This is an optimization exercise on Yosys and OpenROAD, whose aim is small area, a short achievable clock period and few clock cycles per item, not a production implementation. Where RTL was checked, it was by simulation tests only, not by an equivalence proof against the original. Not every run is shown, and edits may drop behaviour that the tests do not exercise. The RTL of runs 2, 3 and 9 was laid out without a check of its function.

--- design/flow/design.v ---
module sbox(
   input wire [4:0] in,
   output wire [4:0] out
);
reg [4:0] i_out;
always @* begin
   case (in)
      5'b00000: i_out = 5'b00000;
      5'b00001: i_out = 5'b00100;
      5'b00010: i_out = 5'b01110;
      5'b00011: i_out = 5'b01001;
      5'b00100: i_out = 5'b01101;
      5'b00101: i_out = 5'b01011;
      5'b00110: i_out = 5'b11110;
      5'b00111: i_out = 5'b11011;
      5'b01000: i_out = 5'b11100;
      5'b01001: i_out = 5'b10100;
      5'b01010: i_out = 5'b10011;
      5'b01011: i_out = 5'b11000;
      5'b01100: i_out = 5'b10111;
      5'b01101: i_out = 5'b11101;
      5'b01110: i_out = 5'b00101;
      5'b01111: i_out = 5'b01100;
      5'b10000: i_out = 5'b01111;
      5'b10001: i_out = 5'b10001;
      5'b10010: i_out = 5'b01000;
      5'b10011: i_out = 5'b10101;
      5'b10100: i_out = 5'b00011;
      5'b10101: i_out = 5'b11111;
      5'b10110: i_out = 5'b11001;
      5'b10111: i_out = 5'b00110;
      5'b11000: i_out = 5'b10000;
      5'b11001: i_out = 5'b00010;
      5'b11010: i_out = 5'b10110;
      5'b11011: i_out = 5'b00111;
      5'b11100: i_out = 5'b11010;
      5'b11101: i_out = 5'b01010;
      5'b11110: i_out = 5'b00001;
      5'b11111: i_out = 5'b10010;
      default: i_out = 5'b00000;
   endcase
end
assign out = i_out;
endmodule
module perm#(
   parameter integer PERM_SIZE = 40
) (
   input wire [PERM_SIZE-1:0] in,
   output wire [PERM_SIZE-1:0] out
);
generate
   if (PERM_SIZE == 30) begin
      assign out = {
         in[29-6]  ^ in[29-22],
         in[29-16] ^ in[29-8],
         in[29-0]  ^ in[29-18],
         in[29-15],
         in[29-1],
         in[29-7]  ^ in[29-27],
         in[29-20] ^ in[29-13],
         in[29-2]  ^ in[29-23],
         in[29-21],
         in[29-11],
         in[29-12] ^ in[29-17],
         in[29-26] ^ in[29-3],
         in[29-10] ^ in[29-28],
         in[29-25],
         in[29-5],
         in[29-2]  ^ in[29-27],
         in[29-21] ^ in[29-9],
         in[29-11] ^ in[29-24],
         in[29-16],
         in[29-0],
         in[29-7]  ^ in[29-17],
         in[29-15] ^ in[29-14],
         in[29-1]  ^ in[29-29],
         in[29-20],
         in[29-10],
         in[29-12] ^ in[29-25],
         in[29-22] ^ in[29-4],
         in[29-5]  ^ in[29-19],
         in[29-26],
         in[29-6]
      };
   end
   if (PERM_SIZE == 40) begin
      assign out = {
         in[39-22] ^ in[39-2],
         in[39-35] ^ in[39-8],
         in[39-16] ^ in[39-28],
         in[39-10],
         in[39-31],
         in[39-20] ^ in[39-7],
         in[39-27] ^ in[39-13],
         in[39-1]  ^ in[39-33],
         in[39-15],
         in[39-36],
         in[39-25] ^ in[39-12],
         in[39-32] ^ in[39-18],
         in[39-6]  ^ in[39-38],
         in[39-0],
         in[39-21],
         in[39-37] ^ in[39-17],
         in[39-26] ^ in[39-3],
         in[39-11] ^ in[39-23],
         in[39-5],
         in[39-30],
         in[39-27] ^ in[39-17],
         in[39-30] ^ in[39-9],
         in[39-0]  ^ in[39-24],
         in[39-11],
         in[39-35],
         in[39-32] ^ in[39-2],
         in[39-36] ^ in[39-14],
         in[39-5]  ^ in[39-29],
         in[39-16],
         in[39-20],
         in[39-37] ^ in[39-7],
         in[39-21] ^ in[39-19],
         in[39-10] ^ in[39-34],
         in[39-1],
         in[39-25],
         in[39-22] ^ in[39-12],
         in[39-31] ^ in[39-4],
         in[39-15] ^ in[39-39],
         in[39-6],
         in[39-26]
      };
   end
endgenerate
endmodule
module mix_groups#(
   parameter integer SIZE_STATE = 160
) (
   input wire [SIZE_STATE-1:0] in,
   output wire [SIZE_STATE-1:0] out
);
localparam integer GROUP_SIZE = SIZE_STATE/8;
assign out = {
   in[8*GROUP_SIZE-1:7*GROUP_SIZE],
   in[4*GROUP_SIZE-1:3*GROUP_SIZE],
   in[7*GROUP_SIZE-1:6*GROUP_SIZE],
   in[3*GROUP_SIZE-1:2*GROUP_SIZE],
   in[6*GROUP_SIZE-1:5*GROUP_SIZE],
   in[2*GROUP_SIZE-1:1*GROUP_SIZE],
   in[5*GROUP_SIZE-1:4*GROUP_SIZE],
   in[1*GROUP_SIZE-1:0*GROUP_SIZE]
};
endmodule
module round#(
   parameter integer SIZE_STATE = 160,
   parameter integer PERM_SIZE = 40
) (
   input wire [3:0] rnd_const,
   input wire [SIZE_STATE-1:0] in,
   output wire [SIZE_STATE-1:0] out
);
localparam integer N_GRPS_SBOX = SIZE_STATE/5;
localparam integer N_GRPS_PERM = SIZE_STATE/PERM_SIZE;
wire [SIZE_STATE-1:0] i_state [4:0];
assign i_state[0] = in;
wire [SIZE_STATE-1:0] rnd_const_ext = {N_GRPS_SBOX{1'b0, rnd_const}};
assign i_state[1] = i_state[0] ^ rnd_const_ext;
genvar I_SBOX;
generate
   for (I_SBOX=0; I_SBOX<N_GRPS_SBOX; I_SBOX=I_SBOX+1) begin: sbox
      sbox inst (
         .in (i_state[1][(I_SBOX+1)*5-1:I_SBOX*5]),
         .out(i_state[2][(I_SBOX+1)*5-1:I_SBOX*5])
      );
   end
endgenerate
genvar I_PERM;
generate
   for (I_PERM=0; I_PERM<N_GRPS_PERM; I_PERM=I_PERM+1) begin: perm
      perm #(
         .PERM_SIZE(PERM_SIZE)
      ) inst (
         .in (i_state[2][(I_PERM+1)*PERM_SIZE-1:I_PERM*PERM_SIZE]),
         .out(i_state[3][(I_PERM+1)*PERM_SIZE-1:I_PERM*PERM_SIZE])
      );
   end
endgenerate
mix_groups #(
   .SIZE_STATE(SIZE_STATE)
) inst (
   .in(i_state[3]),
   .out(i_state[4])
);
assign out = i_state[4];
endmodule
module key_ext#(
   parameter integer SIZE_STATE = 160,
   parameter integer SIZE_KEY = 128
) (
   input wire [SIZE_KEY-1:0] key,
   input wire [3:0] rnd_cnt,
   output wire [SIZE_STATE-1:0] key_ext
);
reg [SIZE_STATE-1:0] i_key_ext;
always @* begin
   if (rnd_cnt == 0) begin
      i_key_ext = {
         key[127:126], 3'd0,
         key[125:124], 3'd0,
         key[123:122], 3'd0,
         key[121:120], 3'd0,
         key[119:118], 3'd0,
         key[117:116], 3'd0,
         key[115:114], 3'd0,
         key[113:112], 3'd0,
         key[111:110], 3'd0,
         key[109:108], 3'd0,
         key[107:106], 3'd0,
         key[105:104], 3'd0,
         key[103:102], 3'd0,
         key[101:100], 3'd0,
         key[99:98], 3'd0,
         key[97:96], 3'd0,
         key[95:94], 3'd0,
         key[93:92], 3'd0,
         key[91:90], 3'd0,
         key[89:88], 3'd0,
         key[87:86], 3'd0,
         key[85:84], 3'd0,
         key[83:82], 3'd0,
         key[81:80], 3'd0,
         key[79:78], 3'd0,
         key[77:76], 3'd0,
         key[75:74], 3'd0,
         key[73:72], 3'd0,
         key[71:70], 3'd0,
         key[69:68], 3'd0,
         key[67:66], 3'd0,
         key[65:64], 3'd0
      };
   end else if (rnd_cnt == 1) begin
      i_key_ext = {
         key[63:62], 3'd0,
         key[61:60], 3'd0,
         key[59:58], 3'd0,
         key[57:56], 3'd0,
         key[55:54], 3'd0,
         key[53:52], 3'd0,
         key[51:50], 3'd0,
         key[49:48], 3'd0,
         key[47:46], 3'd0,
         key[45:44], 3'd0,
         key[43:42], 3'd0,
         key[41:40], 3'd0,
         key[39:38], 3'd0,
         key[37:36], 3'd0,
         key[35:34], 3'd0,
         key[33:32], 3'd0,
         key[31:30], 3'd0,
         key[29:28], 3'd0,
         key[27:26], 3'd0,
         key[25:24], 3'd0,
         key[23:22], 3'd0,
         key[21:20], 3'd0,
         key[19:18], 3'd0,
         key[17:16], 3'd0,
         key[15:14], 3'd0,
         key[13:12], 3'd0,
         key[11:10], 3'd0,
         key[9:8], 3'd0,
         key[7:6], 3'd0,
         key[5:4], 3'd0,
         key[3:2], 3'd0,
         key[1:0], 3'd0
      };
   end else begin
      i_key_ext = 0;
   end
end
assign key_ext = i_key_ext;
endmodule
module rounds_1#(
   parameter integer SIZE_STATE = 160,
   parameter integer SIZE_KEY = 128,
   parameter integer PERM_SIZE = 40
) (
   input wire clk,
   input wire load,
   input wire next,
   input wire [SIZE_KEY-1:0] key,  
   output wire busy,
   output wire [SIZE_STATE-1:0] state_out
);
reg [SIZE_STATE-1:0] state;
reg [3:0] rnd_const_lfsr;
wire final_round;
reg [3:0] rnd_cnt;
reg i_busy;
reg [3:0] rnd_const;
wire [SIZE_STATE-1:0] rnd_in_xor_value;
wire [SIZE_STATE-1:0] rnd_in;
wire [SIZE_STATE-1:0] rnd_out;
key_ext #(
   .SIZE_STATE(SIZE_STATE),
   .SIZE_KEY(SIZE_KEY)
) key_ext_inst (
   .key(key),
   .rnd_cnt(rnd_cnt),
   .key_ext(rnd_in_xor_value)
);
assign rnd_in = (load ? 0 : state) ^ rnd_in_xor_value;
always @(posedge clk) begin
   if (load || next || i_busy) begin
      rnd_const_lfsr <= {
         rnd_const_lfsr[2:0],
         rnd_const_lfsr[3]^rnd_const_lfsr[0]
      };
   end else begin
      rnd_const_lfsr <= 4'b1000;
   end
end
round #(
   .SIZE_STATE(SIZE_STATE),
   .PERM_SIZE(PERM_SIZE)
) rnd_inst (
   .rnd_const(rnd_const_lfsr),
   .in(rnd_in),
   .out(rnd_out)
);
always @(posedge clk) begin
   if (load || next) begin
      state <= rnd_out;
      rnd_cnt <= 1;
      i_busy <= 1;
   end else if (i_busy) begin
      state <= rnd_out;
      if (final_round) begin
         rnd_cnt <= 0;
         i_busy <= 0;
      end else begin
         rnd_cnt <= rnd_cnt + 1;
      end
   end else begin
      rnd_cnt <= 0;
   end
end
assign final_round = (rnd_cnt == 4'he);
assign busy = i_busy;
assign state_out = state;
endmodule
--- design/flow/run.sh ---
#!/bin/bash
# synth_recipe.tcl (not shown) runs the flow's synth.tcl, then flattens the netlist and writes it again
# the make line also repeats each setting of config.mk as NAME=value (left out here)
make -C /OpenROAD-flow-scripts/flow DESIGN_CONFIG=/design/flow/config.mk WORK_HOME=/design/flow/orfs CLKGATE_MAP_FILE= SYNTH_SCRIPT=/design/flow/synth_recipe.tcl finish
--- design/flow/config.mk ---
export PLATFORM = sky130hd
export DESIGN_NAME = rounds_1
export DESIGN_NICKNAME = rounds_1
export VERILOG_FILES = /design/flow/design.v
export SDC_FILE = /design/flow/constraint.sdc
export NUM_CORES = 4
export LEC_CHECK = 0
export CAP_MARGIN = 20
export CORE_MARGIN = 2
export CORE_UTILIZATION = 40
export SLEW_MARGIN = 20
--- design/flow/constraint.sdc ---
create_clock -name core_clock -period 6.0 [get_ports {clk}]
set_input_delay 1.2000 -clock core_clock [delete_from_list [all_inputs] [get_ports {clk}]]
set_output_delay 1.2000 -clock core_clock [all_outputs]
set_load 0.01 [all_outputs]
Run 1, clock distribution:
(2 px per µm)
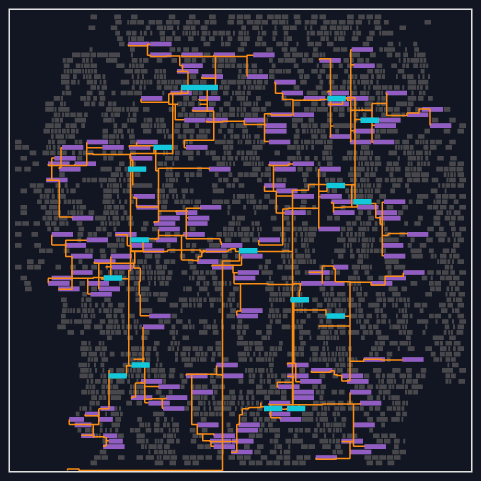
- clock wires: orange (length 2940 µm)
- clock-net drivers: cyan (count 17)
- flip-flops: purple (count 169)
- flops lie: spread over the die
- routed clock nets: 18

Run 1, wire density map:
(1.5 px per µm) The die is cut into 23 by 23 equal tiles; black is low, pale yellow is high, scaled to the fullest tile. Values are wire area over tile area, all layers added.
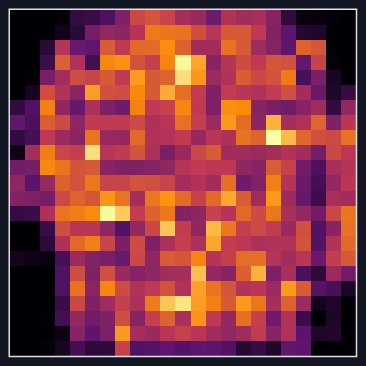
- nearly empty tiles: 10%
- densest ninth of the die: top centre
- mean over tiles: 0.22
- fullest tile: 0.51
- emptiest ninth of the die: lower left

==> impl_results.md, run 1 <==
* Outcome: finished clean
* Port Buffers at 291
* Crit Path Category: register to register
* Routed Antenna Nets at 0
* Die span in x at around 230 µm
* Placed standard-cell area at 23920 µm²
* Syn nets at between 2000 and 3000
* Die H at 230.5 µm
* H-Tree Depth at 4
* Crit path time final at between 4 and 5 ns
* RSZ-0062 raised after global routing: false
* Initial core utilization at between 40% and 50%
* Initial DRT Pass Iterations at 5
* Critical Path RT at around 6.2 ns
* Post-CTS Setup Inserts at 0
* Crit Path Max Fanout at 33
* Layout area overhead at 19.65%
* CTS tree: done
* Primary FF master, synth: edfxtp_1
* Synth top area cells: edfxtp_1 23%, xnor2_1 13%, ha_1 10%
* Setup crit end kind: register
* Critical Path, Cell by Cell: inv_1 > ha_2 > buf_4 > nand3b_1 > a21oi_4 > xor2_2 > xnor2_1 > a211oi_1 > a21oi_1 > xor2_1
* Final HPWL DP at 55.01 mm
* Vias per inst at ~5.6
* Final Hold Violating Endpoints at 0
* Clock skew at between 0.01 and 0.015 ns
* Site row count at 83
* Synth Instances at about 2400
* Post-route DRC at 0
* Bufs on Longest Clock Path at 2
* Clock Pin Slew Worst Setup and Hold Paths at ~0.070 ns
* Final std cells w/o fill at 3296
* CTS Buf Count at 17
* Reg2Reg Launch Point: rnd_cnt[1]
* Reg2reg path depth at 10
* Clock sink total at 169
* Synth cell count leaders: 315 x xnor2_1, 225 x nand2_1, 164 x ha_1, 160 x edfxtp_1, 142 x a21oi_1
* Cells after DPL at ~3300
* Routability cong. at between 0.8 and 0.9
* Root Buffer: clkbuf_16
* Final TNS setup at 0 ns
* Fillers at roughly 4900
* First-pass GRT wire length at 106.0 mm
* Area leader, netlist: edfxtp_1
* Slowest stage cell, crit path: ha_2
* Die area at between 50000 and 60000 µm²
* Grt total ovfl at 0
* Largest net degree at the start of global routing at 86
* Worst-Skew Late Latency at 0.47 ns
* Number of diodes at 0
* Async S/R FF share, synth at 0%
* Netlist cell types at 70
* WP data arrival at 4.24 ns
* Core area at between 50000 and 60000 µm²
* Fin Hold WS at 0.5353 ns
* Number of global-route vias before repair at approximately 17000
* Post-Syn Area at 20530 µm²
* Final setup fails at 0
* Routed WL at approximately 72 mm
* Fmax at between 200 and 250 MHz
* Slowest stage delay, CP at roughly 0.75 ns
* CTS Hold Buffers Added at 0
* Worst setup path startpoint: rnd_cnt[1]
* Top Ports at around 290
* Crit start category: register
* Relative slew margins at between 20 and 25%
* DR iter-0 viols at approximately 1600
* Worst Hold Path Cells at 1
* Yosys warns at 4
* Synthesized flop and latch total at 169
* Worst slew pin tran at around 1.1 ns
* Mapped Avg Cell Area at 8.632 µm²
* Max cap viols at 0
Testbench counts for the RTL of run 1, summed over its fixed seeds: cycles 61,440, items 4,096.
Run 1, the routed nets:
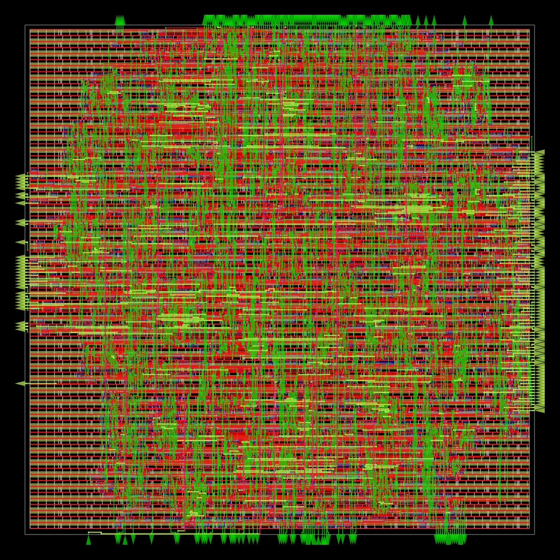
DR vias: 18334
GR Util All Layers: 26.26%
wire length on met3: 4.649 mm

Run 1, metal layers overlaid:
(2 px per µm)
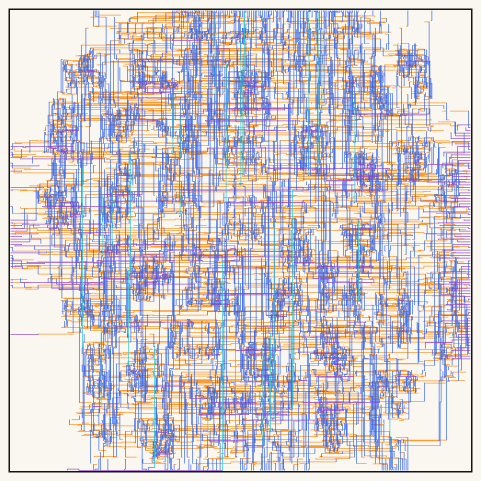
- M2: blue (wire length 31.4 mm)
- M1: orange (wire length 34.1 mm)
- M3: purple (wire length 4650 µm)
- M4: cyan (wire length 1620 µm)

==> run 1: cell type report <==
| type | count | area (µm²) | share of cell area [%] |
|---|---|---|---|
| Multi-Input combinational cell | 1985 | 14580 | 59.38 |
| Sequential cell | 169 | 4992 | 20.33 |
| Timing Repair Buffer | 324 | 3171 | 12.91 |
| Tap cell | 680 | 850.8 | 3.464 |
| Clock buffer | 18 | 429.2 | 1.747 |
| Inverter | 106 | 402.9 | 1.640 |
| Clock inverter | 14 | 131.4 | 0.5349 |
==> run 1: placed cells by master, fill, tap and decap left out, types with 51 or more instances in the layout <==
master	synthesis	final
nand2b_1	116	116
nand3_1	58	58
a21oi_1	142	142
mux2i_1	84	84
nand3b_1	68	68
inv_1	105	104
xor2_1	77	77
nand2_1	225	225
clkdlybuf4s50_1	0	290
edfxtp_1	160	160
xnor2_1	315	303
nor3_1	51	51
ha_1	164	162
nor2b_1	62	62
o21ai_0	94	94
nor2_1	127	127
==> run 1: path summary, 6_finish.rpt <==
path	end	slack, ns
worst max-delay path	state[82]	1.94
worst min-delay path	rnd_cnt[0]	0.54
worst max register to register	state[82]	1.94
worst min register to register	rnd_cnt[0]	0.54
==> run 1: state kept, by name (all words and copies together), names as in the netlist <==
register,cells
state,160
i_busy,1
rnd_const_lfsr,4
rnd_cnt,4
==> run 1: layer usage <==
| metal | routed length (µm) | share of wire [%] | global-route usage, % | up-vias |
|---|---|---|---|---|
| met5 | 0 | 0 | 0 | - |
| met4 | 1624 | 2.3 | 7.258 | 0 |
| met3 | 4649 | 6.5 | 3.026 | 72 |
| met2 | 31410 | 44 | 40.14 | 673 |
| met1 | 34120 | 48 | 38.82 | 8840 |
| li1 | - | - | - | 8749 |
==> run 1: logic make-up after synthesis <==
group | count (synthesis) | share of synthesized area, %
adders and majority gates | 164 | 9.996
and+or+nand+nor | 757 | 18.63
buffers and inverters | 224 | 5.193
xor gates and xnor gates | 430 | 19.79
muxes | 96 | 4.767
AOI/OAI and AO/OA | 538 | 17.34
DFF | 169 | 24.28
==> run 1: through the flow <==
| step | worst slack, ns | util (%) |
|---|---|---|
| after global routing | 1.661 | 48.17 |
| final | 1.935 | 48.17 |
| after global placement | 1.546 | 46.91 |
| after floorplan | 0.5606 | - |
| after CTS | 1.978 | 48.01 |
| after detailed placement | 1.467 | 46.91 |
Run 1, I/O nets highlighted:
(1.5 px per µm)
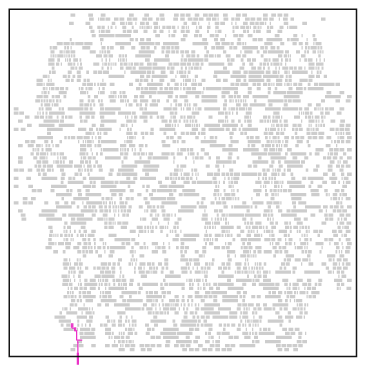

==> run 2, diff against run 1 <==
--- a/design/flow/design.v
+++ b/design/flow/design.v
@@ -2,45 +2,12 @@
    input wire [4:0] in,
    output wire [4:0] out
 );
-reg [4:0] i_out;
-always @* begin
-   case (in)
-      5'b00000: i_out = 5'b00000;
-      5'b00001: i_out = 5'b00100;
-      5'b00010: i_out = 5'b01110;
-      5'b00011: i_out = 5'b01001;
-      5'b00100: i_out = 5'b01101;
-      5'b00101: i_out = 5'b01011;
-      5'b00110: i_out = 5'b11110;
-      5'b00111: i_out = 5'b11011;
-      5'b01000: i_out = 5'b11100;
-      5'b01001: i_out = 5'b10100;
-      5'b01010: i_out = 5'b10011;
-      5'b01011: i_out = 5'b11000;
-      5'b01100: i_out = 5'b10111;
-      5'b01101: i_out = 5'b11101;
-      5'b01110: i_out = 5'b00101;
-      5'b01111: i_out = 5'b01100;
-      5'b10000: i_out = 5'b01111;
-      5'b10001: i_out = 5'b10001;
-      5'b10010: i_out = 5'b01000;
-      5'b10011: i_out = 5'b10101;
-      5'b10100: i_out = 5'b00011;
-      5'b10101: i_out = 5'b11111;
-      5'b10110: i_out = 5'b11001;
-      5'b10111: i_out = 5'b00110;
-      5'b11000: i_out = 5'b10000;
-      5'b11001: i_out = 5'b00010;
-      5'b11010: i_out = 5'b10110;
-      5'b11011: i_out = 5'b00111;
-      5'b11100: i_out = 5'b11010;
-      5'b11101: i_out = 5'b01010;
-      5'b11110: i_out = 5'b00001;
-      5'b11111: i_out = 5'b10010;
-      default: i_out = 5'b00000;
-   endcase
-end
-assign out = i_out;
+wire x0 = in[0], x1 = in[1], x2 = in[2], x3 = in[3], x4 = in[4];
+assign out[0] = (x1 & (x0^x2^x3^x4)) ^ (x4 & ~(x2^x3)) ^ x2;
+assign out[1] = (x0 & (x1^x2^x4)) ^ (x3 & (x2^x4)) ^ x1 ^ x4;
+assign out[2] = (x1&x2) ^ (x3 & (x0^x2)) ^ x0^x1^x2^x3^x4;
+assign out[3] = (x1 & (x2^x4)) ^ (x0 & (x3^x4)) ^ x1^x2^x3^x4;
+assign out[4] = (x1&x2) ^ x3 ^ (x0&x4);
 endmodule
 module perm#(
    parameter integer PERM_SIZE = 40
@@ -288,59 +255,42 @@
    output wire [SIZE_STATE-1:0] state_out
 );
 reg [SIZE_STATE-1:0] state;
-reg [3:0] rnd_const_lfsr;
-wire final_round;
-reg [3:0] rnd_cnt;
+reg [3:0] rc;       
 reg i_busy;
-reg [3:0] rnd_const;
-wire [SIZE_STATE-1:0] rnd_in_xor_value;
-wire [SIZE_STATE-1:0] rnd_in;
-wire [SIZE_STATE-1:0] rnd_out;
-key_ext #(
-   .SIZE_STATE(SIZE_STATE),
-   .SIZE_KEY(SIZE_KEY)
-) key_ext_inst (
-   .key(key),
-   .rnd_cnt(rnd_cnt),
-   .key_ext(rnd_in_xor_value)
-);
-assign rnd_in = (load ? 0 : state) ^ rnd_in_xor_value;
-always @(posedge clk) begin
-   if (load || next || i_busy) begin
-      rnd_const_lfsr <= {
-         rnd_const_lfsr[2:0],
-         rnd_const_lfsr[3]^rnd_const_lfsr[0]
-      };
-   end else begin
-      rnd_const_lfsr <= 4'b1000;
+reg rnd2;           
+wire start = load | next;
+wire last = (rc == 4'b0100) | (rc == 4'b0000);
+wire [63:0] kh = !i_busy ? key[127:64] : (rnd2 ? key[63:0] : 64'd0);
+wire [SIZE_STATE-1:0] kx;
+genvar I;
+generate
+   for (I = 0; I < 32; I = I + 1) begin: kext
+      assign kx[159-5*I -: 5] = {kh[63-2*I], kh[62-2*I], 3'b000};
    end
-end
+endgenerate
+wire [SIZE_STATE-1:0] rnd_in = (load ? {SIZE_STATE{1'b0}} : state) ^ kx;
+wire [SIZE_STATE-1:0] rnd_out;
 round #(
    .SIZE_STATE(SIZE_STATE),
    .PERM_SIZE(PERM_SIZE)
 ) rnd_inst (
-   .rnd_const(rnd_const_lfsr),
+   .rnd_const(rc),
    .in(rnd_in),
    .out(rnd_out)
 );
 always @(posedge clk) begin
-   if (load || next) begin
-      state <= rnd_out;
-      rnd_cnt <= 1;
-      i_busy <= 1;
-   end else if (i_busy) begin
-      state <= rnd_out;
-      if (final_round) begin
-         rnd_cnt <= 0;
-         i_busy <= 0;
-      end else begin
-         rnd_cnt <= rnd_cnt + 1;
-      end
+   if (start || i_busy) state <= rnd_out;
+   rnd2 <= start;
+   if (start) begin
+      i_busy <= 1'b1;
+      rc <= {rc[2:0], rc[3] ^ rc[0]};
+   end else if (i_busy && !last) begin
+      rc <= {rc[2:0], rc[3] ^ rc[0]};
    end else begin
-      rnd_cnt <= 0;
+      i_busy <= 1'b0;
+      rc <= 4'b1000;
    end
 end
-assign final_round = (rnd_cnt == 4'he);
 assign busy = i_busy;
 assign state_out = state;
 endmodule
Run 2, I/O nets highlighted:
(1.5 px per µm)
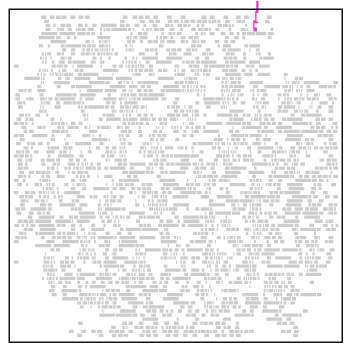
- next: magenta (bits 1; direction input; edge top; end cells 1; buffers 1; wire 16.6 µm)
Top Ports: 292
Port Buffers: 291

Run 2, wire density map:
(1.5 px per µm) The die is cut into 22 by 22 equal tiles; black is low, pale yellow is high, scaled to the fullest tile. Values are wire area over tile area, all layers added.
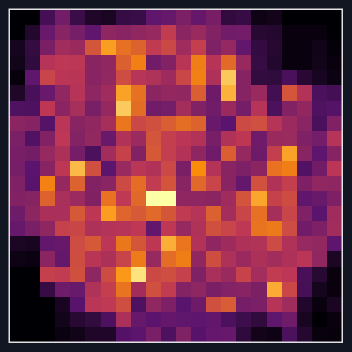
DR vias: 16525
Routed WL: 64.83 mm
GR Util All Layers: 25.83%

Run 2, clock distribution:
(2 px per µm)
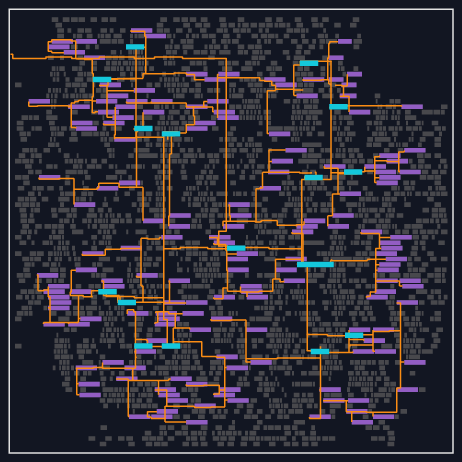
- flip-flops: purple (count 166)
- clock wires: orange (length 2980 µm)
- clock-net drivers: cyan (count 17)
- flops lie: spread over the die

==> run 2 against run 1 <==
- still clean on timing, DRC and antenna
- die area decreased by 8.0%
- synthesized cell count decreased by 11%
- cell count decreased by 9.0%
- setup slack got worse by 0.13 ns
- sequential share of layout area increased by 1.3 points
- cell area decreased by 7.0%
- global-route usage decreased by 0.43 points
- routed wire length decreased by 9.7%
- maximum frequency decreased by 3.0%
- largest cell class unchanged
==> impl_results.md, run 2 <==
* Final Hold Violating Endpoints at 0 (unchanged)
* Largest net degree at the start of global routing at 73 (-15%)
* Worst Hold Class: register to register
* Fmax at 238.6 MHz (-3.0%)
* Initial DRT Pass Iterations at 6 (+1)
* Biggest register: state
* Number of antenna violations at the first check in global routing at 0
* Largest register FFs at 160 (unchanged)
* Synth cell count leaders: 420 x xnor2_1, 167 x nor2_1, 163 x a21oi_1, 160 x edfxtp_1, 157 x nand2_1
* Final setup fails at 0 (unchanged)
* Area leader, netlist: edfxtp_1
* Post-CTS Setup Inserts at 0 (unchanged)
* CTS Hold Buffers Added at 0 (unchanged)
* Number of global-route vias before repair at 15527 (-8.6%)
* Die span in x at 221.1 µm (-4.1%)
* Clock sink total at 166 (-1.8%)
* Vias per inst at 5.506 (-1.0%)
* Reg2reg path depth at 10 (unchanged)
* Final worst path period share at roughly 70%
* First-pass GRT wire length at 96.08 mm (-9.3%)
* Layout cells sized above 1 at under 10%
* Placed standard-cell area at 22230 µm² (-7.1%)
* Worst-Skew Late Latency at 0.48 ns (about the same)
* CTS tree: done
* Max cap viols at 0 (unchanged)
* Most common cell in the netlist: xnor2_1
* Yosys warns at 2 (-2)
* Die H at 221.1 µm (-4.1%)
* Number of flops mapped to enable cells by yosys at 160
* Post-route DRC at 0 (unchanged)
* Final instance area at between 20000 and 25000 µm²
* Setup crit end kind: register
* Clock skew at 0.02042 ns (+0.007805 ns)
* Multi-input logic area at 13190 µm² (-9.5%)
* Final TNS setup at 0 ns (unchanged)
* Crit Path Max Fanout at 42 (+27%)
* Primary FF master, synth: edfxtp_1
* Final HPWL DP at 49.53 mm (-10%)
* Fillers at 4385 (-10%)
* Post_cts resized at 0
* Cells after DPL at 2968 (-9.1%)
* Synth top area cells: edfxtp_1 25%, xnor2_1 20%, xor2_1 5.2%
* Worst setup path startpoint: load
* RSZ-0062 raised after global routing: false
* Bufs on Longest Clock Path at 2 (unchanged)
* Async S/R FF share, synth at 0% (unchanged)
* Routed Antenna Nets at 0 (unchanged)
* Fin Hold WS at 0.7115 ns (+0.1762 ns)
* Most frequent cells in the layout: 420 x xnor2_1, 290 x clkdlybuf4s50_1, 167 x nor2_1
* Critical Path RT at 6.22 ns (+0.05 ns)
* Routability cong. at 0.9249 (+2.9%)
* Sequential share of the synthesized area at 26.13%
* Netlist cell types at 82 (+17%)
* Area share of the largest cell type after synthesis at around 25%
* Grt total ovfl at 0 (unchanged)
* Site row count at 79 (-4.8%)
* Largest regs: state x160, rc x4
* Reg2Reg Launch Point: rc[2]
* Clock Pin Slew Worst Setup and Hold Paths at 0.08 ns (about the same)
* Relative slew margins at 32.73% (+8.2 points)
* Nets@finish at between 2000 and 3000
* Reg area at 4933 µm² (-1.2%)
* DR iter-0 viols at 1645 (+3.6%)
* Commonest non-fill, non-tap cell in the layout: xnor2_1
* Final std cells w/o fill at 3001 (-9.0%)
* Synthesized flop and latch total at 166 (-1.8%)
* Crit Path Category: input port to register
* CTS Buf Count at 17 (unchanged)
* Synth Instances at 2123 (-11%)
* WP data arrival at 4.41 ns (+0.17 ns)
* Mapped Avg Cell Area at 8.878 µm² (+2.8%)
* Outcome: finished clean
* Layout area overhead at 21.19%
* Die area at 48870 µm² (-8.0%)
* Slew Viols, Final at 0
* Crit path time final at 4.191 ns (+0.1257 ns)
* Syn nets at 2318 (-13%)
* Crit start category: input port
* Initial core utilization at 40.48% (+0.23 points)
* Core area at 46560 µm² (-8.7%)
* HP Start: rc[0]
* Avg WL per Cell at about 22 µm
* Root Buffer: clkbuf_16
* H-Tree Depth at 4 (unchanged)
* Worst slew pin tran at 1.009 ns (-0.1144 ns)
* Post-Syn Area at 18850 µm² (-8.2%)
* Worst Hold Path Cells at 1 (unchanged)
## run 2: changes by cell type in the layout (fill, tap and decap cells not counted), sizes merged, moves of 30 or more
cell	change
xnor2	+129
ha	-100
nor2b	+87
mux2i	-71
nand2	-68
nand3b	-62
nand2b	-59
xor2	+44
nor2	+40
nand3	-32
o211ai	-30
## run 2: cell type report
cell class,count,share of cell area [%]
multi-input combinational,1814,57.75
sequential,166,21.60
clock buffer,17,1.862
timing repair buffer,309,13.44
antenna,1,0.01096
clock inverter,15,0.8052
tap,607,3.325
inverter,72,1.205
## run 2: routing by layer
| layer | global-route usage (%) | share of wire (%) | vias to the layer above |
|---|---|---|---|
| li1 | - | - | 7843 |
| met1 | 34.44 | 44 | 7992 |
| met2 | 42.70 | 47 | 603 |
| met3 | 3.227 | 5.9 | 87 |
| met4 | 9.829 | 3.4 | 0 |
| met5 | 0 | 0 | - |
## run 2: cell families after synthesis
group	Yosys count	share of synthesized area (%)
mux	16	0.8630
simple gates	647	17.01
xor+xnor	608	31.66
buf+inv	143	3.897
compound gates	479	16.18
fa+ha+maj	64	4.249
flops	166	26.13
## run 2: critical path: stages
cell and delay (ns):
buf_4 0.26, inv_2 0.64, buf_4 0.31, nand2_1 0.08
xnor2_1 0.59, ha_1 0.40, a22o_1 0.22, a222oi_1 0.39
xor2_1 0.21, xnor2_1 0.08
## run 2: per-stage QoR
step | setup slack (ns) | utilization [%]
after floorplan | 0.3627 | -
after global placement | 1.422 | 47.75
after detailed placement | 1.355 | 47.75
after CTS | 1.856 | 49.06
after global routing | 1.558 | 49.06
final | 1.809 | 49.06
## run 2: final timing paths
path | endpoint | slack, ns
max | state[127] | 1.81
min | rc[1] | 0.71
max reg2reg | state[68] | 2.21
min reg2reg | rc[1] | 0.71
Run 2, the routed nets:
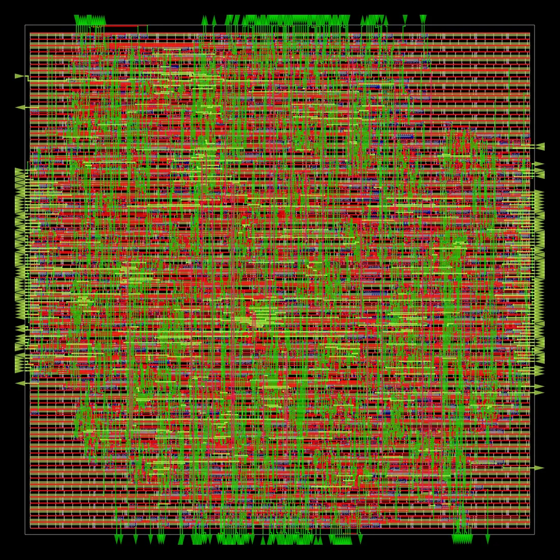

==> run 3, diff against run 2 <==
--- a/design/flow/config.mk
+++ b/design/flow/config.mk
@@ -8,4 +8,5 @@
 export CAP_MARGIN = 20
 export CORE_MARGIN = 2
 export CORE_UTILIZATION = 40
+export SETUP_SLACK_MARGIN = 3.6
 export SLEW_MARGIN = 20
Run 3, the routed nets:
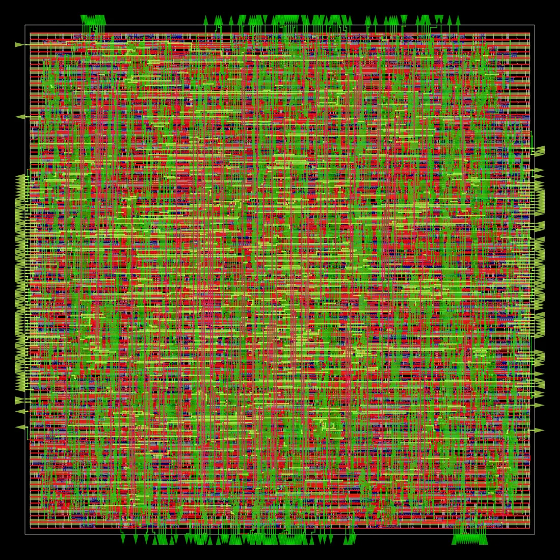
Avg WL per Cell: 25.57 µm
DR vias: 21315
Routed WL: 94.82 mm
wire length on met3: 8.005 mm

Run 3, metal layers overlaid:
(2 px per µm)
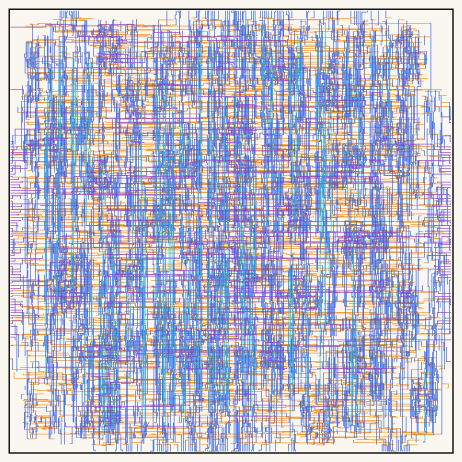
- M4: cyan (wire length 5990 µm)
- M3: purple (wire length 8010 µm)
- M2: blue (wire length 44.4 mm)
- M1: orange (wire length 36.5 mm)
GR Util All Layers: 34.20%

==> run 3 against run 2 <==
- still clean
- global-route usage grew 8.4 points
- sequential share of layout area shrank 8.6 points
- clock skew shrank 0.0033 ns
- cell area grew 66%
- synthesized cell count is the same
==> impl_results.md, run 3 <==
* CTS Buf Count at 17 (unchanged)
* Netlist cell types at 82 (unchanged)
* Commonest non-fill, non-tap cell in the layout: buf_4
* Critical Path RT at 6.22 ns (about the same)
* Max cap viols at 0 (unchanged)
* Primary FF master, synth: edfxtp_1
* Synth cell count leaders: 420 x xnor2_1, 167 x nor2_1, 163 x a21oi_1, 160 x edfxtp_1, 157 x nand2_1
* Layout area overhead at 101.4%
* Worst slew pin tran at 0.8400 ns (-0.1690 ns)
* Most common cell in the netlist: xnor2_1
* Final setup fails at 0 (unchanged)
* Number of global-route vias before repair at 19739 (+27%)
* Fin Hold WS at 0.6532 ns (-0.05835 ns)
* Biggest register: state
* Root Buffer: clkbuf_16
* Crit start category: input port
* Worst Hold Class: register to register
* Final std cells w/o fill at 3708 (+24%)
* Final TNS setup at 0 ns (unchanged)
* Bufs on Longest Clock Path at 2 (unchanged)
* Clock Pin Slew Worst Setup and Hold Paths at 0.07 ns (about the same)
* Relative slew margins at 44.00% (+11 points)
* RSZ-0062 raised after global routing: true
* Final worst slack at 2.866 ns (+1.056 ns)
* Crit Path Max Fanout at 10 (-76%)
* Post-synthesis mux area share at 0.8630% (unchanged)
* Final worst path period share at 52.24% (-18 points)
* Grt total ovfl at 0 (unchanged)
* WP data arrival at 3.36 ns (-1.05 ns)
* H-Tree Depth at 4 (unchanged)
* Core area at 46560 µm² (unchanged)
* Clock skew at 0.01715 ns (-0.003265 ns)
* Synth Area in Adders at 4.249% (unchanged)
* Site row count at 79 (unchanged)
* Post-Syn Area at 18850 µm² (unchanged)
* Synth Instances at 2123 (unchanged)
* Mapped Avg Cell Area at 8.878 µm² (unchanged)
* Async S/R FF share, synth at 0% (unchanged)
* Area share of the largest cell type after synthesis at 25.49% (unchanged)
* Crit path time final at 3.134 ns (-1.056 ns)
* Nets@finish at 3284 (+28%)
* Clock sink total at 166 (unchanged)
* Largest register FFs at 160 (unchanged)
* Initial DRT Pass Iterations at 9 (+3)
* First-pass GRT wire length at 125.3 mm (+30%)
* Cells after DPL at 2971 (+0.10%)
* Initial core utilization at 40.48% (unchanged)
* CTS tree: done
* Area leader, netlist: edfxtp_1
* Synth top area cells: edfxtp_1 25%, xnor2_1 20%, xor2_1 5.2%
* Largest regs: state x160, rc x4
* Vias per inst at 5.748 (+4.4%)
* Pre-CTS WS at 1.424 ns (+0.06865 ns)
* Synthesized flop and latch total at 166 (unchanged)
* Fmax at 319.0 MHz (+34%)
* Number of antenna violations at the first check in global routing at 1 (+1)
* Synth Area in Simple Gates at 17.01% (unchanged)
* Routed Antenna Nets at 0 (unchanged)
* Fillers at 2566 (-41%)
* Most frequent cells in the layout: 462 x buf_4, 175 x xnor2_2, 169 x buf_6
* Post-route DRC at 0 (unchanged)
* Syn nets at 2318 (unchanged)
* Final Hold Violating Endpoints at 0 (unchanged)
* Crit Path Category: input port to register
* Yosys warns at 2 (unchanged)
* Sequential share of the synthesized area at 26.13% (unchanged)
* Layout cells sized above 1 at 59.66% (+52 points)
* Port Buffers at 291 (unchanged)
* Final HPWL DP at 51.07 mm (+3.1%)
* Slew Viols, Final at 0 (unchanged)
* Number of diodes at 0 (-1)
* Die H at 221.1 µm (unchanged)
* Synth Area in Compound Gates at 16.18% (unchanged)
* Setup crit end kind: register
* Die span in x at 221.1 µm (unchanged)
* Routability cong. at 0.8967 (-3.0%)
* Largest net degree at the start of global routing at 29 (-60%)
* DR iter-0 viols at 2069 (+26%)
* Die area at 48870 µm² (unchanged)
* Core Util, Final at 81.56% (+32 points)
* Number of flops mapped to enable cells by yosys at 160 (unchanged)
* Top Ports at 292 (unchanged)
* Largest family of logic cells by synthesized area: XOR/XNOR gates
* Worst-Skew Late Latency at 0.48 ns (about the same)
* Post-synthesis xor/xnor area fraction at 31.66% (unchanged)
* Outcome: finished clean
Run 3, wire density map:
(1.5 px per µm) The die is cut into 22 by 22 equal tiles; black is low, pale yellow is high, scaled to the fullest tile. Values are wire area over tile area, all layers added.
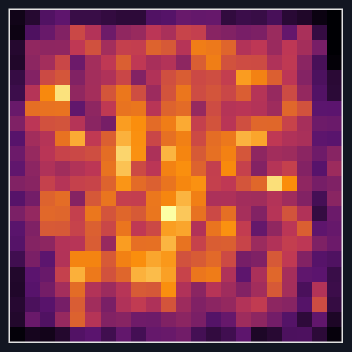

==> run 3: final cells by class <==
class                      instances  area (µm²)  share of cell area, %
multi-input combinational       1817       21330                  56.18
timing repair buffer            1009        9911                  26.10
sequential                       166        4943                  13.02
tap                              607       759.5                  2.000
clock buffer                      21       440.4                  1.160
inverter                          72       314.1                 0.8271
timing repair inverter             6       137.6                 0.3625
clock inverter                    10       131.4                 0.3460
==> run 3: layer usage <==
metal / part of all wire, % / routed length, µm / vias to the layer above / global-route usage, %
li1: - / - / 9301 / -
met1: 38 / 36450 / 10472 / 44.66
met2: 47 / 44370 / 1244 / 56.04
met3: 8.4 / 8005 / 298 / 5.072
met4: 6.3 / 5993 / 0 / 15.61
met5: 0 / 0 / - / 0
==> run 3: kinds of logic (layout without fill, tap and decap cells) <==
group	Yosys count	in the layout
AND/OR/NAND/NOR	647	648
adder cells (fa/ha/maj)	64	64
buffers and inverters	143	1118
XOR/XNOR	608	610
flip-flops	166	166
multiplexers	16	16
AO/OA/AOI/OAI	479	479
==> run 3: through the flow <==
step           area, µm²
6_report           37970
5_1_grt            37970
4_1_cts            34000
3_5_place_dp       25150
3_3_place_gp       25150
2_1_floorplan      21970
==> run 3: final timing paths <==
| kind | endpoint | cells past startpoint | from | slack (ns) |
|---|---|---|---|---|
| worst min register to register | rc[3] | 1 | rc[2] | 0.65 |
| worst max-delay path | state[157] | 12 | load | 2.87 |
| worst min-delay path | rc[3] | 1 | rc[2] | 0.65 |
| worst max register to register | state[148] | 12 | rc[2] | 2.95 |
==> run 3: critical path, stage by stage <==
cell	delay, ns
clkbuf_16	0.18
buf_12	0.16
buf_16	0.16
nand2b_4	0.17
xnor2_4	0.17
buf_4	0.17
nor2_2	0.17
nand2_1	0.09
o221ai_1	0.32
a21oi_1	0.10
xnor2_1	0.32
xnor2_1	0.12
==> run 3: timing repair <==
action                     in CTS  in global routing
hold buffers                    0                  0
pin swaps                     340                353
setup endpoints to repair     481                355
buffers inserted              494                172
gates resized for setup      1138                513
hold endpoints to repair        0                  0
gates cloned                   31                  9
Run 3, I/O nets highlighted:
(1.5 px per µm)
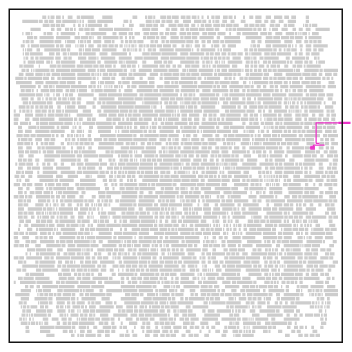

==> run 4, diff against run 3 <==
--- a/design/flow/design.v
+++ b/design/flow/design.v
@@ -3,10 +3,10 @@
    output wire [4:0] out
 );
 wire x0 = in[0], x1 = in[1], x2 = in[2], x3 = in[3], x4 = in[4];
-assign out[0] = (x1 & (x0^x2^x3^x4)) ^ (x4 & ~(x2^x3)) ^ x2;
-assign out[1] = (x0 & (x1^x2^x4)) ^ (x3 & (x2^x4)) ^ x1 ^ x4;
-assign out[2] = (x1&x2) ^ (x3 & (x0^x2)) ^ x0^x1^x2^x3^x4;
-assign out[3] = (x1 & (x2^x4)) ^ (x0 & (x3^x4)) ^ x1^x2^x3^x4;
+assign out[0] = (x0&x1) ^ x2 ^ (x1&x2) ^ (x1&x3) ^ x4 ^ (x1&x4) ^ (x2&x4) ^ (x3&x4);
+assign out[1] = x1 ^ (x0&x1) ^ (x0&x2) ^ (x2&x3) ^ x4 ^ (x0&x4) ^ (x3&x4);
+assign out[2] = x0 ^ x1 ^ x2 ^ (x1&x2) ^ x3 ^ (x0&x3) ^ (x2&x3) ^ x4;
+assign out[3] = x1 ^ x2 ^ (x1&x2) ^ x3 ^ (x0&x3) ^ x4 ^ (x0&x4) ^ (x1&x4);
 assign out[4] = (x1&x2) ^ x3 ^ (x0&x4);
 endmodule
 module perm#(
--- a/design/flow/config.mk
+++ b/design/flow/config.mk
@@ -8,5 +8,4 @@
 export CAP_MARGIN = 20
 export CORE_MARGIN = 2
 export CORE_UTILIZATION = 40
-export SETUP_SLACK_MARGIN = 3.6
 export SLEW_MARGIN = 20
Run 4, I/O nets highlighted:
(2 px per µm)
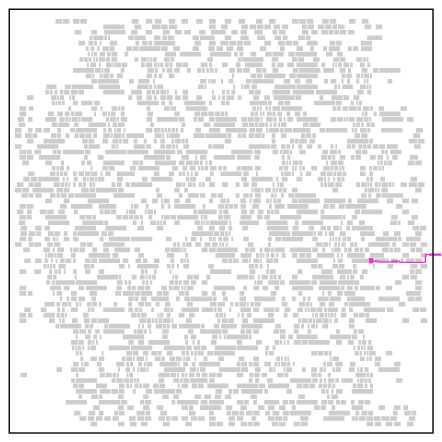
- next: magenta (bits 1; direction input; edge right; end cells 1; buffers 1; wire 39.2 µm)

Run 4, the routed nets:
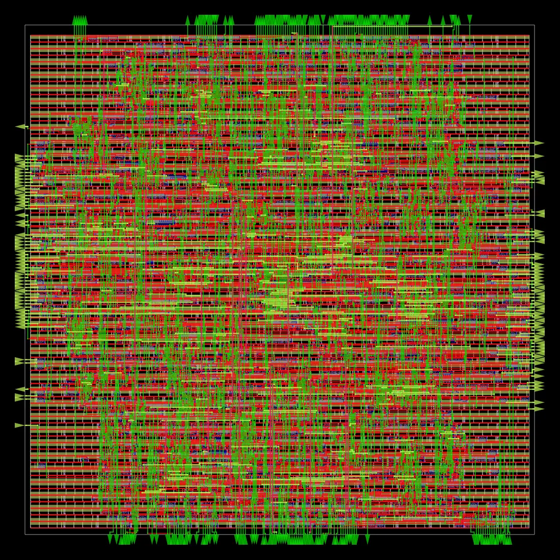
DR top layer: met4
wire length on met3: 4.234 mm
M1 WL: 26.96 mm
GR Util All Layers: 25.62%

Run 4, wire density map:
(2 px per µm) The die is cut into 21 by 21 equal tiles; black is low, pale yellow is high, scaled to the fullest tile. Values are wire area over tile area, all layers added.
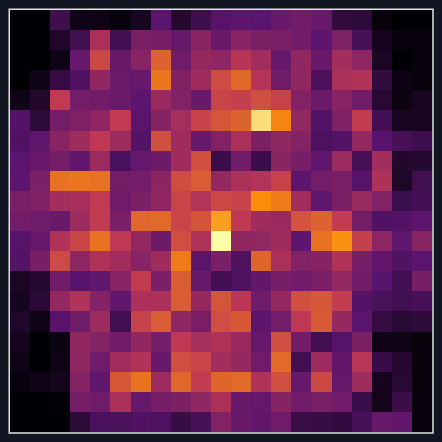
Routed WL: 58.21 mm
Avg WL per Cell: 22.04 µm

==> run 4 against run 3 <==
- flip-flop and latch count unchanged
- count of clock-buffer cells in the layout down 4
- first-iteration DRC count down 33%
- global-route usage down 8.6 points
- routed wire length down 39%
- synthesized cell count down 13%
- critical endpoint is now state[18]
- highest routed layer unchanged
==> impl_results.md, run 4 <==
* Final HPWL DP at 44.14 mm (-14%)
* Pre-CTS WS at 1.534 ns (+0.1105 ns)
* Clock sink total at 166 (unchanged)
* Slowest stage cell, crit path: xnor2_1
* Sequential share of the synthesized area at 28.71% (+2.6 points)
* Final instance area at 20860 µm² (-45%)
* Layout cells sized above 1 at 8.230% (-51 points)
* Reg2Reg Launch Point: i_busy
* Worst-Skew Late Latency at 0.46 ns (-0.02 ns)
* Final Hold Violating Endpoints at 0 (unchanged)
* Relative slew margins at 26.83% (-17 points)
* WP depth at 9 (-3)
* Worst Hold Path Cells at 2 (+1)
* Final worst slack at 1.931 ns (-0.9347 ns)
* Most used cell, CP: xnor2_1
* Largest register FFs at 160 (unchanged)
* Post-CTS Setup Inserts at 0 (-100%)
* Bufs on Longest Clock Path at 2 (unchanged)
* Post-Syn Area at 17150 µm² (-9.0%)
* Fmax at 245.8 MHz (-23%)
* Synth top area cells: edfxtp_1 28%, xnor2_1 16%, xor2_1 6.6%
* Crit start category: input port
* Setup crit end kind: register
* Placed standard-cell area at 20300 µm² (-19%)
* Worst path buffer plus inverter count at 2 (-2)
* Async S/R FF share, synth at 0% (unchanged)
* Area leader, netlist: edfxtp_1
* Top Ports at 292 (unchanged)
* Synth cell count leaders: 323 x xnor2_1, 160 x edfxtp_1, 141 x nor2_1, 130 x xor2_1, 111 x nand2_1
* WP data arrival at 4.26 ns (+0.90 ns)
* Netlist cell types at 76 (-7.3%)
* CTS tree: done
* Vias per inst at 5.660 (-1.5%)
* Crit path time final at 4.069 ns (+0.9347 ns)
* Final TNS setup at 0 ns (unchanged)
* Die area at 44550 µm² (-8.8%)
* DR vias at 14949 (-30%)
* Primary FF master, synth: edfxtp_1
* Commonest non-fill, non-tap cell in the layout: xnor2_1
* Routability cong. at 0.9144 (+2.0%)
* Clock Pin Slew Worst Setup and Hold Paths at 0.07 ns (about the same)
* Port Buffers at 291 (unchanged)
* Outcome: finished clean
* Root Buffer: clkbuf_16
* Number of flops mapped to enable cells by yosys at 160 (unchanged)
* Slew Viols, Final at 0 (unchanged)
* Slowest stage delay, CP at 0.81 ns (+0.49 ns)
* Post-route DRC at 0 (unchanged)
* Crit Path Max Fanout at 86 (+76)
* RSZ-0062 raised after global routing: false
* Worst slew pin tran at 1.090 ns (+0.2498 ns)
* Most frequent cells in the layout: 323 x xnor2_1, 290 x clkdlybuf4s50_1, 160 x edfxtp_1
* Routed Antenna Nets at 0 (unchanged)
* Nets@finish at 2220 (-32%)
* Synthesized flop and latch total at 166 (unchanged)
* Reg2reg path depth at 8 (-4)
* CTS Hold Buffers Added at 0 (unchanged)
* DR iter-0 viols at 1388 (-33%)
* Synth Instances at 1855 (-13%)
* Final worst path period share at 67.82% (+16 points)
Testbench counts for the RTL of run 4, summed over its fixed seeds: cycles 61,440, items 4,096.
[run 4: changes by cell type in the layout (fill, tap and decap cells not counted), sizes merged, moves of 65 or more]
cell / delta
clkdlybuf4s15: -73
clkdlybuf4s50: +226
xnor2: -115
buf: -740
a22oi: +65
a21oi: -113
dlygate4sd2: -66
[run 4: cell families (layout without fill, tap and decap cells)]
kind of cell,count (synthesis),count (layout),synth area share [%]
buf+inv,113,360,3.852
flops,166,166,28.71
compound gates,398,398,16.92
mux,83,83,5.106
xor+xnor,502,502,27.91
simple gates,593,593,17.49
[run 4: area by class of cell]
cell class	count	area, µm²	area share [%]
clock buffer	17	425.4	2.039
timing repair buffer	310	3060	14.67
multi-input combinational	1576	11570	55.44
sequential	166	4932	23.64
clock inverter	15	128.9	0.6178
inverter	18	73.82	0.3539
tap	539	674.4	3.233
[run 4: per-layer routing]
metal / GRT usage (%) / vias up / share of wire (%)
met3: 4.490 / 68 / 7.3
met1: 37.54 / 7254 / 46
met4: 7.188 / 0 / 2.3
met2: 38.54 / 562 / 44
met5: 0 / - / 0
li1: - / 7065 / -
[run 4: worst reg2reg max path: stages, from the launching register on]
cell,delay (ns)
dfxtp_1,0.46
and2_4,0.64
buf_4,0.45
a22oi_1,0.16
xnor2_1,0.85
nor2_1,0.19
or3_1,0.40
a31oi_1,0.24
xor2_1,0.09
[run 4: path summary, 6_finish.rpt]
| check | to |
|---|---|
| worst min-delay path | rc[2] |
| worst min register to register | rc[2] |
| worst max register to register | state[18] |
| worst max-delay path | state[18] |
[run 4: per-stage QoR]
step | util [%] | cells
floorplan | - | 1855
global placement | 48.17 | 2607
detailed placement | 48.17 | 2607
CTS | 49.49 | 2639
global route | 49.51 | 2641
finish | 49.51 | 2641
Run 4, clock distribution:
(3 px per µm)
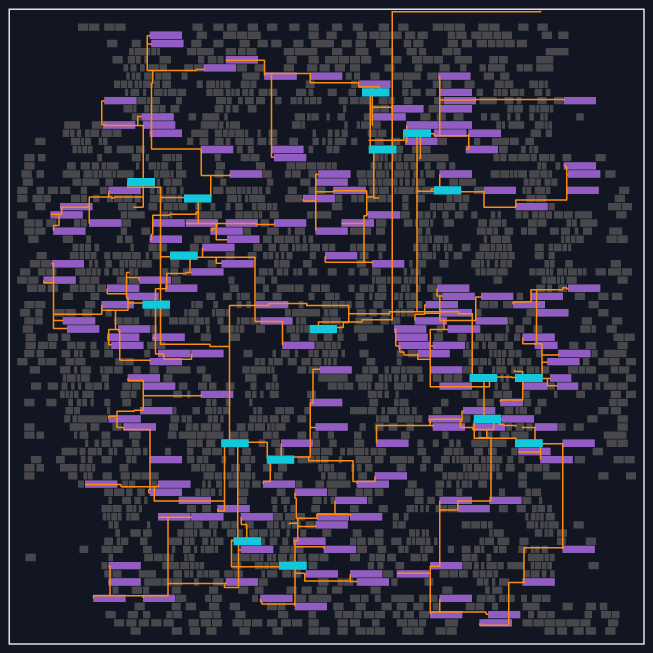

==> run 5, diff against run 4 <==
--- a/design/flow/config.mk
+++ b/design/flow/config.mk
@@ -8,4 +8,5 @@
 export CAP_MARGIN = 20
 export CORE_MARGIN = 2
 export CORE_UTILIZATION = 40
+export SETUP_SLACK_MARGIN = 3.3
 export SLEW_MARGIN = 20
Run 5, clock distribution:
(3 px per µm)
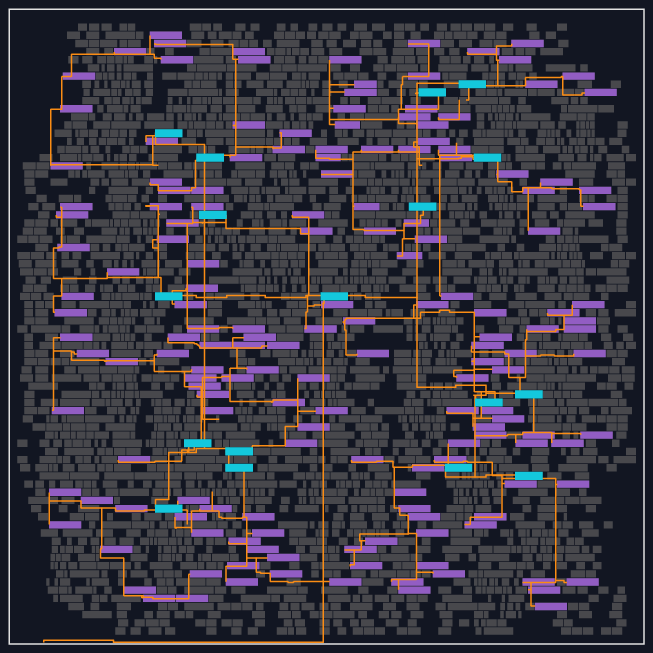
- clock-net drivers: cyan (count 17)
- clock wires: orange (length 2980 µm)
- flip-flops: purple (count 166)
- routed clock nets: 18
- flops lie: spread over the die

Run 5, I/O nets highlighted:
(2 px per µm)
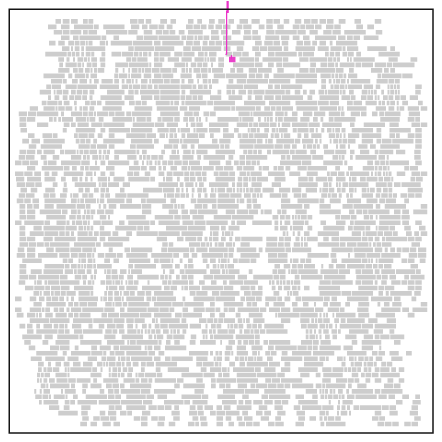
- next: magenta (bits 1; direction input; edge top; end cells 1; buffers 1; wire 25.0 µm)

Run 5, metal layers overlaid:
(3 px per µm)
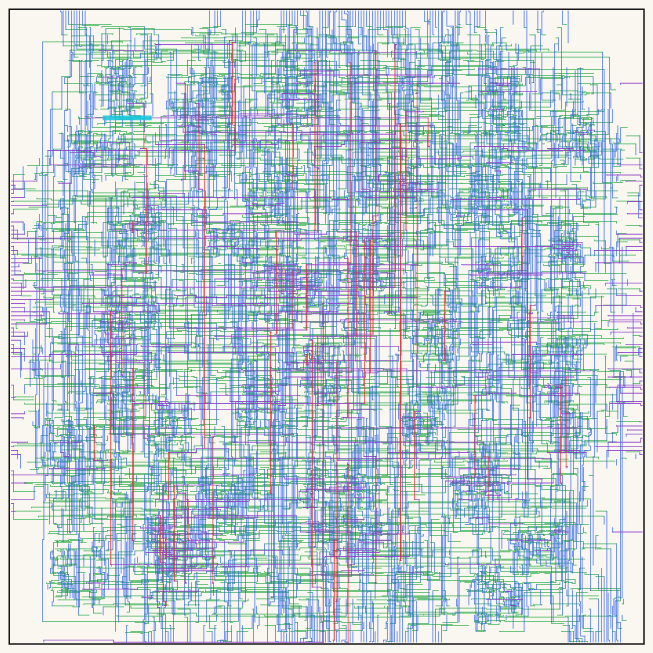
- M1: green (wire length 30.7 mm)
- M4: red (wire length 3010 µm)
- M3: purple (wire length 5980 µm)
- M2: blue (wire length 35.3 mm)
- M5: cyan (wire length 14.7 µm)

==> run 5 against run 4 <==
- utilization rose by 22 points
- maximum frequency rose by 42%
- via count rose by 18%
- cell count rose by 15%
- critical path type unchanged
==> impl_results.md, run 5 <==
* Synth Area in Adders at 0% (unchanged)
* Final worst path period share at 47.74% (-20 points)
* Final std cells w/o fill at 3048 (+15%)
* Worst slew pin tran at 0.5986 ns (-0.4911 ns)
* CTS Buf Count at 17
* Routed WL at 75.00 mm (+29%)
* Largest register FFs at 160 (unchanged)
* Number of antenna violations at the first check in global routing at 1
* Routability cong. at 0.8829 (-3.4%)
* Cells after DPL at 2613 (+0.23%)
* Final Hold Violating Endpoints at 0 (unchanged)
* Avg WL per Cell at 24.60 µm (+12%)
* Worst-Skew Late Latency at 0.47 ns (about the same)
* Most frequent cells in the layout: 328 x buf_4, 194 x clkdlybuf4s50_1, 160 x edfxtp_1
* Post-synthesis mux area share at 5.107% (unchanged)
* Die span in x at 211.1 µm
* Vias per inst at 5.780 (+2.1%)
* DR vias at 17616 (+18%)
* Synthesized flop and latch total at 166 (unchanged)
* Area leader, netlist: edfxtp_1
* Bufs on Longest Clock Path at 2 (unchanged)
* CTS tree: done
* Slew Viols, Final at 0 (unchanged)
* Number of global-route vias before repair at between 15000 and 20000
* WP data arrival at 3.07 ns (-1.19 ns)
* CTS Hold Buffers Added at 0 (unchanged)
* Outcome: finished clean
* Clock skew at roughly 0.013 ns
* Mapped Avg Cell Area at around 9.2 µm²
* Max cap viols at 0
* H-Tree Depth at 4
* Async S/R FF share, synth at 0% (unchanged)
* Root Buffer: clkbuf_16
* Crit Path Max Fanout at 4 (-95%)
* Synth cell count leaders: 323 x xnor2_1, 160 x edfxtp_1, 141 x nor2_1, 130 x xor2_1, 111 x nand2_1
* Number of flops mapped to enable cells by yosys at 160 (unchanged)
* Nets@finish at 2627 (+18%)
* Biggest register: state
* Area share of the largest cell type after synthesis at 28.01%
* Netlist cell types at 76 (unchanged)
* Grt total ovfl at 0
* Layout cells sized above 1 at 45.68% (+37 points)
* First-pass GRT wire length at roughly 100 mm
* Initial core utilization at approximately two fifths
* Final HPWL DP at 45.59 mm (+3.3%)
* Commonest non-fill, non-tap cell in the layout: buf_4
* Pre-CTS WS at 1.532 ns (-0.002160 ns)
* Final TNS setup at 0 ns (unchanged)
* Largest family of logic cells by synthesized area: XOR/XNOR gates
* Final worst slack at 3.136 ns (+1.205 ns)
* DR iter-0 viols at 1643 (+18%)
* Synth Area in Compound Gates at 16.92% (unchanged)
* Sequential share of the synthesized area at 28.71% (unchanged)
* Synth Instances at 1855 (unchanged)
* RSZ-0062 raised after global routing: true
* Clock Pin Slew Worst Setup and Hold Paths at 0.07 ns (about the same)
* Yosys warns at 2
* Relative slew margins at 59.81% (+33 points)
* GR Util All Layers at 31.86% (+6.2 points)
* Primary FF master, synth: edfxtp_1
* Final setup fails at 0
* Setup crit end kind: register
* Largest net degree at the start of global routing at 50
* Fmax at 349.1 MHz (+42%)
* Top Ports at 292 (unchanged)
* Largest regs: state x160, rc x4
* Post-route DRC at 0 (unchanged)
* Worst Hold Class: register to register
* Post-Syn Area at 17150 µm² (unchanged)
* Synth Area in Simple Gates at 17.49% (unchanged)
* Synth top area cells: edfxtp_1 28%, xnor2_1 16%, xor2_1 6.6%
* Crit path time final at 2.864 ns (-1.205 ns)
* Port Buffers at 291 (unchanged)
* Fin Hold WS at 0.7452 ns
* Clock sink total at 166 (unchanged)
* Post-synthesis xor/xnor area fraction at 27.91% (unchanged)
* Initial DRT Pass Iterations at 5
* Crit start category: input port
* Critical Path RT at 6.21 ns
* Core Util, Final at 71.16% (+22 points)
* Number of diodes at 0
* Core area at approximately 42000 µm²
* Syn nets at 1986
* Die H at 211.1 µm
* Die area at 44550 µm² (unchanged)
* Layout area overhead at 74.81%
* Crit Path Category: input port to register
* Site row count at between 70 and 80
* Routed Antenna Nets at 0 (unchanged)
* Most common cell in the netlist: xnor2_1
run 5: cell count changes in the layout (fill, tap and decap cells not counted), sizes merged:
cell / before / now
buf: 19 / 410
clkdlybuf4s50: 290 / 194
dlygate4sd2: 0 / 57
dlymetal6s2s: 0 / 39
clkbuf: 18 / 26
xnor2: 360 / 365
and2: 12 / 15
bufinv: 1 / 4
clkinv: 10 / 7
clkinvlp: 1 / 4
inv: 21 / 18
run 5: area by class of cell:
| class | count | area [µm²] |
|---|---|---|
| fillers | 2908 | 12150 |
| repair buffers | 707 | 6788 |
| multi-input cells | 1584 | 16850 |
| well taps | 539 | 674.4 |
| inverters | 18 | 97.59 |
| clock inverters | 13 | 178.9 |
| repair inverters | 2 | 16.27 |
| flip-flops and latches | 166 | 4945 |
| clock buffers | 19 | 432.9 |
run 5: critical path, cell delays in order:
cell	delay (ns)
clkdlybuf4s50_1	0.44
a22oi_2	0.34
xor2_2	0.31
nor2_1	0.11
o32ai_1	0.35
a311o_1	0.23
xor2_1	0.09
run 5: routing by layer:
metal  vias up  GRT usage, %  part of all wire, %  routed length (µm)
met5         -             0                0.019                  14
met4         2         11.51                  4.0                3014
met3       155         5.843                  8.0                5978
met2       841         50.82                   47               35260
met1      8729         43.26                   41               30730
li1       7889             -                    -                   -
run 5: final timing paths:
kind,startpoint,endpoint,slack [ns],cells past startpoint
setup / recovery,key[91],state[122],3.14,7
hold / removal,i_busy,rc[2],0.75,3
setup reg to reg,i_busy,state[57],3.34,9
hold reg to reg,i_busy,rc[2],0.75,3
run 5: kinds of logic (layout without fill, tap and decap cells):
kind of cell    count (synthesis)  in the layout
xor+xnor                      502            507
mux                            83             83
flops                         166            166
buf+inv                       113            759
simple gates                  593            596
compound gates                398            398
run 5: per-stage QoR:
step           cell area, µm²
4_1_cts                 27510
3_5_place_dp            22480
5_1_grt                 29980
6_report                29980
3_3_place_gp            22480
2_1_floorplan           19540
run 5: repair_timing:
action                                  CTS  global route
resized for setup                       369           264
pin swaps                               164           175
endpoints found under the setup margin  373           123
cloned                                   19             2
buffers inserted                        264           118
Run 5, the routed nets:
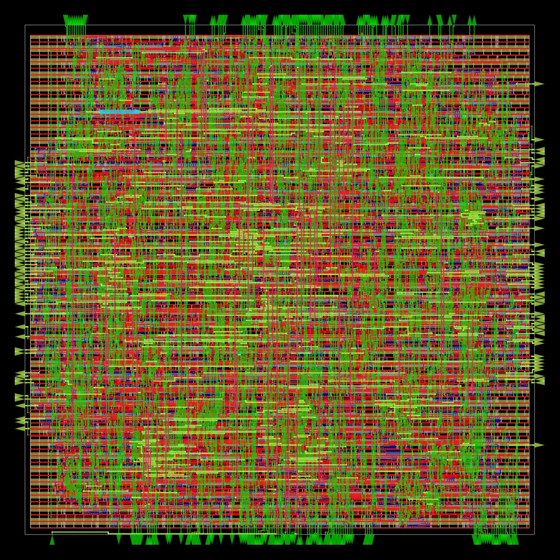

==> run 6, diff against run 5 <==
--- a/design/flow/config.mk
+++ b/design/flow/config.mk
@@ -8,5 +8,5 @@
 export CAP_MARGIN = 20
 export CORE_MARGIN = 2
 export CORE_UTILIZATION = 40
-export SETUP_SLACK_MARGIN = 3.3
+export SETUP_SLACK_MARGIN = 3.7
 export SLEW_MARGIN = 20
Run 6, the routed nets:
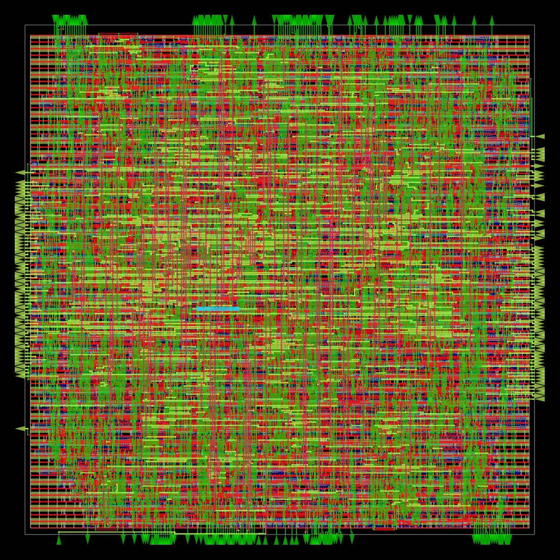
metal2 WL: 42.25 mm
GR Util All Layers: 35.21%
M1 WL: 34.17 mm

Run 6, wire density map:
(2 px per µm) The die is cut into 21 by 21 equal tiles; black is low, pale yellow is high, scaled to the fullest tile. Values are wire area over tile area, all layers added.
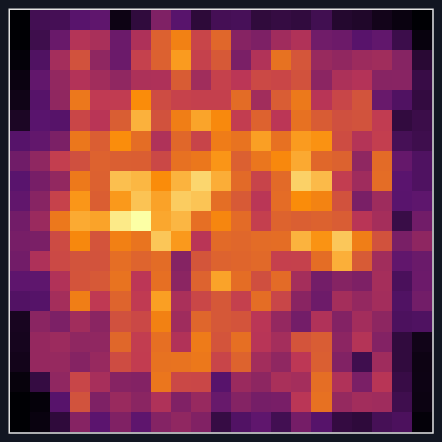
- densest ninth of the die: centre
- tiles over half the peak: 45%
- mean over tiles: 0.35
- fullest tile: 0.77
- nearly empty tiles: 2.0%

==> run 6 against run 5 <==
- via count is 15% higher
- still clean on timing, DRC and antenna
- utilization is 12 points higher
- non-clock buffer count is 301 higher
- critical endpoint is now state[33]
- clock skew is 0.0067 ns higher
- count of clock-buffer cells in the layout is 2 lower
- die area stayed put
- flip-flop and latch count stayed put
- critical path depth is 2 higher
==> impl_results.md, run 6 <==
* Grt total ovfl at 0 (unchanged)
* Die area at 44550 µm² (unchanged)
* CTS Hold Buffers Added at 0 (unchanged)
* Number of flops mapped to enable cells by yosys at 160 (unchanged)
* Number of diodes at 0 (unchanged)
* Initial core utilization at 40.71% (unchanged)
* Relative slew margins at 49.54% (-10 points)
* Max cap viols at 0 (unchanged)
* Final Hold Violating Endpoints at 0 (unchanged)
* Critical Path RT at 6.28 ns (+0.07 ns)
* Synth Area in Compound Gates at 16.92% (unchanged)
* Post-synthesis mux area share at 5.107% (unchanged)
* Synth Instances at 1855 (unchanged)
* Synth Area in Simple Gates at 17.49% (unchanged)
* H-Tree Depth at 4 (unchanged)
* WP data arrival at 3.23 ns (+0.16 ns)
* R2R Setup Slk at 3.22 ns (-0.12 ns)
* Crit path time final at 2.949 ns (+0.08432 ns)
* Largest family of logic cells by synthesized area: XOR/XNOR gates
* Number of global-route vias before repair at 18433 (+13%)
* Reg2reg path depth at 11 (+2)
* Final HPWL DP at 46.21 mm (+1.4%)
* Crit start category: input port
* Cells after DPL at 2610 (-0.11%)
* Worst-Skew Late Latency at 0.48 ns (about the same)
* Layout area overhead at 104.3%
* Async S/R FF share, synth at 0% (unchanged)
* Die span in x at 211.1 µm (unchanged)
* Netlist cell types at 76 (unchanged)
* Number of antenna violations at the first check in global routing at 1 (unchanged)
* Root Buffer: clkbuf_16
* Largest net degree at the start of global routing at 31 (-38%)
* Final worst path period share at 49.14% (+1.4 points)
* R2R Path End: state[33]
* Setup crit end: state[33]
* Synth Area in Adders at 0% (unchanged)
* Final setup fails at 0 (unchanged)
* Sequential share of the synthesized area at 28.71% (unchanged)
* RSZ-0062 raised after global routing: true
* Biggest register: state
* Routability cong. at 0.8921 (+1.0%)
* Layout cells sized above 1 at 65.15% (+19 points)
* Crit Path Max Fanout at 10 (+6)
* Area leader, netlist: edfxtp_1
* Commonest non-fill, non-tap cell in the layout: buf_4
* Largest regs: state x160, rc x4
* Most frequent cells in the layout: 449 x buf_4, 196 x buf_6, 160 x edfxtp_1
* Outcome: finished clean
* Syn nets at 1986 (unchanged)
* Die H at 211.1 µm (unchanged)
* Yosys warns at 2 (unchanged)
* Largest register FFs at 160 (unchanged)
* Top Ports at 292 (unchanged)
* First-pass GRT wire length at 115.1 mm (+10%)
* Vias per inst at 6.015 (+4.1%)
* CTS Buf Count at 17 (unchanged)
* CTS tree: done
* Worst setup path startpoint: load
* Slew Viols, Final at 0 (unchanged)
* Most common cell in the netlist: xnor2_1
* Routed Antenna Nets at 0 (unchanged)
* Final std cells w/o fill at 3360 (+10%)
* Clock Pin Slew Worst Setup and Hold Paths at 0.08 ns (about the same)
* Mapped Avg Cell Area at 9.246 µm² (unchanged)
* Port Buffers at 291 (unchanged)
* Final TNS setup at 0 ns (unchanged)
* Synth top area cells: edfxtp_1 28%, xnor2_1 16%, xor2_1 6.6%
* Area share of the largest cell type after synthesis at 28.01% (unchanged)
* Site row count at 75 (unchanged)
* Initial DRT Pass Iterations at 6 (+1)
* Setup crit end kind: register
* Worst Hold Class: register to register
* Bufs on Longest Clock Path at 2 (unchanged)
* Nets@finish at 2939 (+12%)
* Synthesized flop and latch total at 166 (unchanged)
* Worst slew pin tran at 0.7515 ns (+0.1529 ns)
* DR vias at 20209 (+15%)
* Clock skew at 0.01923 ns (+0.006728 ns)
* Clock sink total at 166 (unchanged)
* Core area at 42130 µm² (unchanged)
* Crit Path Category: input port to register
* Fmax at 339.1 MHz (-2.9%)
* Post-route DRC at 0 (unchanged)
* Reg2Reg Launch Point: i_busy
* DR iter-0 viols at 2301 (+40%)
* Primary FF master, synth: edfxtp_1
* Post-Syn Area at 17150 µm² (unchanged)
* Post-synthesis xor/xnor area fraction at 27.91% (unchanged)
* Synth cell count leaders: 323 x xnor2_1, 160 x edfxtp_1, 141 x nor2_1, 130 x xor2_1, 111 x nand2_1
Run 6, metal layers overlaid:
(3 px per µm)
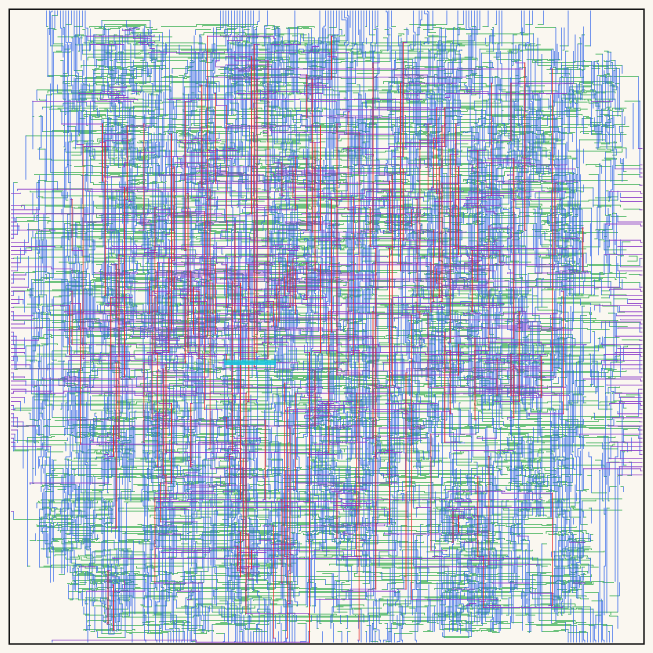
- M2: blue (wire length 42.2 mm)
- M4: red (wire length 5600 µm)
- M3: purple (wire length 9440 µm)
- M1: green (wire length 34.2 mm)
- M5: cyan (wire length 15.6 µm)
Routed WL: 91.47 mm
Avg WL per Cell: 27.22 µm

## run 6: cell counts after synthesis
Identical to the previous run, type by type.
## run 6: kinds of logic after synthesis
group	count (synthesis)
AOI/OAI and AO/OA	398
xor gates and xnor gates	502
buffers and inverters	113
DFF	166
muxes	83
and+or+nand+nor	593
## run 6: per-stage QoR
stage	util [%]	worst slack [ns]	instance area (µm²)	hold WS [ns]
6_report	83.15	3.051	35030	0.7348
3_3_place_gp	54.62	1.683	23010	0.7001
3_5_place_dp	54.62	1.620	23010	0.7163
2_1_floorplan	-	1.396	20120	0.6436
4_1_cts	75.03	3.188	31610	0.6918
5_1_grt	83.15	3.032	35030	0.7490
## run 6: final cells by class
class                           count  area, µm²
Sequential cell                   166       4945
Tap cell                          539      674.4
Inverter                           18      83.83
Timing Repair Buffer             1008       9447
Clock inverter                     15      130.1
Fill cell                        2109       7101
Timing Repair inverter              5      38.79
Clock buffer                       17      425.4
Multi-Input combinational cell   1592      19290
## run 6: critical path, cell delays in order
cell	delay [ns]
clkbuf_16	0.17
buf_16	0.17
nor2b_4	0.16
xnor2_4	0.11
xnor2_4	0.31
mux2i_1	0.30
o22ai_1	0.14
a311o_2	0.39
xnor2_1	0.27
## run 6: worst min path at each step
stage          startpoint    end  slack, ns  cells after the start
2_1_floorplan      i_busy  rc[0]       0.64                      2
3_3_place_gp       i_busy  rc[1]       0.70                      2
3_5_place_dp       i_busy  rc[0]       0.72                      2
4_1_cts             rc[3]  rc[0]       0.69                      3
5_1_grt             rc[3]  rc[0]       0.75                      3
6_report            rc[3]  rc[0]       0.73                      3
## run 6: timing repair
item | CTS | global route
buffers inserted | 510 | 155
endpoints found under the setup margin | 482 | 378
pin swaps | 365 | 262
cloned | 38 | 15
gates resized for setup | 1429 | 374
## run 6: metal layers
| metal | part of all wire, % | up-vias | routed length, µm | global-route usage [%] |
|---|---|---|---|---|
| met4 | 6.1 | 2 | 5598 | 15.64 |
| li1 | - | 8536 | - | - |
| met5 | 0.016 | - | 15 | 0 |
| met2 | 46 | 1350 | 42250 | 55.12 |
| met3 | 10 | 345 | 9436 | 10.75 |
| met1 | 37 | 9976 | 34170 | 44.86 |
Run 6, I/O nets highlighted:
(2 px per µm)
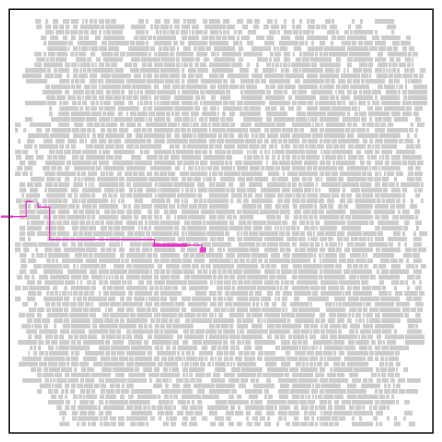

==> run 7, diff against run 6 <==
--- a/design/flow/config.mk
+++ b/design/flow/config.mk
@@ -8,5 +8,5 @@
 export CAP_MARGIN = 20
 export CORE_MARGIN = 2
 export CORE_UTILIZATION = 40
-export SETUP_SLACK_MARGIN = 3.7
+export SETUP_SLACK_MARGIN = 3.0
 export SLEW_MARGIN = 20
Run 7, I/O nets highlighted:
(2 px per µm)
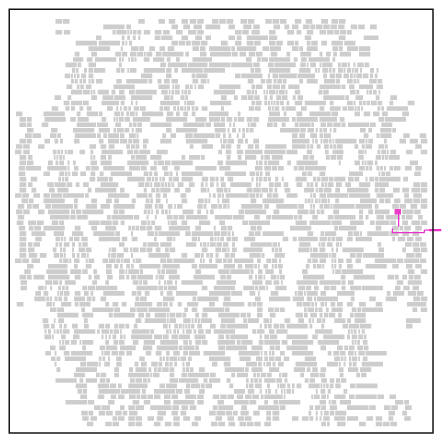
- next: magenta (bits 1; direction input; edge right; end cells 1; buffers 1; wire 31.2 µm)

Run 7, clock distribution:
(3 px per µm)
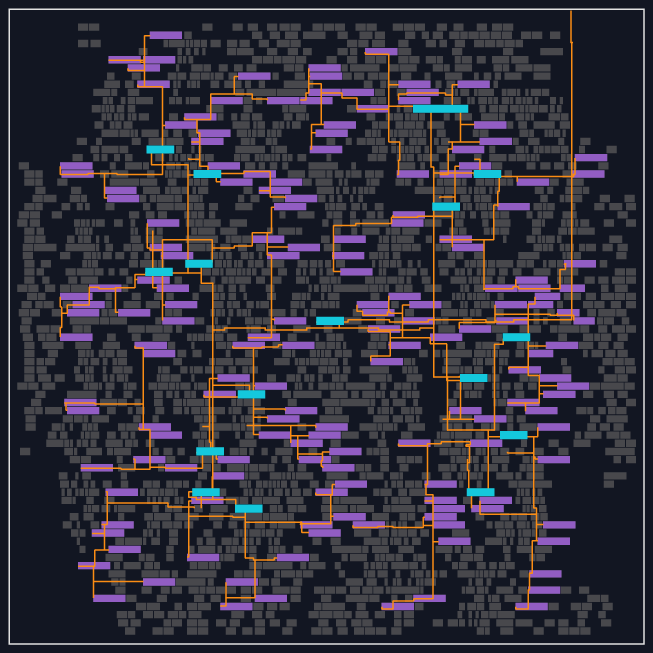
- clock-net drivers: cyan (count 17)
- clock wires: orange (length 2760 µm)
- flip-flops: purple (count 166)
- routed clock nets: 18
clock skew: 0.01454 ns

Run 7, metal layers overlaid:
(3 px per µm)
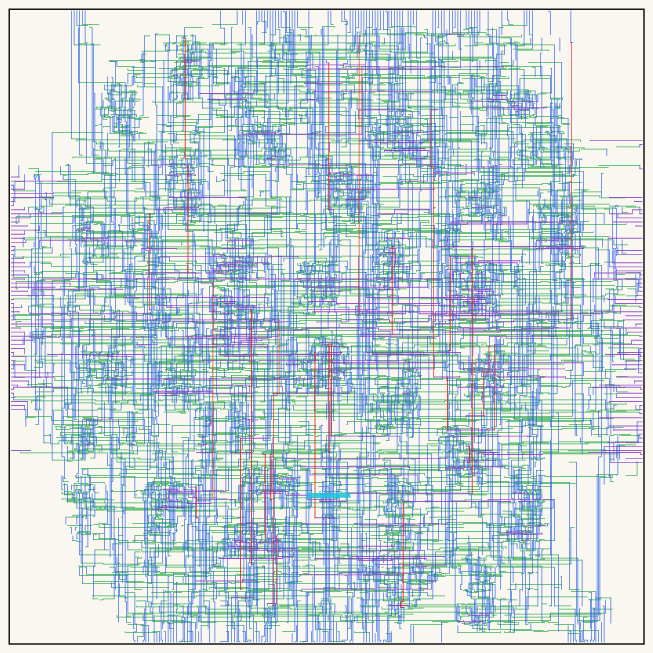
GR Util All Layers: 27.49%
Routed WL: 64.26 mm

==> run 7 against run 6 <==
- still clean
- cell area shrank 33%
- hold slack better by 0.011 ns
- cell count decreased by 18%
- first-iteration DRC count is 34% lower
- area after synthesis unchanged
==> impl_results.md, run 7 <==
* Synth Area in Adders at 0% (unchanged)
* Synth Area in Simple Gates at 17.49% (unchanged)
* Layout cells sized above 1 at 20.41% (-45 points)
* Port Buffers at 291 (unchanged)
* Post-synthesis mux area share at 5.107% (unchanged)
* Site row count at 75 (unchanged)
* Commonest non-fill, non-tap cell in the layout: clkdlybuf4s50_1
* Final TNS setup at 0 ns (unchanged)
* Root Buffer: clkbuf_16
* Final Hold Violating Endpoints at 0 (unchanged)
* Pre-CTS WS at 1.734 ns (+0.1147 ns)
* Largest register FFs at 160 (unchanged)
* DR iter-0 viols at 1520 (-34%)
* Number of global-route vias before repair at 14023 (-24%)
* Die span in x at 211.1 µm (unchanged)
* Mapped Avg Cell Area at 9.246 µm² (unchanged)
* Synth Instances at 1855 (unchanged)
* Critical Path RT at 6.20 ns (-0.08 ns)
* RSZ-0062 raised after global routing: true
* Area leader, netlist: edfxtp_1
* Slew Viols, Final at 0 (unchanged)
* Yosys warns at 2 (unchanged)
* Largest net degree at the start of global routing at 104 (+240%)
* Reg2Reg Launch Point: rnd2
* Post-route DRC at 0 (unchanged)
* Final worst slack at 2.992 ns (-0.05990 ns)
* Netlist cell types at 76 (unchanged)
* Critical Path, Cell by Cell: buf_16 > buf_6 > nor2b_1 > xnor2_2 > xnor2_1 > nand3_1 > o21ai_0 > a2111oi_2 > xnor2_1
* Worst Hold End: rc[1]
* Crit Path Max Fanout at 21 (+11)
* Synth top area cells: edfxtp_1 28%, xnor2_1 16%, xor2_1 6.6%
* Worst Hold Class: register to register
* Async S/R FF share, synth at 0% (unchanged)
* Post-synthesis xor/xnor area fraction at 27.91% (unchanged)
* Relative slew margins at 41.75% (-7.8 points)
* CTS Buf Count at 17 (unchanged)
* Synth Area in Compound Gates at 16.92% (unchanged)
* Most frequent cells in the layout: 290 x clkdlybuf4s50_1, 236 x xnor2_1, 160 x edfxtp_1
* Slowest stage cell, crit path: a2111oi_2
* Crit Path Category: input port to register
* Routability cong. at 0.9016 (+1.1%)
* Initial core utilization at 40.71% (unchanged)
* Synth cell count leaders: 323 x xnor2_1, 160 x edfxtp_1, 141 x nor2_1, 130 x xor2_1, 111 x nand2_1
* DR vias at 15755 (-22%)
* Avg WL per Cell at 23.37 µm (-14%)
* Fmax at 332.4 MHz (-2.0%)
* Fillers at 3740 (+77%)
* Outcome: finished clean
* Grt total ovfl at 0 (unchanged)
* R2R Path End: state[57]
* Vias per inst at 5.729 (-4.7%)
* CTS Hold Buffers Added at 0 (unchanged)
* Final setup fails at 0 (unchanged)
* Worst slew pin tran at 0.8676 ns (+0.1160 ns)
* Slowest stage delay, CP at 0.52 ns (+0.13 ns)
* Worst Hold Path Cells at 1 (-2)
* Die H at 211.1 µm (unchanged)
* Die area at 44550 µm² (unchanged)
* First-pass GRT wire length at 90.71 mm (-21%)
* Primary FF master, synth: edfxtp_1
* Area share of the largest cell type after synthesis at 28.01% (unchanged)
* Nets@finish at 2328 (-21%)
* Number of antenna violations at the first check in global routing at 2 (+1)
* Largest family of logic cells by synthesized area: XOR/XNOR gates
* Synthesized flop and latch total at 166 (unchanged)
* Fin Hold WS at 0.7463 ns (+0.01147 ns)
* Top Ports at 292 (unchanged)
* Routed Antenna Nets at 0 (unchanged)
* Initial DRT Pass Iterations at 5 (-1)
* Biggest register: state
* Layout area overhead at 36.08%
* Clock Pin Slew Worst Setup and Hold Paths at 0.07 ns (about the same)
* Worst-Skew Late Latency at 0.46 ns (-0.02 ns)
* CTS tree: done
* Largest regs: state x160, rc x4
* Max cap viols at 0 (unchanged)
* Post-Syn Area at 17150 µm² (unchanged)
* WP data arrival at 3.21 ns (-0.02 ns)
* R2R Setup Slk at 3.06 ns (-0.16 ns)
* H-Tree Depth at 4 (unchanged)
* HP Start: rc[0]
* Setup crit end kind: register
* Crit start category: input port
* Core area at 42130 µm² (unchanged)
* Most used cell, CP: xnor2_1
* Bufs on Longest Clock Path at 2 (unchanged)
* Number of flops mapped to enable cells by yosys at 160 (unchanged)
* Crit path time final at 3.008 ns (+0.05990 ns)
* Syn nets at 1986 (unchanged)
* Most common cell in the netlist: xnor2_1
* Final HPWL DP at 44.62 mm (-3.5%)
* Reg2reg path depth at 7 (-4)
* Final worst path period share at 50.14% (+1.0 points)
* Sequential share of the synthesized area at 28.71% (unchanged)
* Clock sink total at 166 (unchanged)
-- run 7: cell types whose count changed in the layout (fill, tap and decap cells not counted), sizes merged, moves of 12 or more --
cell           change
buf              -735
clkbuf            -22
clkdlybuf4s15     -13
clkdlybuf4s50    +264
dlygate4sd2       -83
xnor2             -12
-- run 7: cell families (layout without fill, tap and decap cells) --
| group | after synthesis | in the layout |
|---|---|---|
| AOI/OAI and AO/OA | 398 | 398 |
| xor gates and xnor gates | 502 | 503 |
| DFF | 166 | 166 |
| buffers and inverters | 113 | 464 |
| muxes | 83 | 83 |
| and+or+nand+nor | 593 | 596 |
| other | 0 | 1 |
-- run 7: what timing repair did --
| item | in CTS | in global routing |
|---|---|---|
| endpoints found under the hold margin | 0 | 0 |
| gates cloned | 5 | 5 |
| buffers inserted | 55 | 38 |
| endpoints found under the setup margin | 261 | 122 |
| gates resized for setup | 106 | 86 |
| pin swaps | 27 | 22 |
-- run 7: per-stage QoR --
stage,cells,cell area (µm²),util [%]
6_report,2750,23340,55.39
5_1_grt,2749,23340,55.39
4_1_cts,2706,22380,53.13
3_5_place_dp,2614,20530,48.72
3_3_place_gp,2614,20530,48.72
2_1_floorplan,1855,17380,-
-- run 7: how the worst max path moves through the flow --
| stage | from | to | slack [ns] |
|---|---|---|---|
| final | load | state[127] | 2.99 |
| after global routing | load | state[104] | 2.93 |
| after CTS | key[109] | state[38] | 2.94 |
| after detailed placement | load | state[4] | 1.73 |
| after global placement | load | state[38] | 1.70 |
| after floorplan | load | state[0] | 1.40 |
-- run 7: metal layers --
metal,vias up,wire (µm),track usage (%)
met5,-,12,0
met4,2,1212,5.949
met3,65,5057,3.241
met2,695,28690,41.58
met1,7715,29280,41.81
li1,7278,-,-
-- run 7: area by class of cell --
class                      count  area, µm²  share of cell area [%]
multi-input combinational   1580      12940                   55.45
sequential                   166       4941                   21.17
timing repair buffer         413       4066                   17.42
tap                          539      674.4                   2.889
clock buffer                  18      439.2                   1.882
clock inverter                14      193.9                  0.8309
inverter                      18      76.32                  0.3270
timing repair inverter         1      5.005                 0.02144
antenna                        1      2.502                 0.01072
-- run 7: critical path, delay by kind of cell --
kind	cells	cell delay [ns]
compound gates	2	0.63
xor+xnor	3	0.74
simple gates	2	0.24
buf+inv	2	0.39
Run 7, wire density map:
(2 px per µm) The die is cut into 21 by 21 equal tiles; black is low, pale yellow is high, scaled to the fullest tile. Values are wire area over tile area, all layers added.
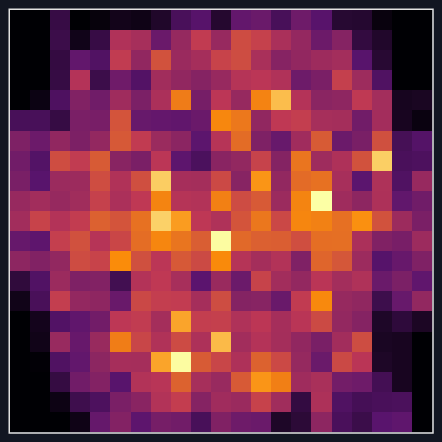

==> run 8, diff against run 7 <==
--- a/design/flow/config.mk
+++ b/design/flow/config.mk
@@ -8,5 +8,5 @@
 export CAP_MARGIN = 20
 export CORE_MARGIN = 2
 export CORE_UTILIZATION = 40
-export SETUP_SLACK_MARGIN = 3.0
+export SETUP_SLACK_MARGIN = 2.8
 export SLEW_MARGIN = 20
Run 8, wire density map:
(2 px per µm) The die is cut into 21 by 21 equal tiles; black is low, pale yellow is high, scaled to the fullest tile. Values are wire area over tile area, all layers added.
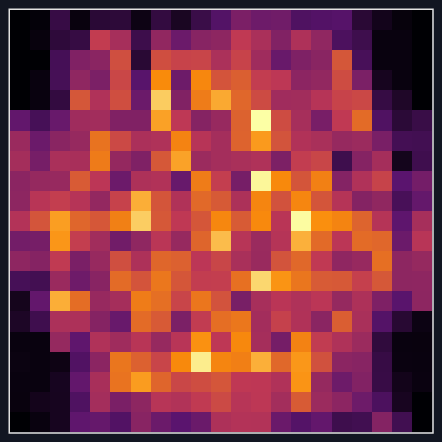
- nearly empty tiles: 3.6%
- fullest tile: 0.54
- tiles over half the peak: 34%

Run 8, I/O nets highlighted:
(2 px per µm)
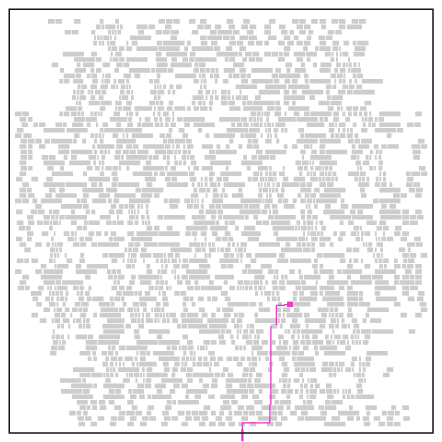
- next: magenta (bits 1; direction input; edge bottom; end cells 1; buffers 1; wire 83.6 µm)

==> run 8 against run 7 <==
- still clean on timing, DRC and antenna
- cell count is 3.2% lower
- synthesized cell count unchanged
- count of clock-buffer cells in the layout grew 1
- hold slack improved by 0.055 ns
==> impl_results.md, run 8 <==
* Number of flops mapped to enable cells by yosys at 160 (unchanged)
* Synth top area cells: edfxtp_1 28%, xnor2_1 16%, xor2_1 6.6%
* Largest net degree at the start of global routing at 81 (-22%)
* HP Start: i_busy
* Nets@finish at 2241 (-3.7%)
* Final worst path period share at 52.06% (+1.9 points)
* Slew Viols, Final at 0 (unchanged)
* Max cap viols at 0 (unchanged)
* Pre-CTS WS at 1.450 ns (-0.2843 ns)
* Final TNS setup at 0 ns (unchanged)
* Reg2reg path depth at 8 (+1)
* CTS tree: done
* Area leader, netlist: edfxtp_1
* H-Tree Depth at 4 (unchanged)
* Fmax at 320.2 MHz (-3.7%)
* R2R Setup Slk at 2.88 ns (-0.18 ns)
* Outcome: finished clean
* Mapped Avg Cell Area at 9.246 µm² (unchanged)
* Critical Path RT at 6.22 ns (+0.02 ns)
* Root Buffer: clkbuf_16
* Routed Antenna Nets at 0 (unchanged)
* Relative slew margins at 27.33% (-14 points)
* WP data arrival at 3.34 ns (+0.13 ns)
* Yosys warns at 2 (unchanged)
* Vias per inst at 5.700 (-0.51%)
* Die H at 211.1 µm (unchanged)
* Final HPWL DP at 44.55 mm (-0.16%)
* Worst Hold Class: register to register
* Most common cell in the netlist: xnor2_1
* Final setup fails at 0 (unchanged)
* Core Util, Final at 51.93% (-3.5 points)
* Crit path time final at 3.123 ns (+0.1149 ns)
* Fillers at 3838 (+2.6%)
* R2R Path End: state[108]
* Die area at 44550 µm² (unchanged)
* Clock Pin Slew Worst Setup and Hold Paths at 0.07 ns (about the same)
* Port Buffers at 291 (unchanged)
* Reg2Reg Launch Point: i_busy
* Final Hold Violating Endpoints at 0 (unchanged)
* Post-Syn Area at 17150 µm² (unchanged)
* Grt total ovfl at 0 (unchanged)
* Core area at 42130 µm² (unchanged)
* Post-route DRC at 0 (unchanged)
* Layout area overhead at 27.57%
* Largest register FFs at 160 (unchanged)
* DR top layer: met4
* Layout cells sized above 1 at 12.76% (-7.6 points)
* RSZ-0062 raised after global routing: true
* GR Util All Layers at 26.08% (-1.4 points)
* Synth cell count leaders: 323 x xnor2_1, 160 x edfxtp_1, 141 x nor2_1, 130 x xor2_1, 111 x nand2_1
* Worst Hold Path Cells at 2 (+1)
* Sequential share of the synthesized area at 28.71% (unchanged)
* Bufs on Longest Clock Path at 2 (unchanged)
* Top Ports at 292 (unchanged)
* Routability cong. at 0.9322 (+3.4%)
* Clock sink total at 166 (unchanged)
* Number of global-route vias before repair at 13608 (-3.0%)
* Synth Instances at 1855 (unchanged)
* Commonest non-fill, non-tap cell in the layout: clkdlybuf4s50_1
* Primary FF master, synth: edfxtp_1
* Netlist cell types at 76 (unchanged)
* DR vias at 15179 (-3.7%)
* Synthesized flop and latch total at 166 (unchanged)
* Crit Path Max Fanout at 41 (+95%)
* Initial core utilization at 40.71% (unchanged)
* Clock skew at 0.008829 ns (-0.005708 ns)
* DR iter-0 viols at 1559 (+2.6%)
* Async S/R FF share, synth at 0% (unchanged)
* Worst Hold End: rc[1]
* Initial DRT Pass Iterations at 5 (unchanged)
* Worst slew pin tran at 1.082 ns (+0.2148 ns)
* Site row count at 75 (unchanged)
* M1 WL at 28.16 mm (-3.8%)
* Largest regs: state x160, rc x4
* Final worst slack at 2.877 ns (-0.1149 ns)
* Setup crit end kind: register
* Syn nets at 1986 (unchanged)
* Worst-Skew Late Latency at 0.45 ns (about the same)
* Biggest register: state
* Crit Path Category: register to register
* Most frequent cells in the layout: 290 x clkdlybuf4s50_1, 267 x xnor2_1, 160 x edfxtp_1
* Die span in x at 211.1 µm (unchanged)
* Number of antenna violations at the first check in global routing at 1 (-1)
* Area share of the largest cell type after synthesis at 28.01% (unchanged)
* CTS Buf Count at 17 (unchanged)
* First-pass GRT wire length at 86.65 mm (-4.5%)
* Crit start category: register
Run 8, the routed nets:
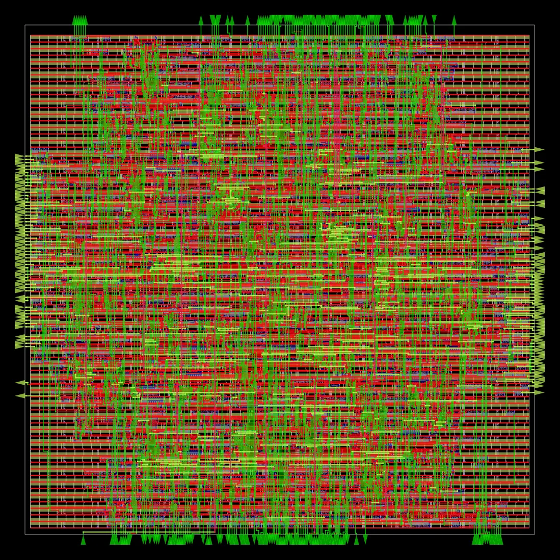
wire length on met3: 4.514 mm
Routed WL: 61.22 mm
metal2 WL: 27.42 mm
Avg WL per Cell: 22.99 µm

==> run 8: area by class of cell <==
cell class / count / area, µm² / area share (%)
Antenna cell: 1 / 2.502 / 0.01144
Clock buffer: 19 / 432.9 / 1.979
Clock inverter: 13 / 177.7 / 0.8120
Inverter: 18 / 83.83 / 0.3831
Multi-Input combinational cell: 1578 / 12280 / 56.12
Sequential cell: 166 / 4936 / 22.56
Tap cell: 539 / 674.4 / 3.082
Timing Repair Buffer: 328 / 3289 / 15.03
Timing Repair inverter: 1 / 5.005 / 0.02287
==> run 8: repair_timing <==
action | 4_1_cts | 5_1_grt
buffers inserted | 9 | 11
hold endpoints to repair | 0 | 0
pin swaps | 6 | 6
setup endpoints to repair | 280 | 85
gates resized for setup | 50 | 53
cloned | 2 | 2
hold buffers | 0 | 0
==> run 8: cell families (layout without fill, tap and decap cells) <==
group / Yosys count / after routing / share of synthesized area (%)
AND/OR/NAND/NOR: 593 / 595 / 17.49
XOR/XNOR: 502 / 502 / 27.91
AO/OA/AOI/OAI: 398 / 398 / 16.92
flip-flops: 166 / 166 / 28.71
buffers and inverters: 113 / 379 / 3.852
multiplexers: 83 / 83 / 5.106
other: 0 / 1 / 0
==> run 8: critical path, cell delays in order, from the launching register on <==
cell and delay (ns):
dfxtp_2 0.56, clkinv_8 0.30, buf_4 0.35, a22oi_2 0.35, xnor2_4 0.22, or4b_1 0.51, nand2_1 0.09, a221oi_2 0.10
xnor2_1 0.40
==> run 8: routing by layer <==
layer	track usage [%]	vias to the layer above
met1	38.76	7375
li1	-	7113
met4	6.459	0
met3	3.420	53
met2	39.87	638
met5	0	-
==> run 8: worst max-delay path by stage <==
stage | to | slack [ns] | from
global placement | state[18] | 1.51 | load
global route | state[18] | 2.75 | i_busy
finish | state[108] | 2.88 | i_busy
detailed placement | state[18] | 1.45 | load
floorplan | state[0] | 1.40 | load
CTS | state[18] | 2.77 | i_busy
==> run 8: metrics by stage <==
step                      instances  hold WS, ns  instance area [µm²]
after CTS                      2648       0.7878                21340
after detailed placement       2605       0.6802                20320
after floorplan                1855       0.6436                17190
after global placement         2605       0.6753                20320
final                          2663       0.8011                21880
after global routing           2663       0.8215                21880
Run 8, clock distribution:
(3 px per µm)
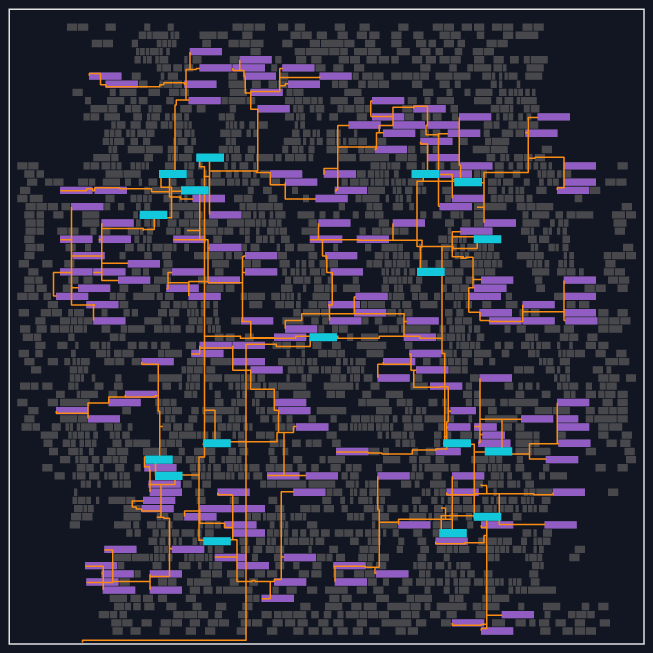

==> run 9, diff against run 8 <==
--- a/design/flow/design.v
+++ b/design/flow/design.v
@@ -3,10 +3,10 @@
    output wire [4:0] out
 );
 wire x0 = in[0], x1 = in[1], x2 = in[2], x3 = in[3], x4 = in[4];
-assign out[0] = (x0&x1) ^ x2 ^ (x1&x2) ^ (x1&x3) ^ x4 ^ (x1&x4) ^ (x2&x4) ^ (x3&x4);
-assign out[1] = x1 ^ (x0&x1) ^ (x0&x2) ^ (x2&x3) ^ x4 ^ (x0&x4) ^ (x3&x4);
-assign out[2] = x0 ^ x1 ^ x2 ^ (x1&x2) ^ x3 ^ (x0&x3) ^ (x2&x3) ^ x4;
-assign out[3] = x1 ^ x2 ^ (x1&x2) ^ x3 ^ (x0&x3) ^ x4 ^ (x0&x4) ^ (x1&x4);
+assign out[0] = (x1 & (x0^x2^x3^x4)) ^ (x4 & ~(x2^x3)) ^ x2;
+assign out[1] = (x0 & (x1^x2^x4)) ^ (x3 & (x2^x4)) ^ x1 ^ x4;
+assign out[2] = (x1&x2) ^ (x3 & (x0^x2)) ^ x0^x1^x2^x3^x4;
+assign out[3] = (x1 & (x2^x4)) ^ (x0 & (x3^x4)) ^ x1^x2^x3^x4;
 assign out[4] = (x1&x2) ^ x3 ^ (x0&x4);
 endmodule
 module perm#(
@@ -254,41 +254,68 @@
    output wire busy,
    output wire [SIZE_STATE-1:0] state_out
 );
+localparam integer K = 1;
+localparam integer NCYC = 15 / K;
+function [3:0] rc_of(input integer r);
+   integer i;
+   reg [3:0] c;
+   begin
+      c = 4'b1000;
+      for (i = 1; i < r; i = i + 1) c = {c[2:0], c[3] ^ c[0]};
+      rc_of = c;
+   end
+endfunction
+function [SIZE_STATE-1:0] kext(input [63:0] h);
+   integer i;
+   begin
+      kext = 0;
+      for (i = 0; i < 32; i = i + 1) begin
+         kext[159 - 5*i] = h[63 - 2*i];
+         kext[158 - 5*i] = h[62 - 2*i];
+      end
+   end
+endfunction
 reg [SIZE_STATE-1:0] state;
-reg [3:0] rc;       
 reg i_busy;
-reg rnd2;           
+reg [3:0] cyc;    
 wire start = load | next;
-wire last = (rc == 4'b0100) | (rc == 4'b0000);
-wire [63:0] kh = !i_busy ? key[127:64] : (rnd2 ? key[63:0] : 64'd0);
-wire [SIZE_STATE-1:0] kx;
-genvar I;
+wire [3:0] c = start ? 4'd0 : cyc;
+wire [SIZE_STATE-1:0] st_in [0:K];
+genvar J;
 generate
-   for (I = 0; I < 32; I = I + 1) begin: kext
-      assign kx[159-5*I -: 5] = {kh[63-2*I], kh[62-2*I], 3'b000};
+   for (J = 0; J < K; J = J + 1) begin: stg
+      reg [3:0] rc;
+      reg [SIZE_STATE-1:0] kx;
+      integer q;
+      always @* begin
+         rc = 4'b0;
+         for (q = 0; q < NCYC; q = q + 1)
+            if (c == q) rc = rc_of(q*K + J + 1);
+      end
+      always @* begin
+         kx = 0;
+         if (J == 0) begin
+            if (start) kx = kext(key[127:64]);
+            if (K == 1 && !start && cyc == 1) kx = kext(key[63:0]);
+         end
+         if (J == 1 && start) kx = kext(key[63:0]);
+      end
+      round #(.SIZE_STATE(SIZE_STATE), .PERM_SIZE(PERM_SIZE)) rnd (
+         .rnd_const(rc),
+         .in(st_in[J] ^ kx),
+         .out(st_in[J+1])
+      );
    end
 endgenerate
-wire [SIZE_STATE-1:0] rnd_in = (load ? {SIZE_STATE{1'b0}} : state) ^ kx;
-wire [SIZE_STATE-1:0] rnd_out;
-round #(
-   .SIZE_STATE(SIZE_STATE),
-   .PERM_SIZE(PERM_SIZE)
-) rnd_inst (
-   .rnd_const(rc),
-   .in(rnd_in),
-   .out(rnd_out)
-);
+assign st_in[0] = load ? {SIZE_STATE{1'b0}} : state;
 always @(posedge clk) begin
-   if (start || i_busy) state <= rnd_out;
-   rnd2 <= start;
+   if (start || i_busy) state <= st_in[K];
    if (start) begin
-      i_busy <= 1'b1;
-      rc <= {rc[2:0], rc[3] ^ rc[0]};
-   end else if (i_busy && !last) begin
-      rc <= {rc[2:0], rc[3] ^ rc[0]};
-   end else begin
-      i_busy <= 1'b0;
-      rc <= 4'b1000;
+      i_busy <= (NCYC > 1);
+      cyc <= 1;
+   end else if (i_busy) begin
+      if (cyc == NCYC - 1) i_busy <= 0;
+      cyc <= cyc + 1;
    end
 end
 assign busy = i_busy;
--- a/design/flow/config.mk
+++ b/design/flow/config.mk
@@ -8,5 +8,4 @@
 export CAP_MARGIN = 20
 export CORE_MARGIN = 2
 export CORE_UTILIZATION = 40
-export SETUP_SLACK_MARGIN = 2.8
 export SLEW_MARGIN = 20
Run 9, clock distribution:
(2 px per µm)
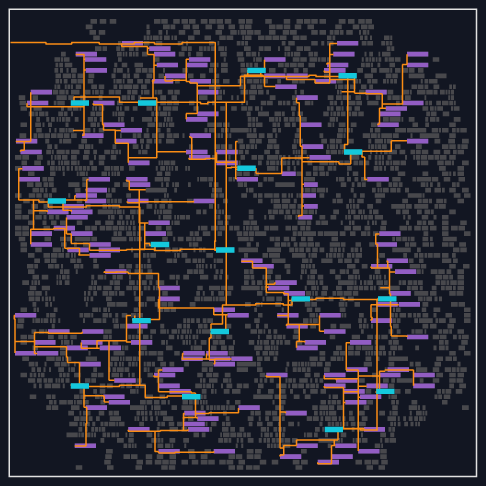
Worst-Skew Late Latency: 0.50 ns
clock skew: 0.008084 ns

Run 9, metal layers overlaid:
(2 px per µm)
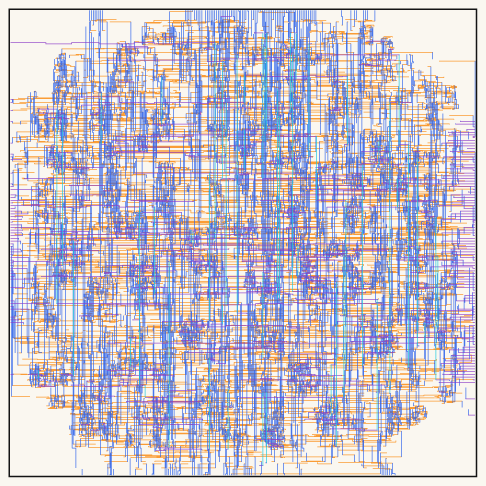
- M4: cyan (wire length 2920 µm)
- M2: blue (wire length 38.6 mm)
- M3: purple (wire length 6720 µm)
- M1: orange (wire length 37.9 mm)
Routed WL: 86.14 mm
GR Util All Layers: 31.05%

==> run 9 against run 8 <==
- still clean
- setup slack lost 1.7 ns
- die area is 22% higher
- clock skew is 0.00075 ns lower
- hold slack got worse by 0.16 ns
- maximum frequency decreased by 36%
- global-route usage rose by 5.0 points
- area after synthesis rose by 22%
- register-to-register slack lost 1.7 ns
- count of clock-buffer cells in the layout shrank 1
- critical path type unchanged
- highest routed layer unchanged
==> impl_results.md, run 9 <==
* Outcome: finished clean
* Layout cells sized above 1 at 7.397% (-5.4 points)
* DR iter-0 viols at 2255 (+45%)
* Final TNS setup at 0 ns (unchanged)
* Synth Area in Adders at 4.002% (+4.0 points)
* Netlist cell types at 97 (+28%)
* CTS tree: done
* Synthesized flop and latch total at 165 (-0.60%)
* Largest family of logic cells by synthesized area: XOR/XNOR gates
* Yosys warns at 2 (unchanged)
* Final setup fails at 0 (unchanged)
* Bufs on Longest Clock Path at 2 (unchanged)
* Fmax at 206.5 MHz (-36%)
* H-Tree Depth at 4 (unchanged)
* Clock Pin Slew Worst Setup and Hold Paths at 0.07 ns (about the same)
* CP delay by family, top: XOR/XNOR gates
* Async S/R FF share, synth at 0% (unchanged)
* Clock sink total at 165 (-0.60%)
* Final std cells w/o fill at 3412 (+28%)
* Area leader, netlist: edfxtp_1
* Post-CTS Setup Inserts at 0 (-9)
* Largest net degree at the start of global routing at 94 (+16%)
* Largest regs: state x160, cyc x4, i_busy x1
* Post-synthesis mux area share at 1.899% (-3.2 points)
* Die H at 232.8 µm (+10%)
* Port Buffers at 291 (unchanged)
* Critical Path, Cell by Cell: buf_4 > nor4b_1 > a211o_1 > buf_4 > mux2i_1 > inv_1 > ha_1 > xnor2_1 > xnor2_1 > xnor2_1 > xnor2_1 > xnor2_1
* Number of global-route vias before repair at 18588 (+37%)
* Layout area overhead at 20.15%
* Grt total ovfl at 0 (unchanged)
* Post-route DRC at 0 (unchanged)
* Commonest non-fill, non-tap cell in the layout: xnor2_1
* CTS Hold Buffers Added at 0 (unchanged)
* Slew Viols, Final at 0 (unchanged)
* Final worst path period share at 80.72% (+29 points)
* Mapped Avg Cell Area at 8.416 µm² (-9.0%)
* Avg WL per Cell at 25.25 µm (+9.8%)
* Routed Antenna Nets at 0 (unchanged)
* Largest register FFs at 160 (unchanged)
* Crit path time final at 4.843 ns (+1.720 ns)
* Core area at 51510 µm² (+22%)
* Initial core utilization at 40.67% (about the same)
* Routability cong. at 0.9348 (+0.28%)
* Worst Hold Class: register to register
* WP data arrival at 5.09 ns (+1.75 ns)
* RSZ-0062 raised after global routing: false
* Crit Path Max Fanout at 14 (-66%)
* Most frequent cells in the layout: 371 x xnor2_1, 289 x clkdlybuf4s50_1, 199 x nand2_1
* Synth cell count leaders: 372 x xnor2_1, 199 x nand2_1, 196 x nor2_1, 160 x edfxtp_1, 157 x a21oi_1
* DR vias at 20575 (+36%)
* Critical Path RT at 6.24 ns (+0.02 ns)
* Post-synthesis xor/xnor area fraction at 23.52% (-4.4 points)
* Site row count at 83 (+11%)
* Relative slew margins at 25.58% (-1.8 points)
* Slowest stage cell, crit path: dfxtp_1
* Synth Area in Simple Gates at 21.08% (+3.6 points)
* Fillers at 4911 (+28%)
* Max cap viols at 0 (unchanged)
* Slowest stage delay, CP at 0.79 ns (+0.23 ns)
* Die span in x at 232.8 µm (+10%)
* Crit Path Category: register to register
* Synth top area cells: edfxtp_1 23%, xnor2_1 16%, xor2_1 4.6%
* Primary FF master, synth: edfxtp_1
* Synth Instances at 2489 (+34%)
* Synth Area in Compound Gates at 21.05% (+4.1 points)
* Final Hold Violating Endpoints at 0 (unchanged)
* Vias per inst at 6.030 (+5.8%)
* Number of antenna violations at the first check in global routing at 0 (-1)
* Area share of the largest cell type after synthesis at 22.94% (-5.1 points)
* Syn nets at 2687 (+35%)
* Die area at 54210 µm² (+22%)
* Sequential share of the synthesized area at 23.41% (-5.3 points)
* Initial DRT Pass Iterations at 6 (+1)
* Top Ports at 292 (unchanged)
* Cells after DPL at 3379 (+30%)
* CTS Buf Count at 17 (unchanged)
* Setup crit end kind: register
* Biggest register: state
* Worst path buffer plus inverter count at 3 (+1)
* Nets@finish at 2916 (+30%)
* Root Buffer: clkbuf_16
* Post_cts resized at 0 (-100%)
* Most used cell, CP: xnor2_1
* Final HPWL DP at 66.38 mm (+49%)
* First-pass GRT wire length at 123.1 mm (+42%)
* Post-Syn Area at 20950 µm² (+22%)
* Number of flops mapped to enable cells by yosys at 160 (unchanged)
* Most common cell in the netlist: xnor2_1
* Worst slew pin tran at 1.108 ns (+0.02607 ns)
* R2R Setup Slk at 1.16 ns (-1.72 ns)
* Crit start category: register
Run 9, I/O nets highlighted:
(1.5 px per µm)
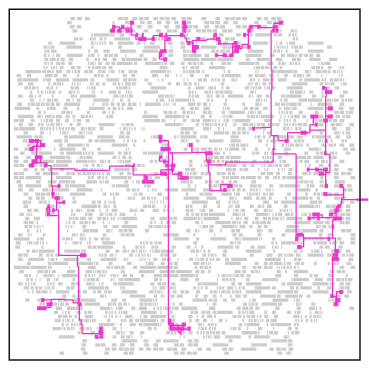
- next: magenta (bits 1; direction input; edge right; end cells 155; buffers 3; wire 1520 µm)

[run 9: worst paths after layout]
kind	from	end	cells after the start
setup / recovery	cyc[2]	state[128]	12
hold / removal	i_busy	i_busy	2
setup reg to reg	cyc[2]	state[128]	12
hold reg to reg	i_busy	i_busy	2
[run 9: logic make-up (layout without fill, tap and decap cells)]
family | count (synthesis) | count (layout)
simple gates | 844 | 844
compound gates | 629 | 629
xor+xnor | 519 | 519
buf+inv | 227 | 469
flops | 165 | 165
fa+ha+maj | 67 | 67
mux | 38 | 38
other cells | 0 | 1
[run 9: metrics by stage]
| step | util (%) | area [µm²] | setup WS (ns) | hold slack (ns) |
|---|---|---|---|---|
| 6_report | 48.86 | 25170 | 1.157 | 0.6441 |
| 4_1_cts | 48.84 | 25160 | 1.344 | 0.6340 |
| 3_5_place_dp | 47.66 | 24550 | 0.8122 | 0.6240 |
| 3_3_place_gp | 47.66 | 24550 | 0.9151 | 0.6218 |
| 5_1_grt | 48.86 | 25170 | 0.9959 | 0.6866 |
| 2_1_floorplan | - | 20950 | 0.9177 | 0.5465 |
[run 9: worst reg2reg max path, cell delays in order, from the launching register on]
cell	delay [ns]
dfxtp_1	0.79
buf_4	0.34
nor4b_1	0.51
a211o_1	0.49
buf_4	0.32
mux2i_1	0.60
inv_1	0.21
ha_1	0.25
xnor2_1	0.31
xnor2_1	0.14
xnor2_1	0.35
xnor2_1	0.19
xnor2_1	0.10
[run 9: area by class of cell]
| type | count | area [µm²] | share of cell area, % |
|---|---|---|---|
| diodes | 1 | 2.502 | 0.009942 |
| clock buffers | 18 | 429.2 | 1.705 |
| clock inverters | 14 | 182.7 | 0.7258 |
| inverters | 80 | 300.3 | 1.193 |
| multi-input cells | 2097 | 15030 | 59.70 |
| flip-flops and latches | 165 | 4905 | 19.49 |
| well taps | 680 | 850.8 | 3.380 |
| repair buffers | 357 | 3472 | 13.80 |
[run 9: routing by layer]
| layer | share of wire, % | global-route usage (%) |
|---|---|---|
| met4 | 3.4 | 11.25 |
| met5 | 0 | 0 |
| met1 | 44 | 43.24 |
| met3 | 7.8 | 4.645 |
| met2 | 45 | 48.56 |

separate check: timing with driven ports:
In the flow no input, the clock included, has a driving cell. The finished layouts below were timed again as built, in two steps.
Step 1 sets driving cells, clkbuf_16 on the clock port and buf_2 on the other inputs (assumed; they add their load-dependent delay and slew).
Step 2 adds t to the input delays and takes it off the output delays; t is the mean of the earliest and latest rising clock arrival at the registers after step 1. Input paths then give back, and output paths get back, about the clock's delay inside the block.
a / b / c = no drivers / after step 1 / after step 2; a / b = the first two.
| run | shift t [ns] | setup WS [ns] | hold slack, ns | latest minus earliest clock arrival (ns) |
|---|---|---|---|---|
| run 1 | 0.513 | 1.935 / 1.935 / 1.502 | 0.535 / 0.535 / 0.535 | 0.012 / 0.012 |
| run 2 | 0.528 | 1.809 / 1.846 / 1.319 | 0.712 / 0.712 / 0.712 | 0.021 / 0.021 |
| run 3 | 0.535 | 2.866 / 2.517 / 1.982 | 0.653 / 0.653 / 0.653 | 0.018 / 0.018 |
| run 4 | 0.511 | 1.931 / 1.961 / 1.450 | 0.790 / 0.790 / 0.790 | 0.015 / 0.014 |
| run 5 | 0.514 | 3.136 / 2.914 / 2.400 | 0.745 / 0.745 / 0.745 | 0.012 / 0.012 |
| run 6 | 0.523 | 3.051 / 2.666 / 2.143 | 0.735 / 0.735 / 0.735 | 0.020 / 0.020 |
| run 7 | 0.512 | 2.992 / 2.799 / 2.286 | 0.746 / 0.746 / 0.746 | 0.017 / 0.017 |
| run 8 | 0.499 | 2.877 / 2.780 / 2.280 | 0.801 / 0.801 / 0.801 | 0.009 / 0.009 |
| run 9 | 0.556 | 1.157 / 1.157 / 0.685 | 0.644 / 0.644 / 0.644 | 0.009 / 0.009 |
After both steps setup and hold are still met in every run listed. The setup slack of run 6, which loses most, moves by -0.385 ns with the drivers and by -0.908 ns with both steps.
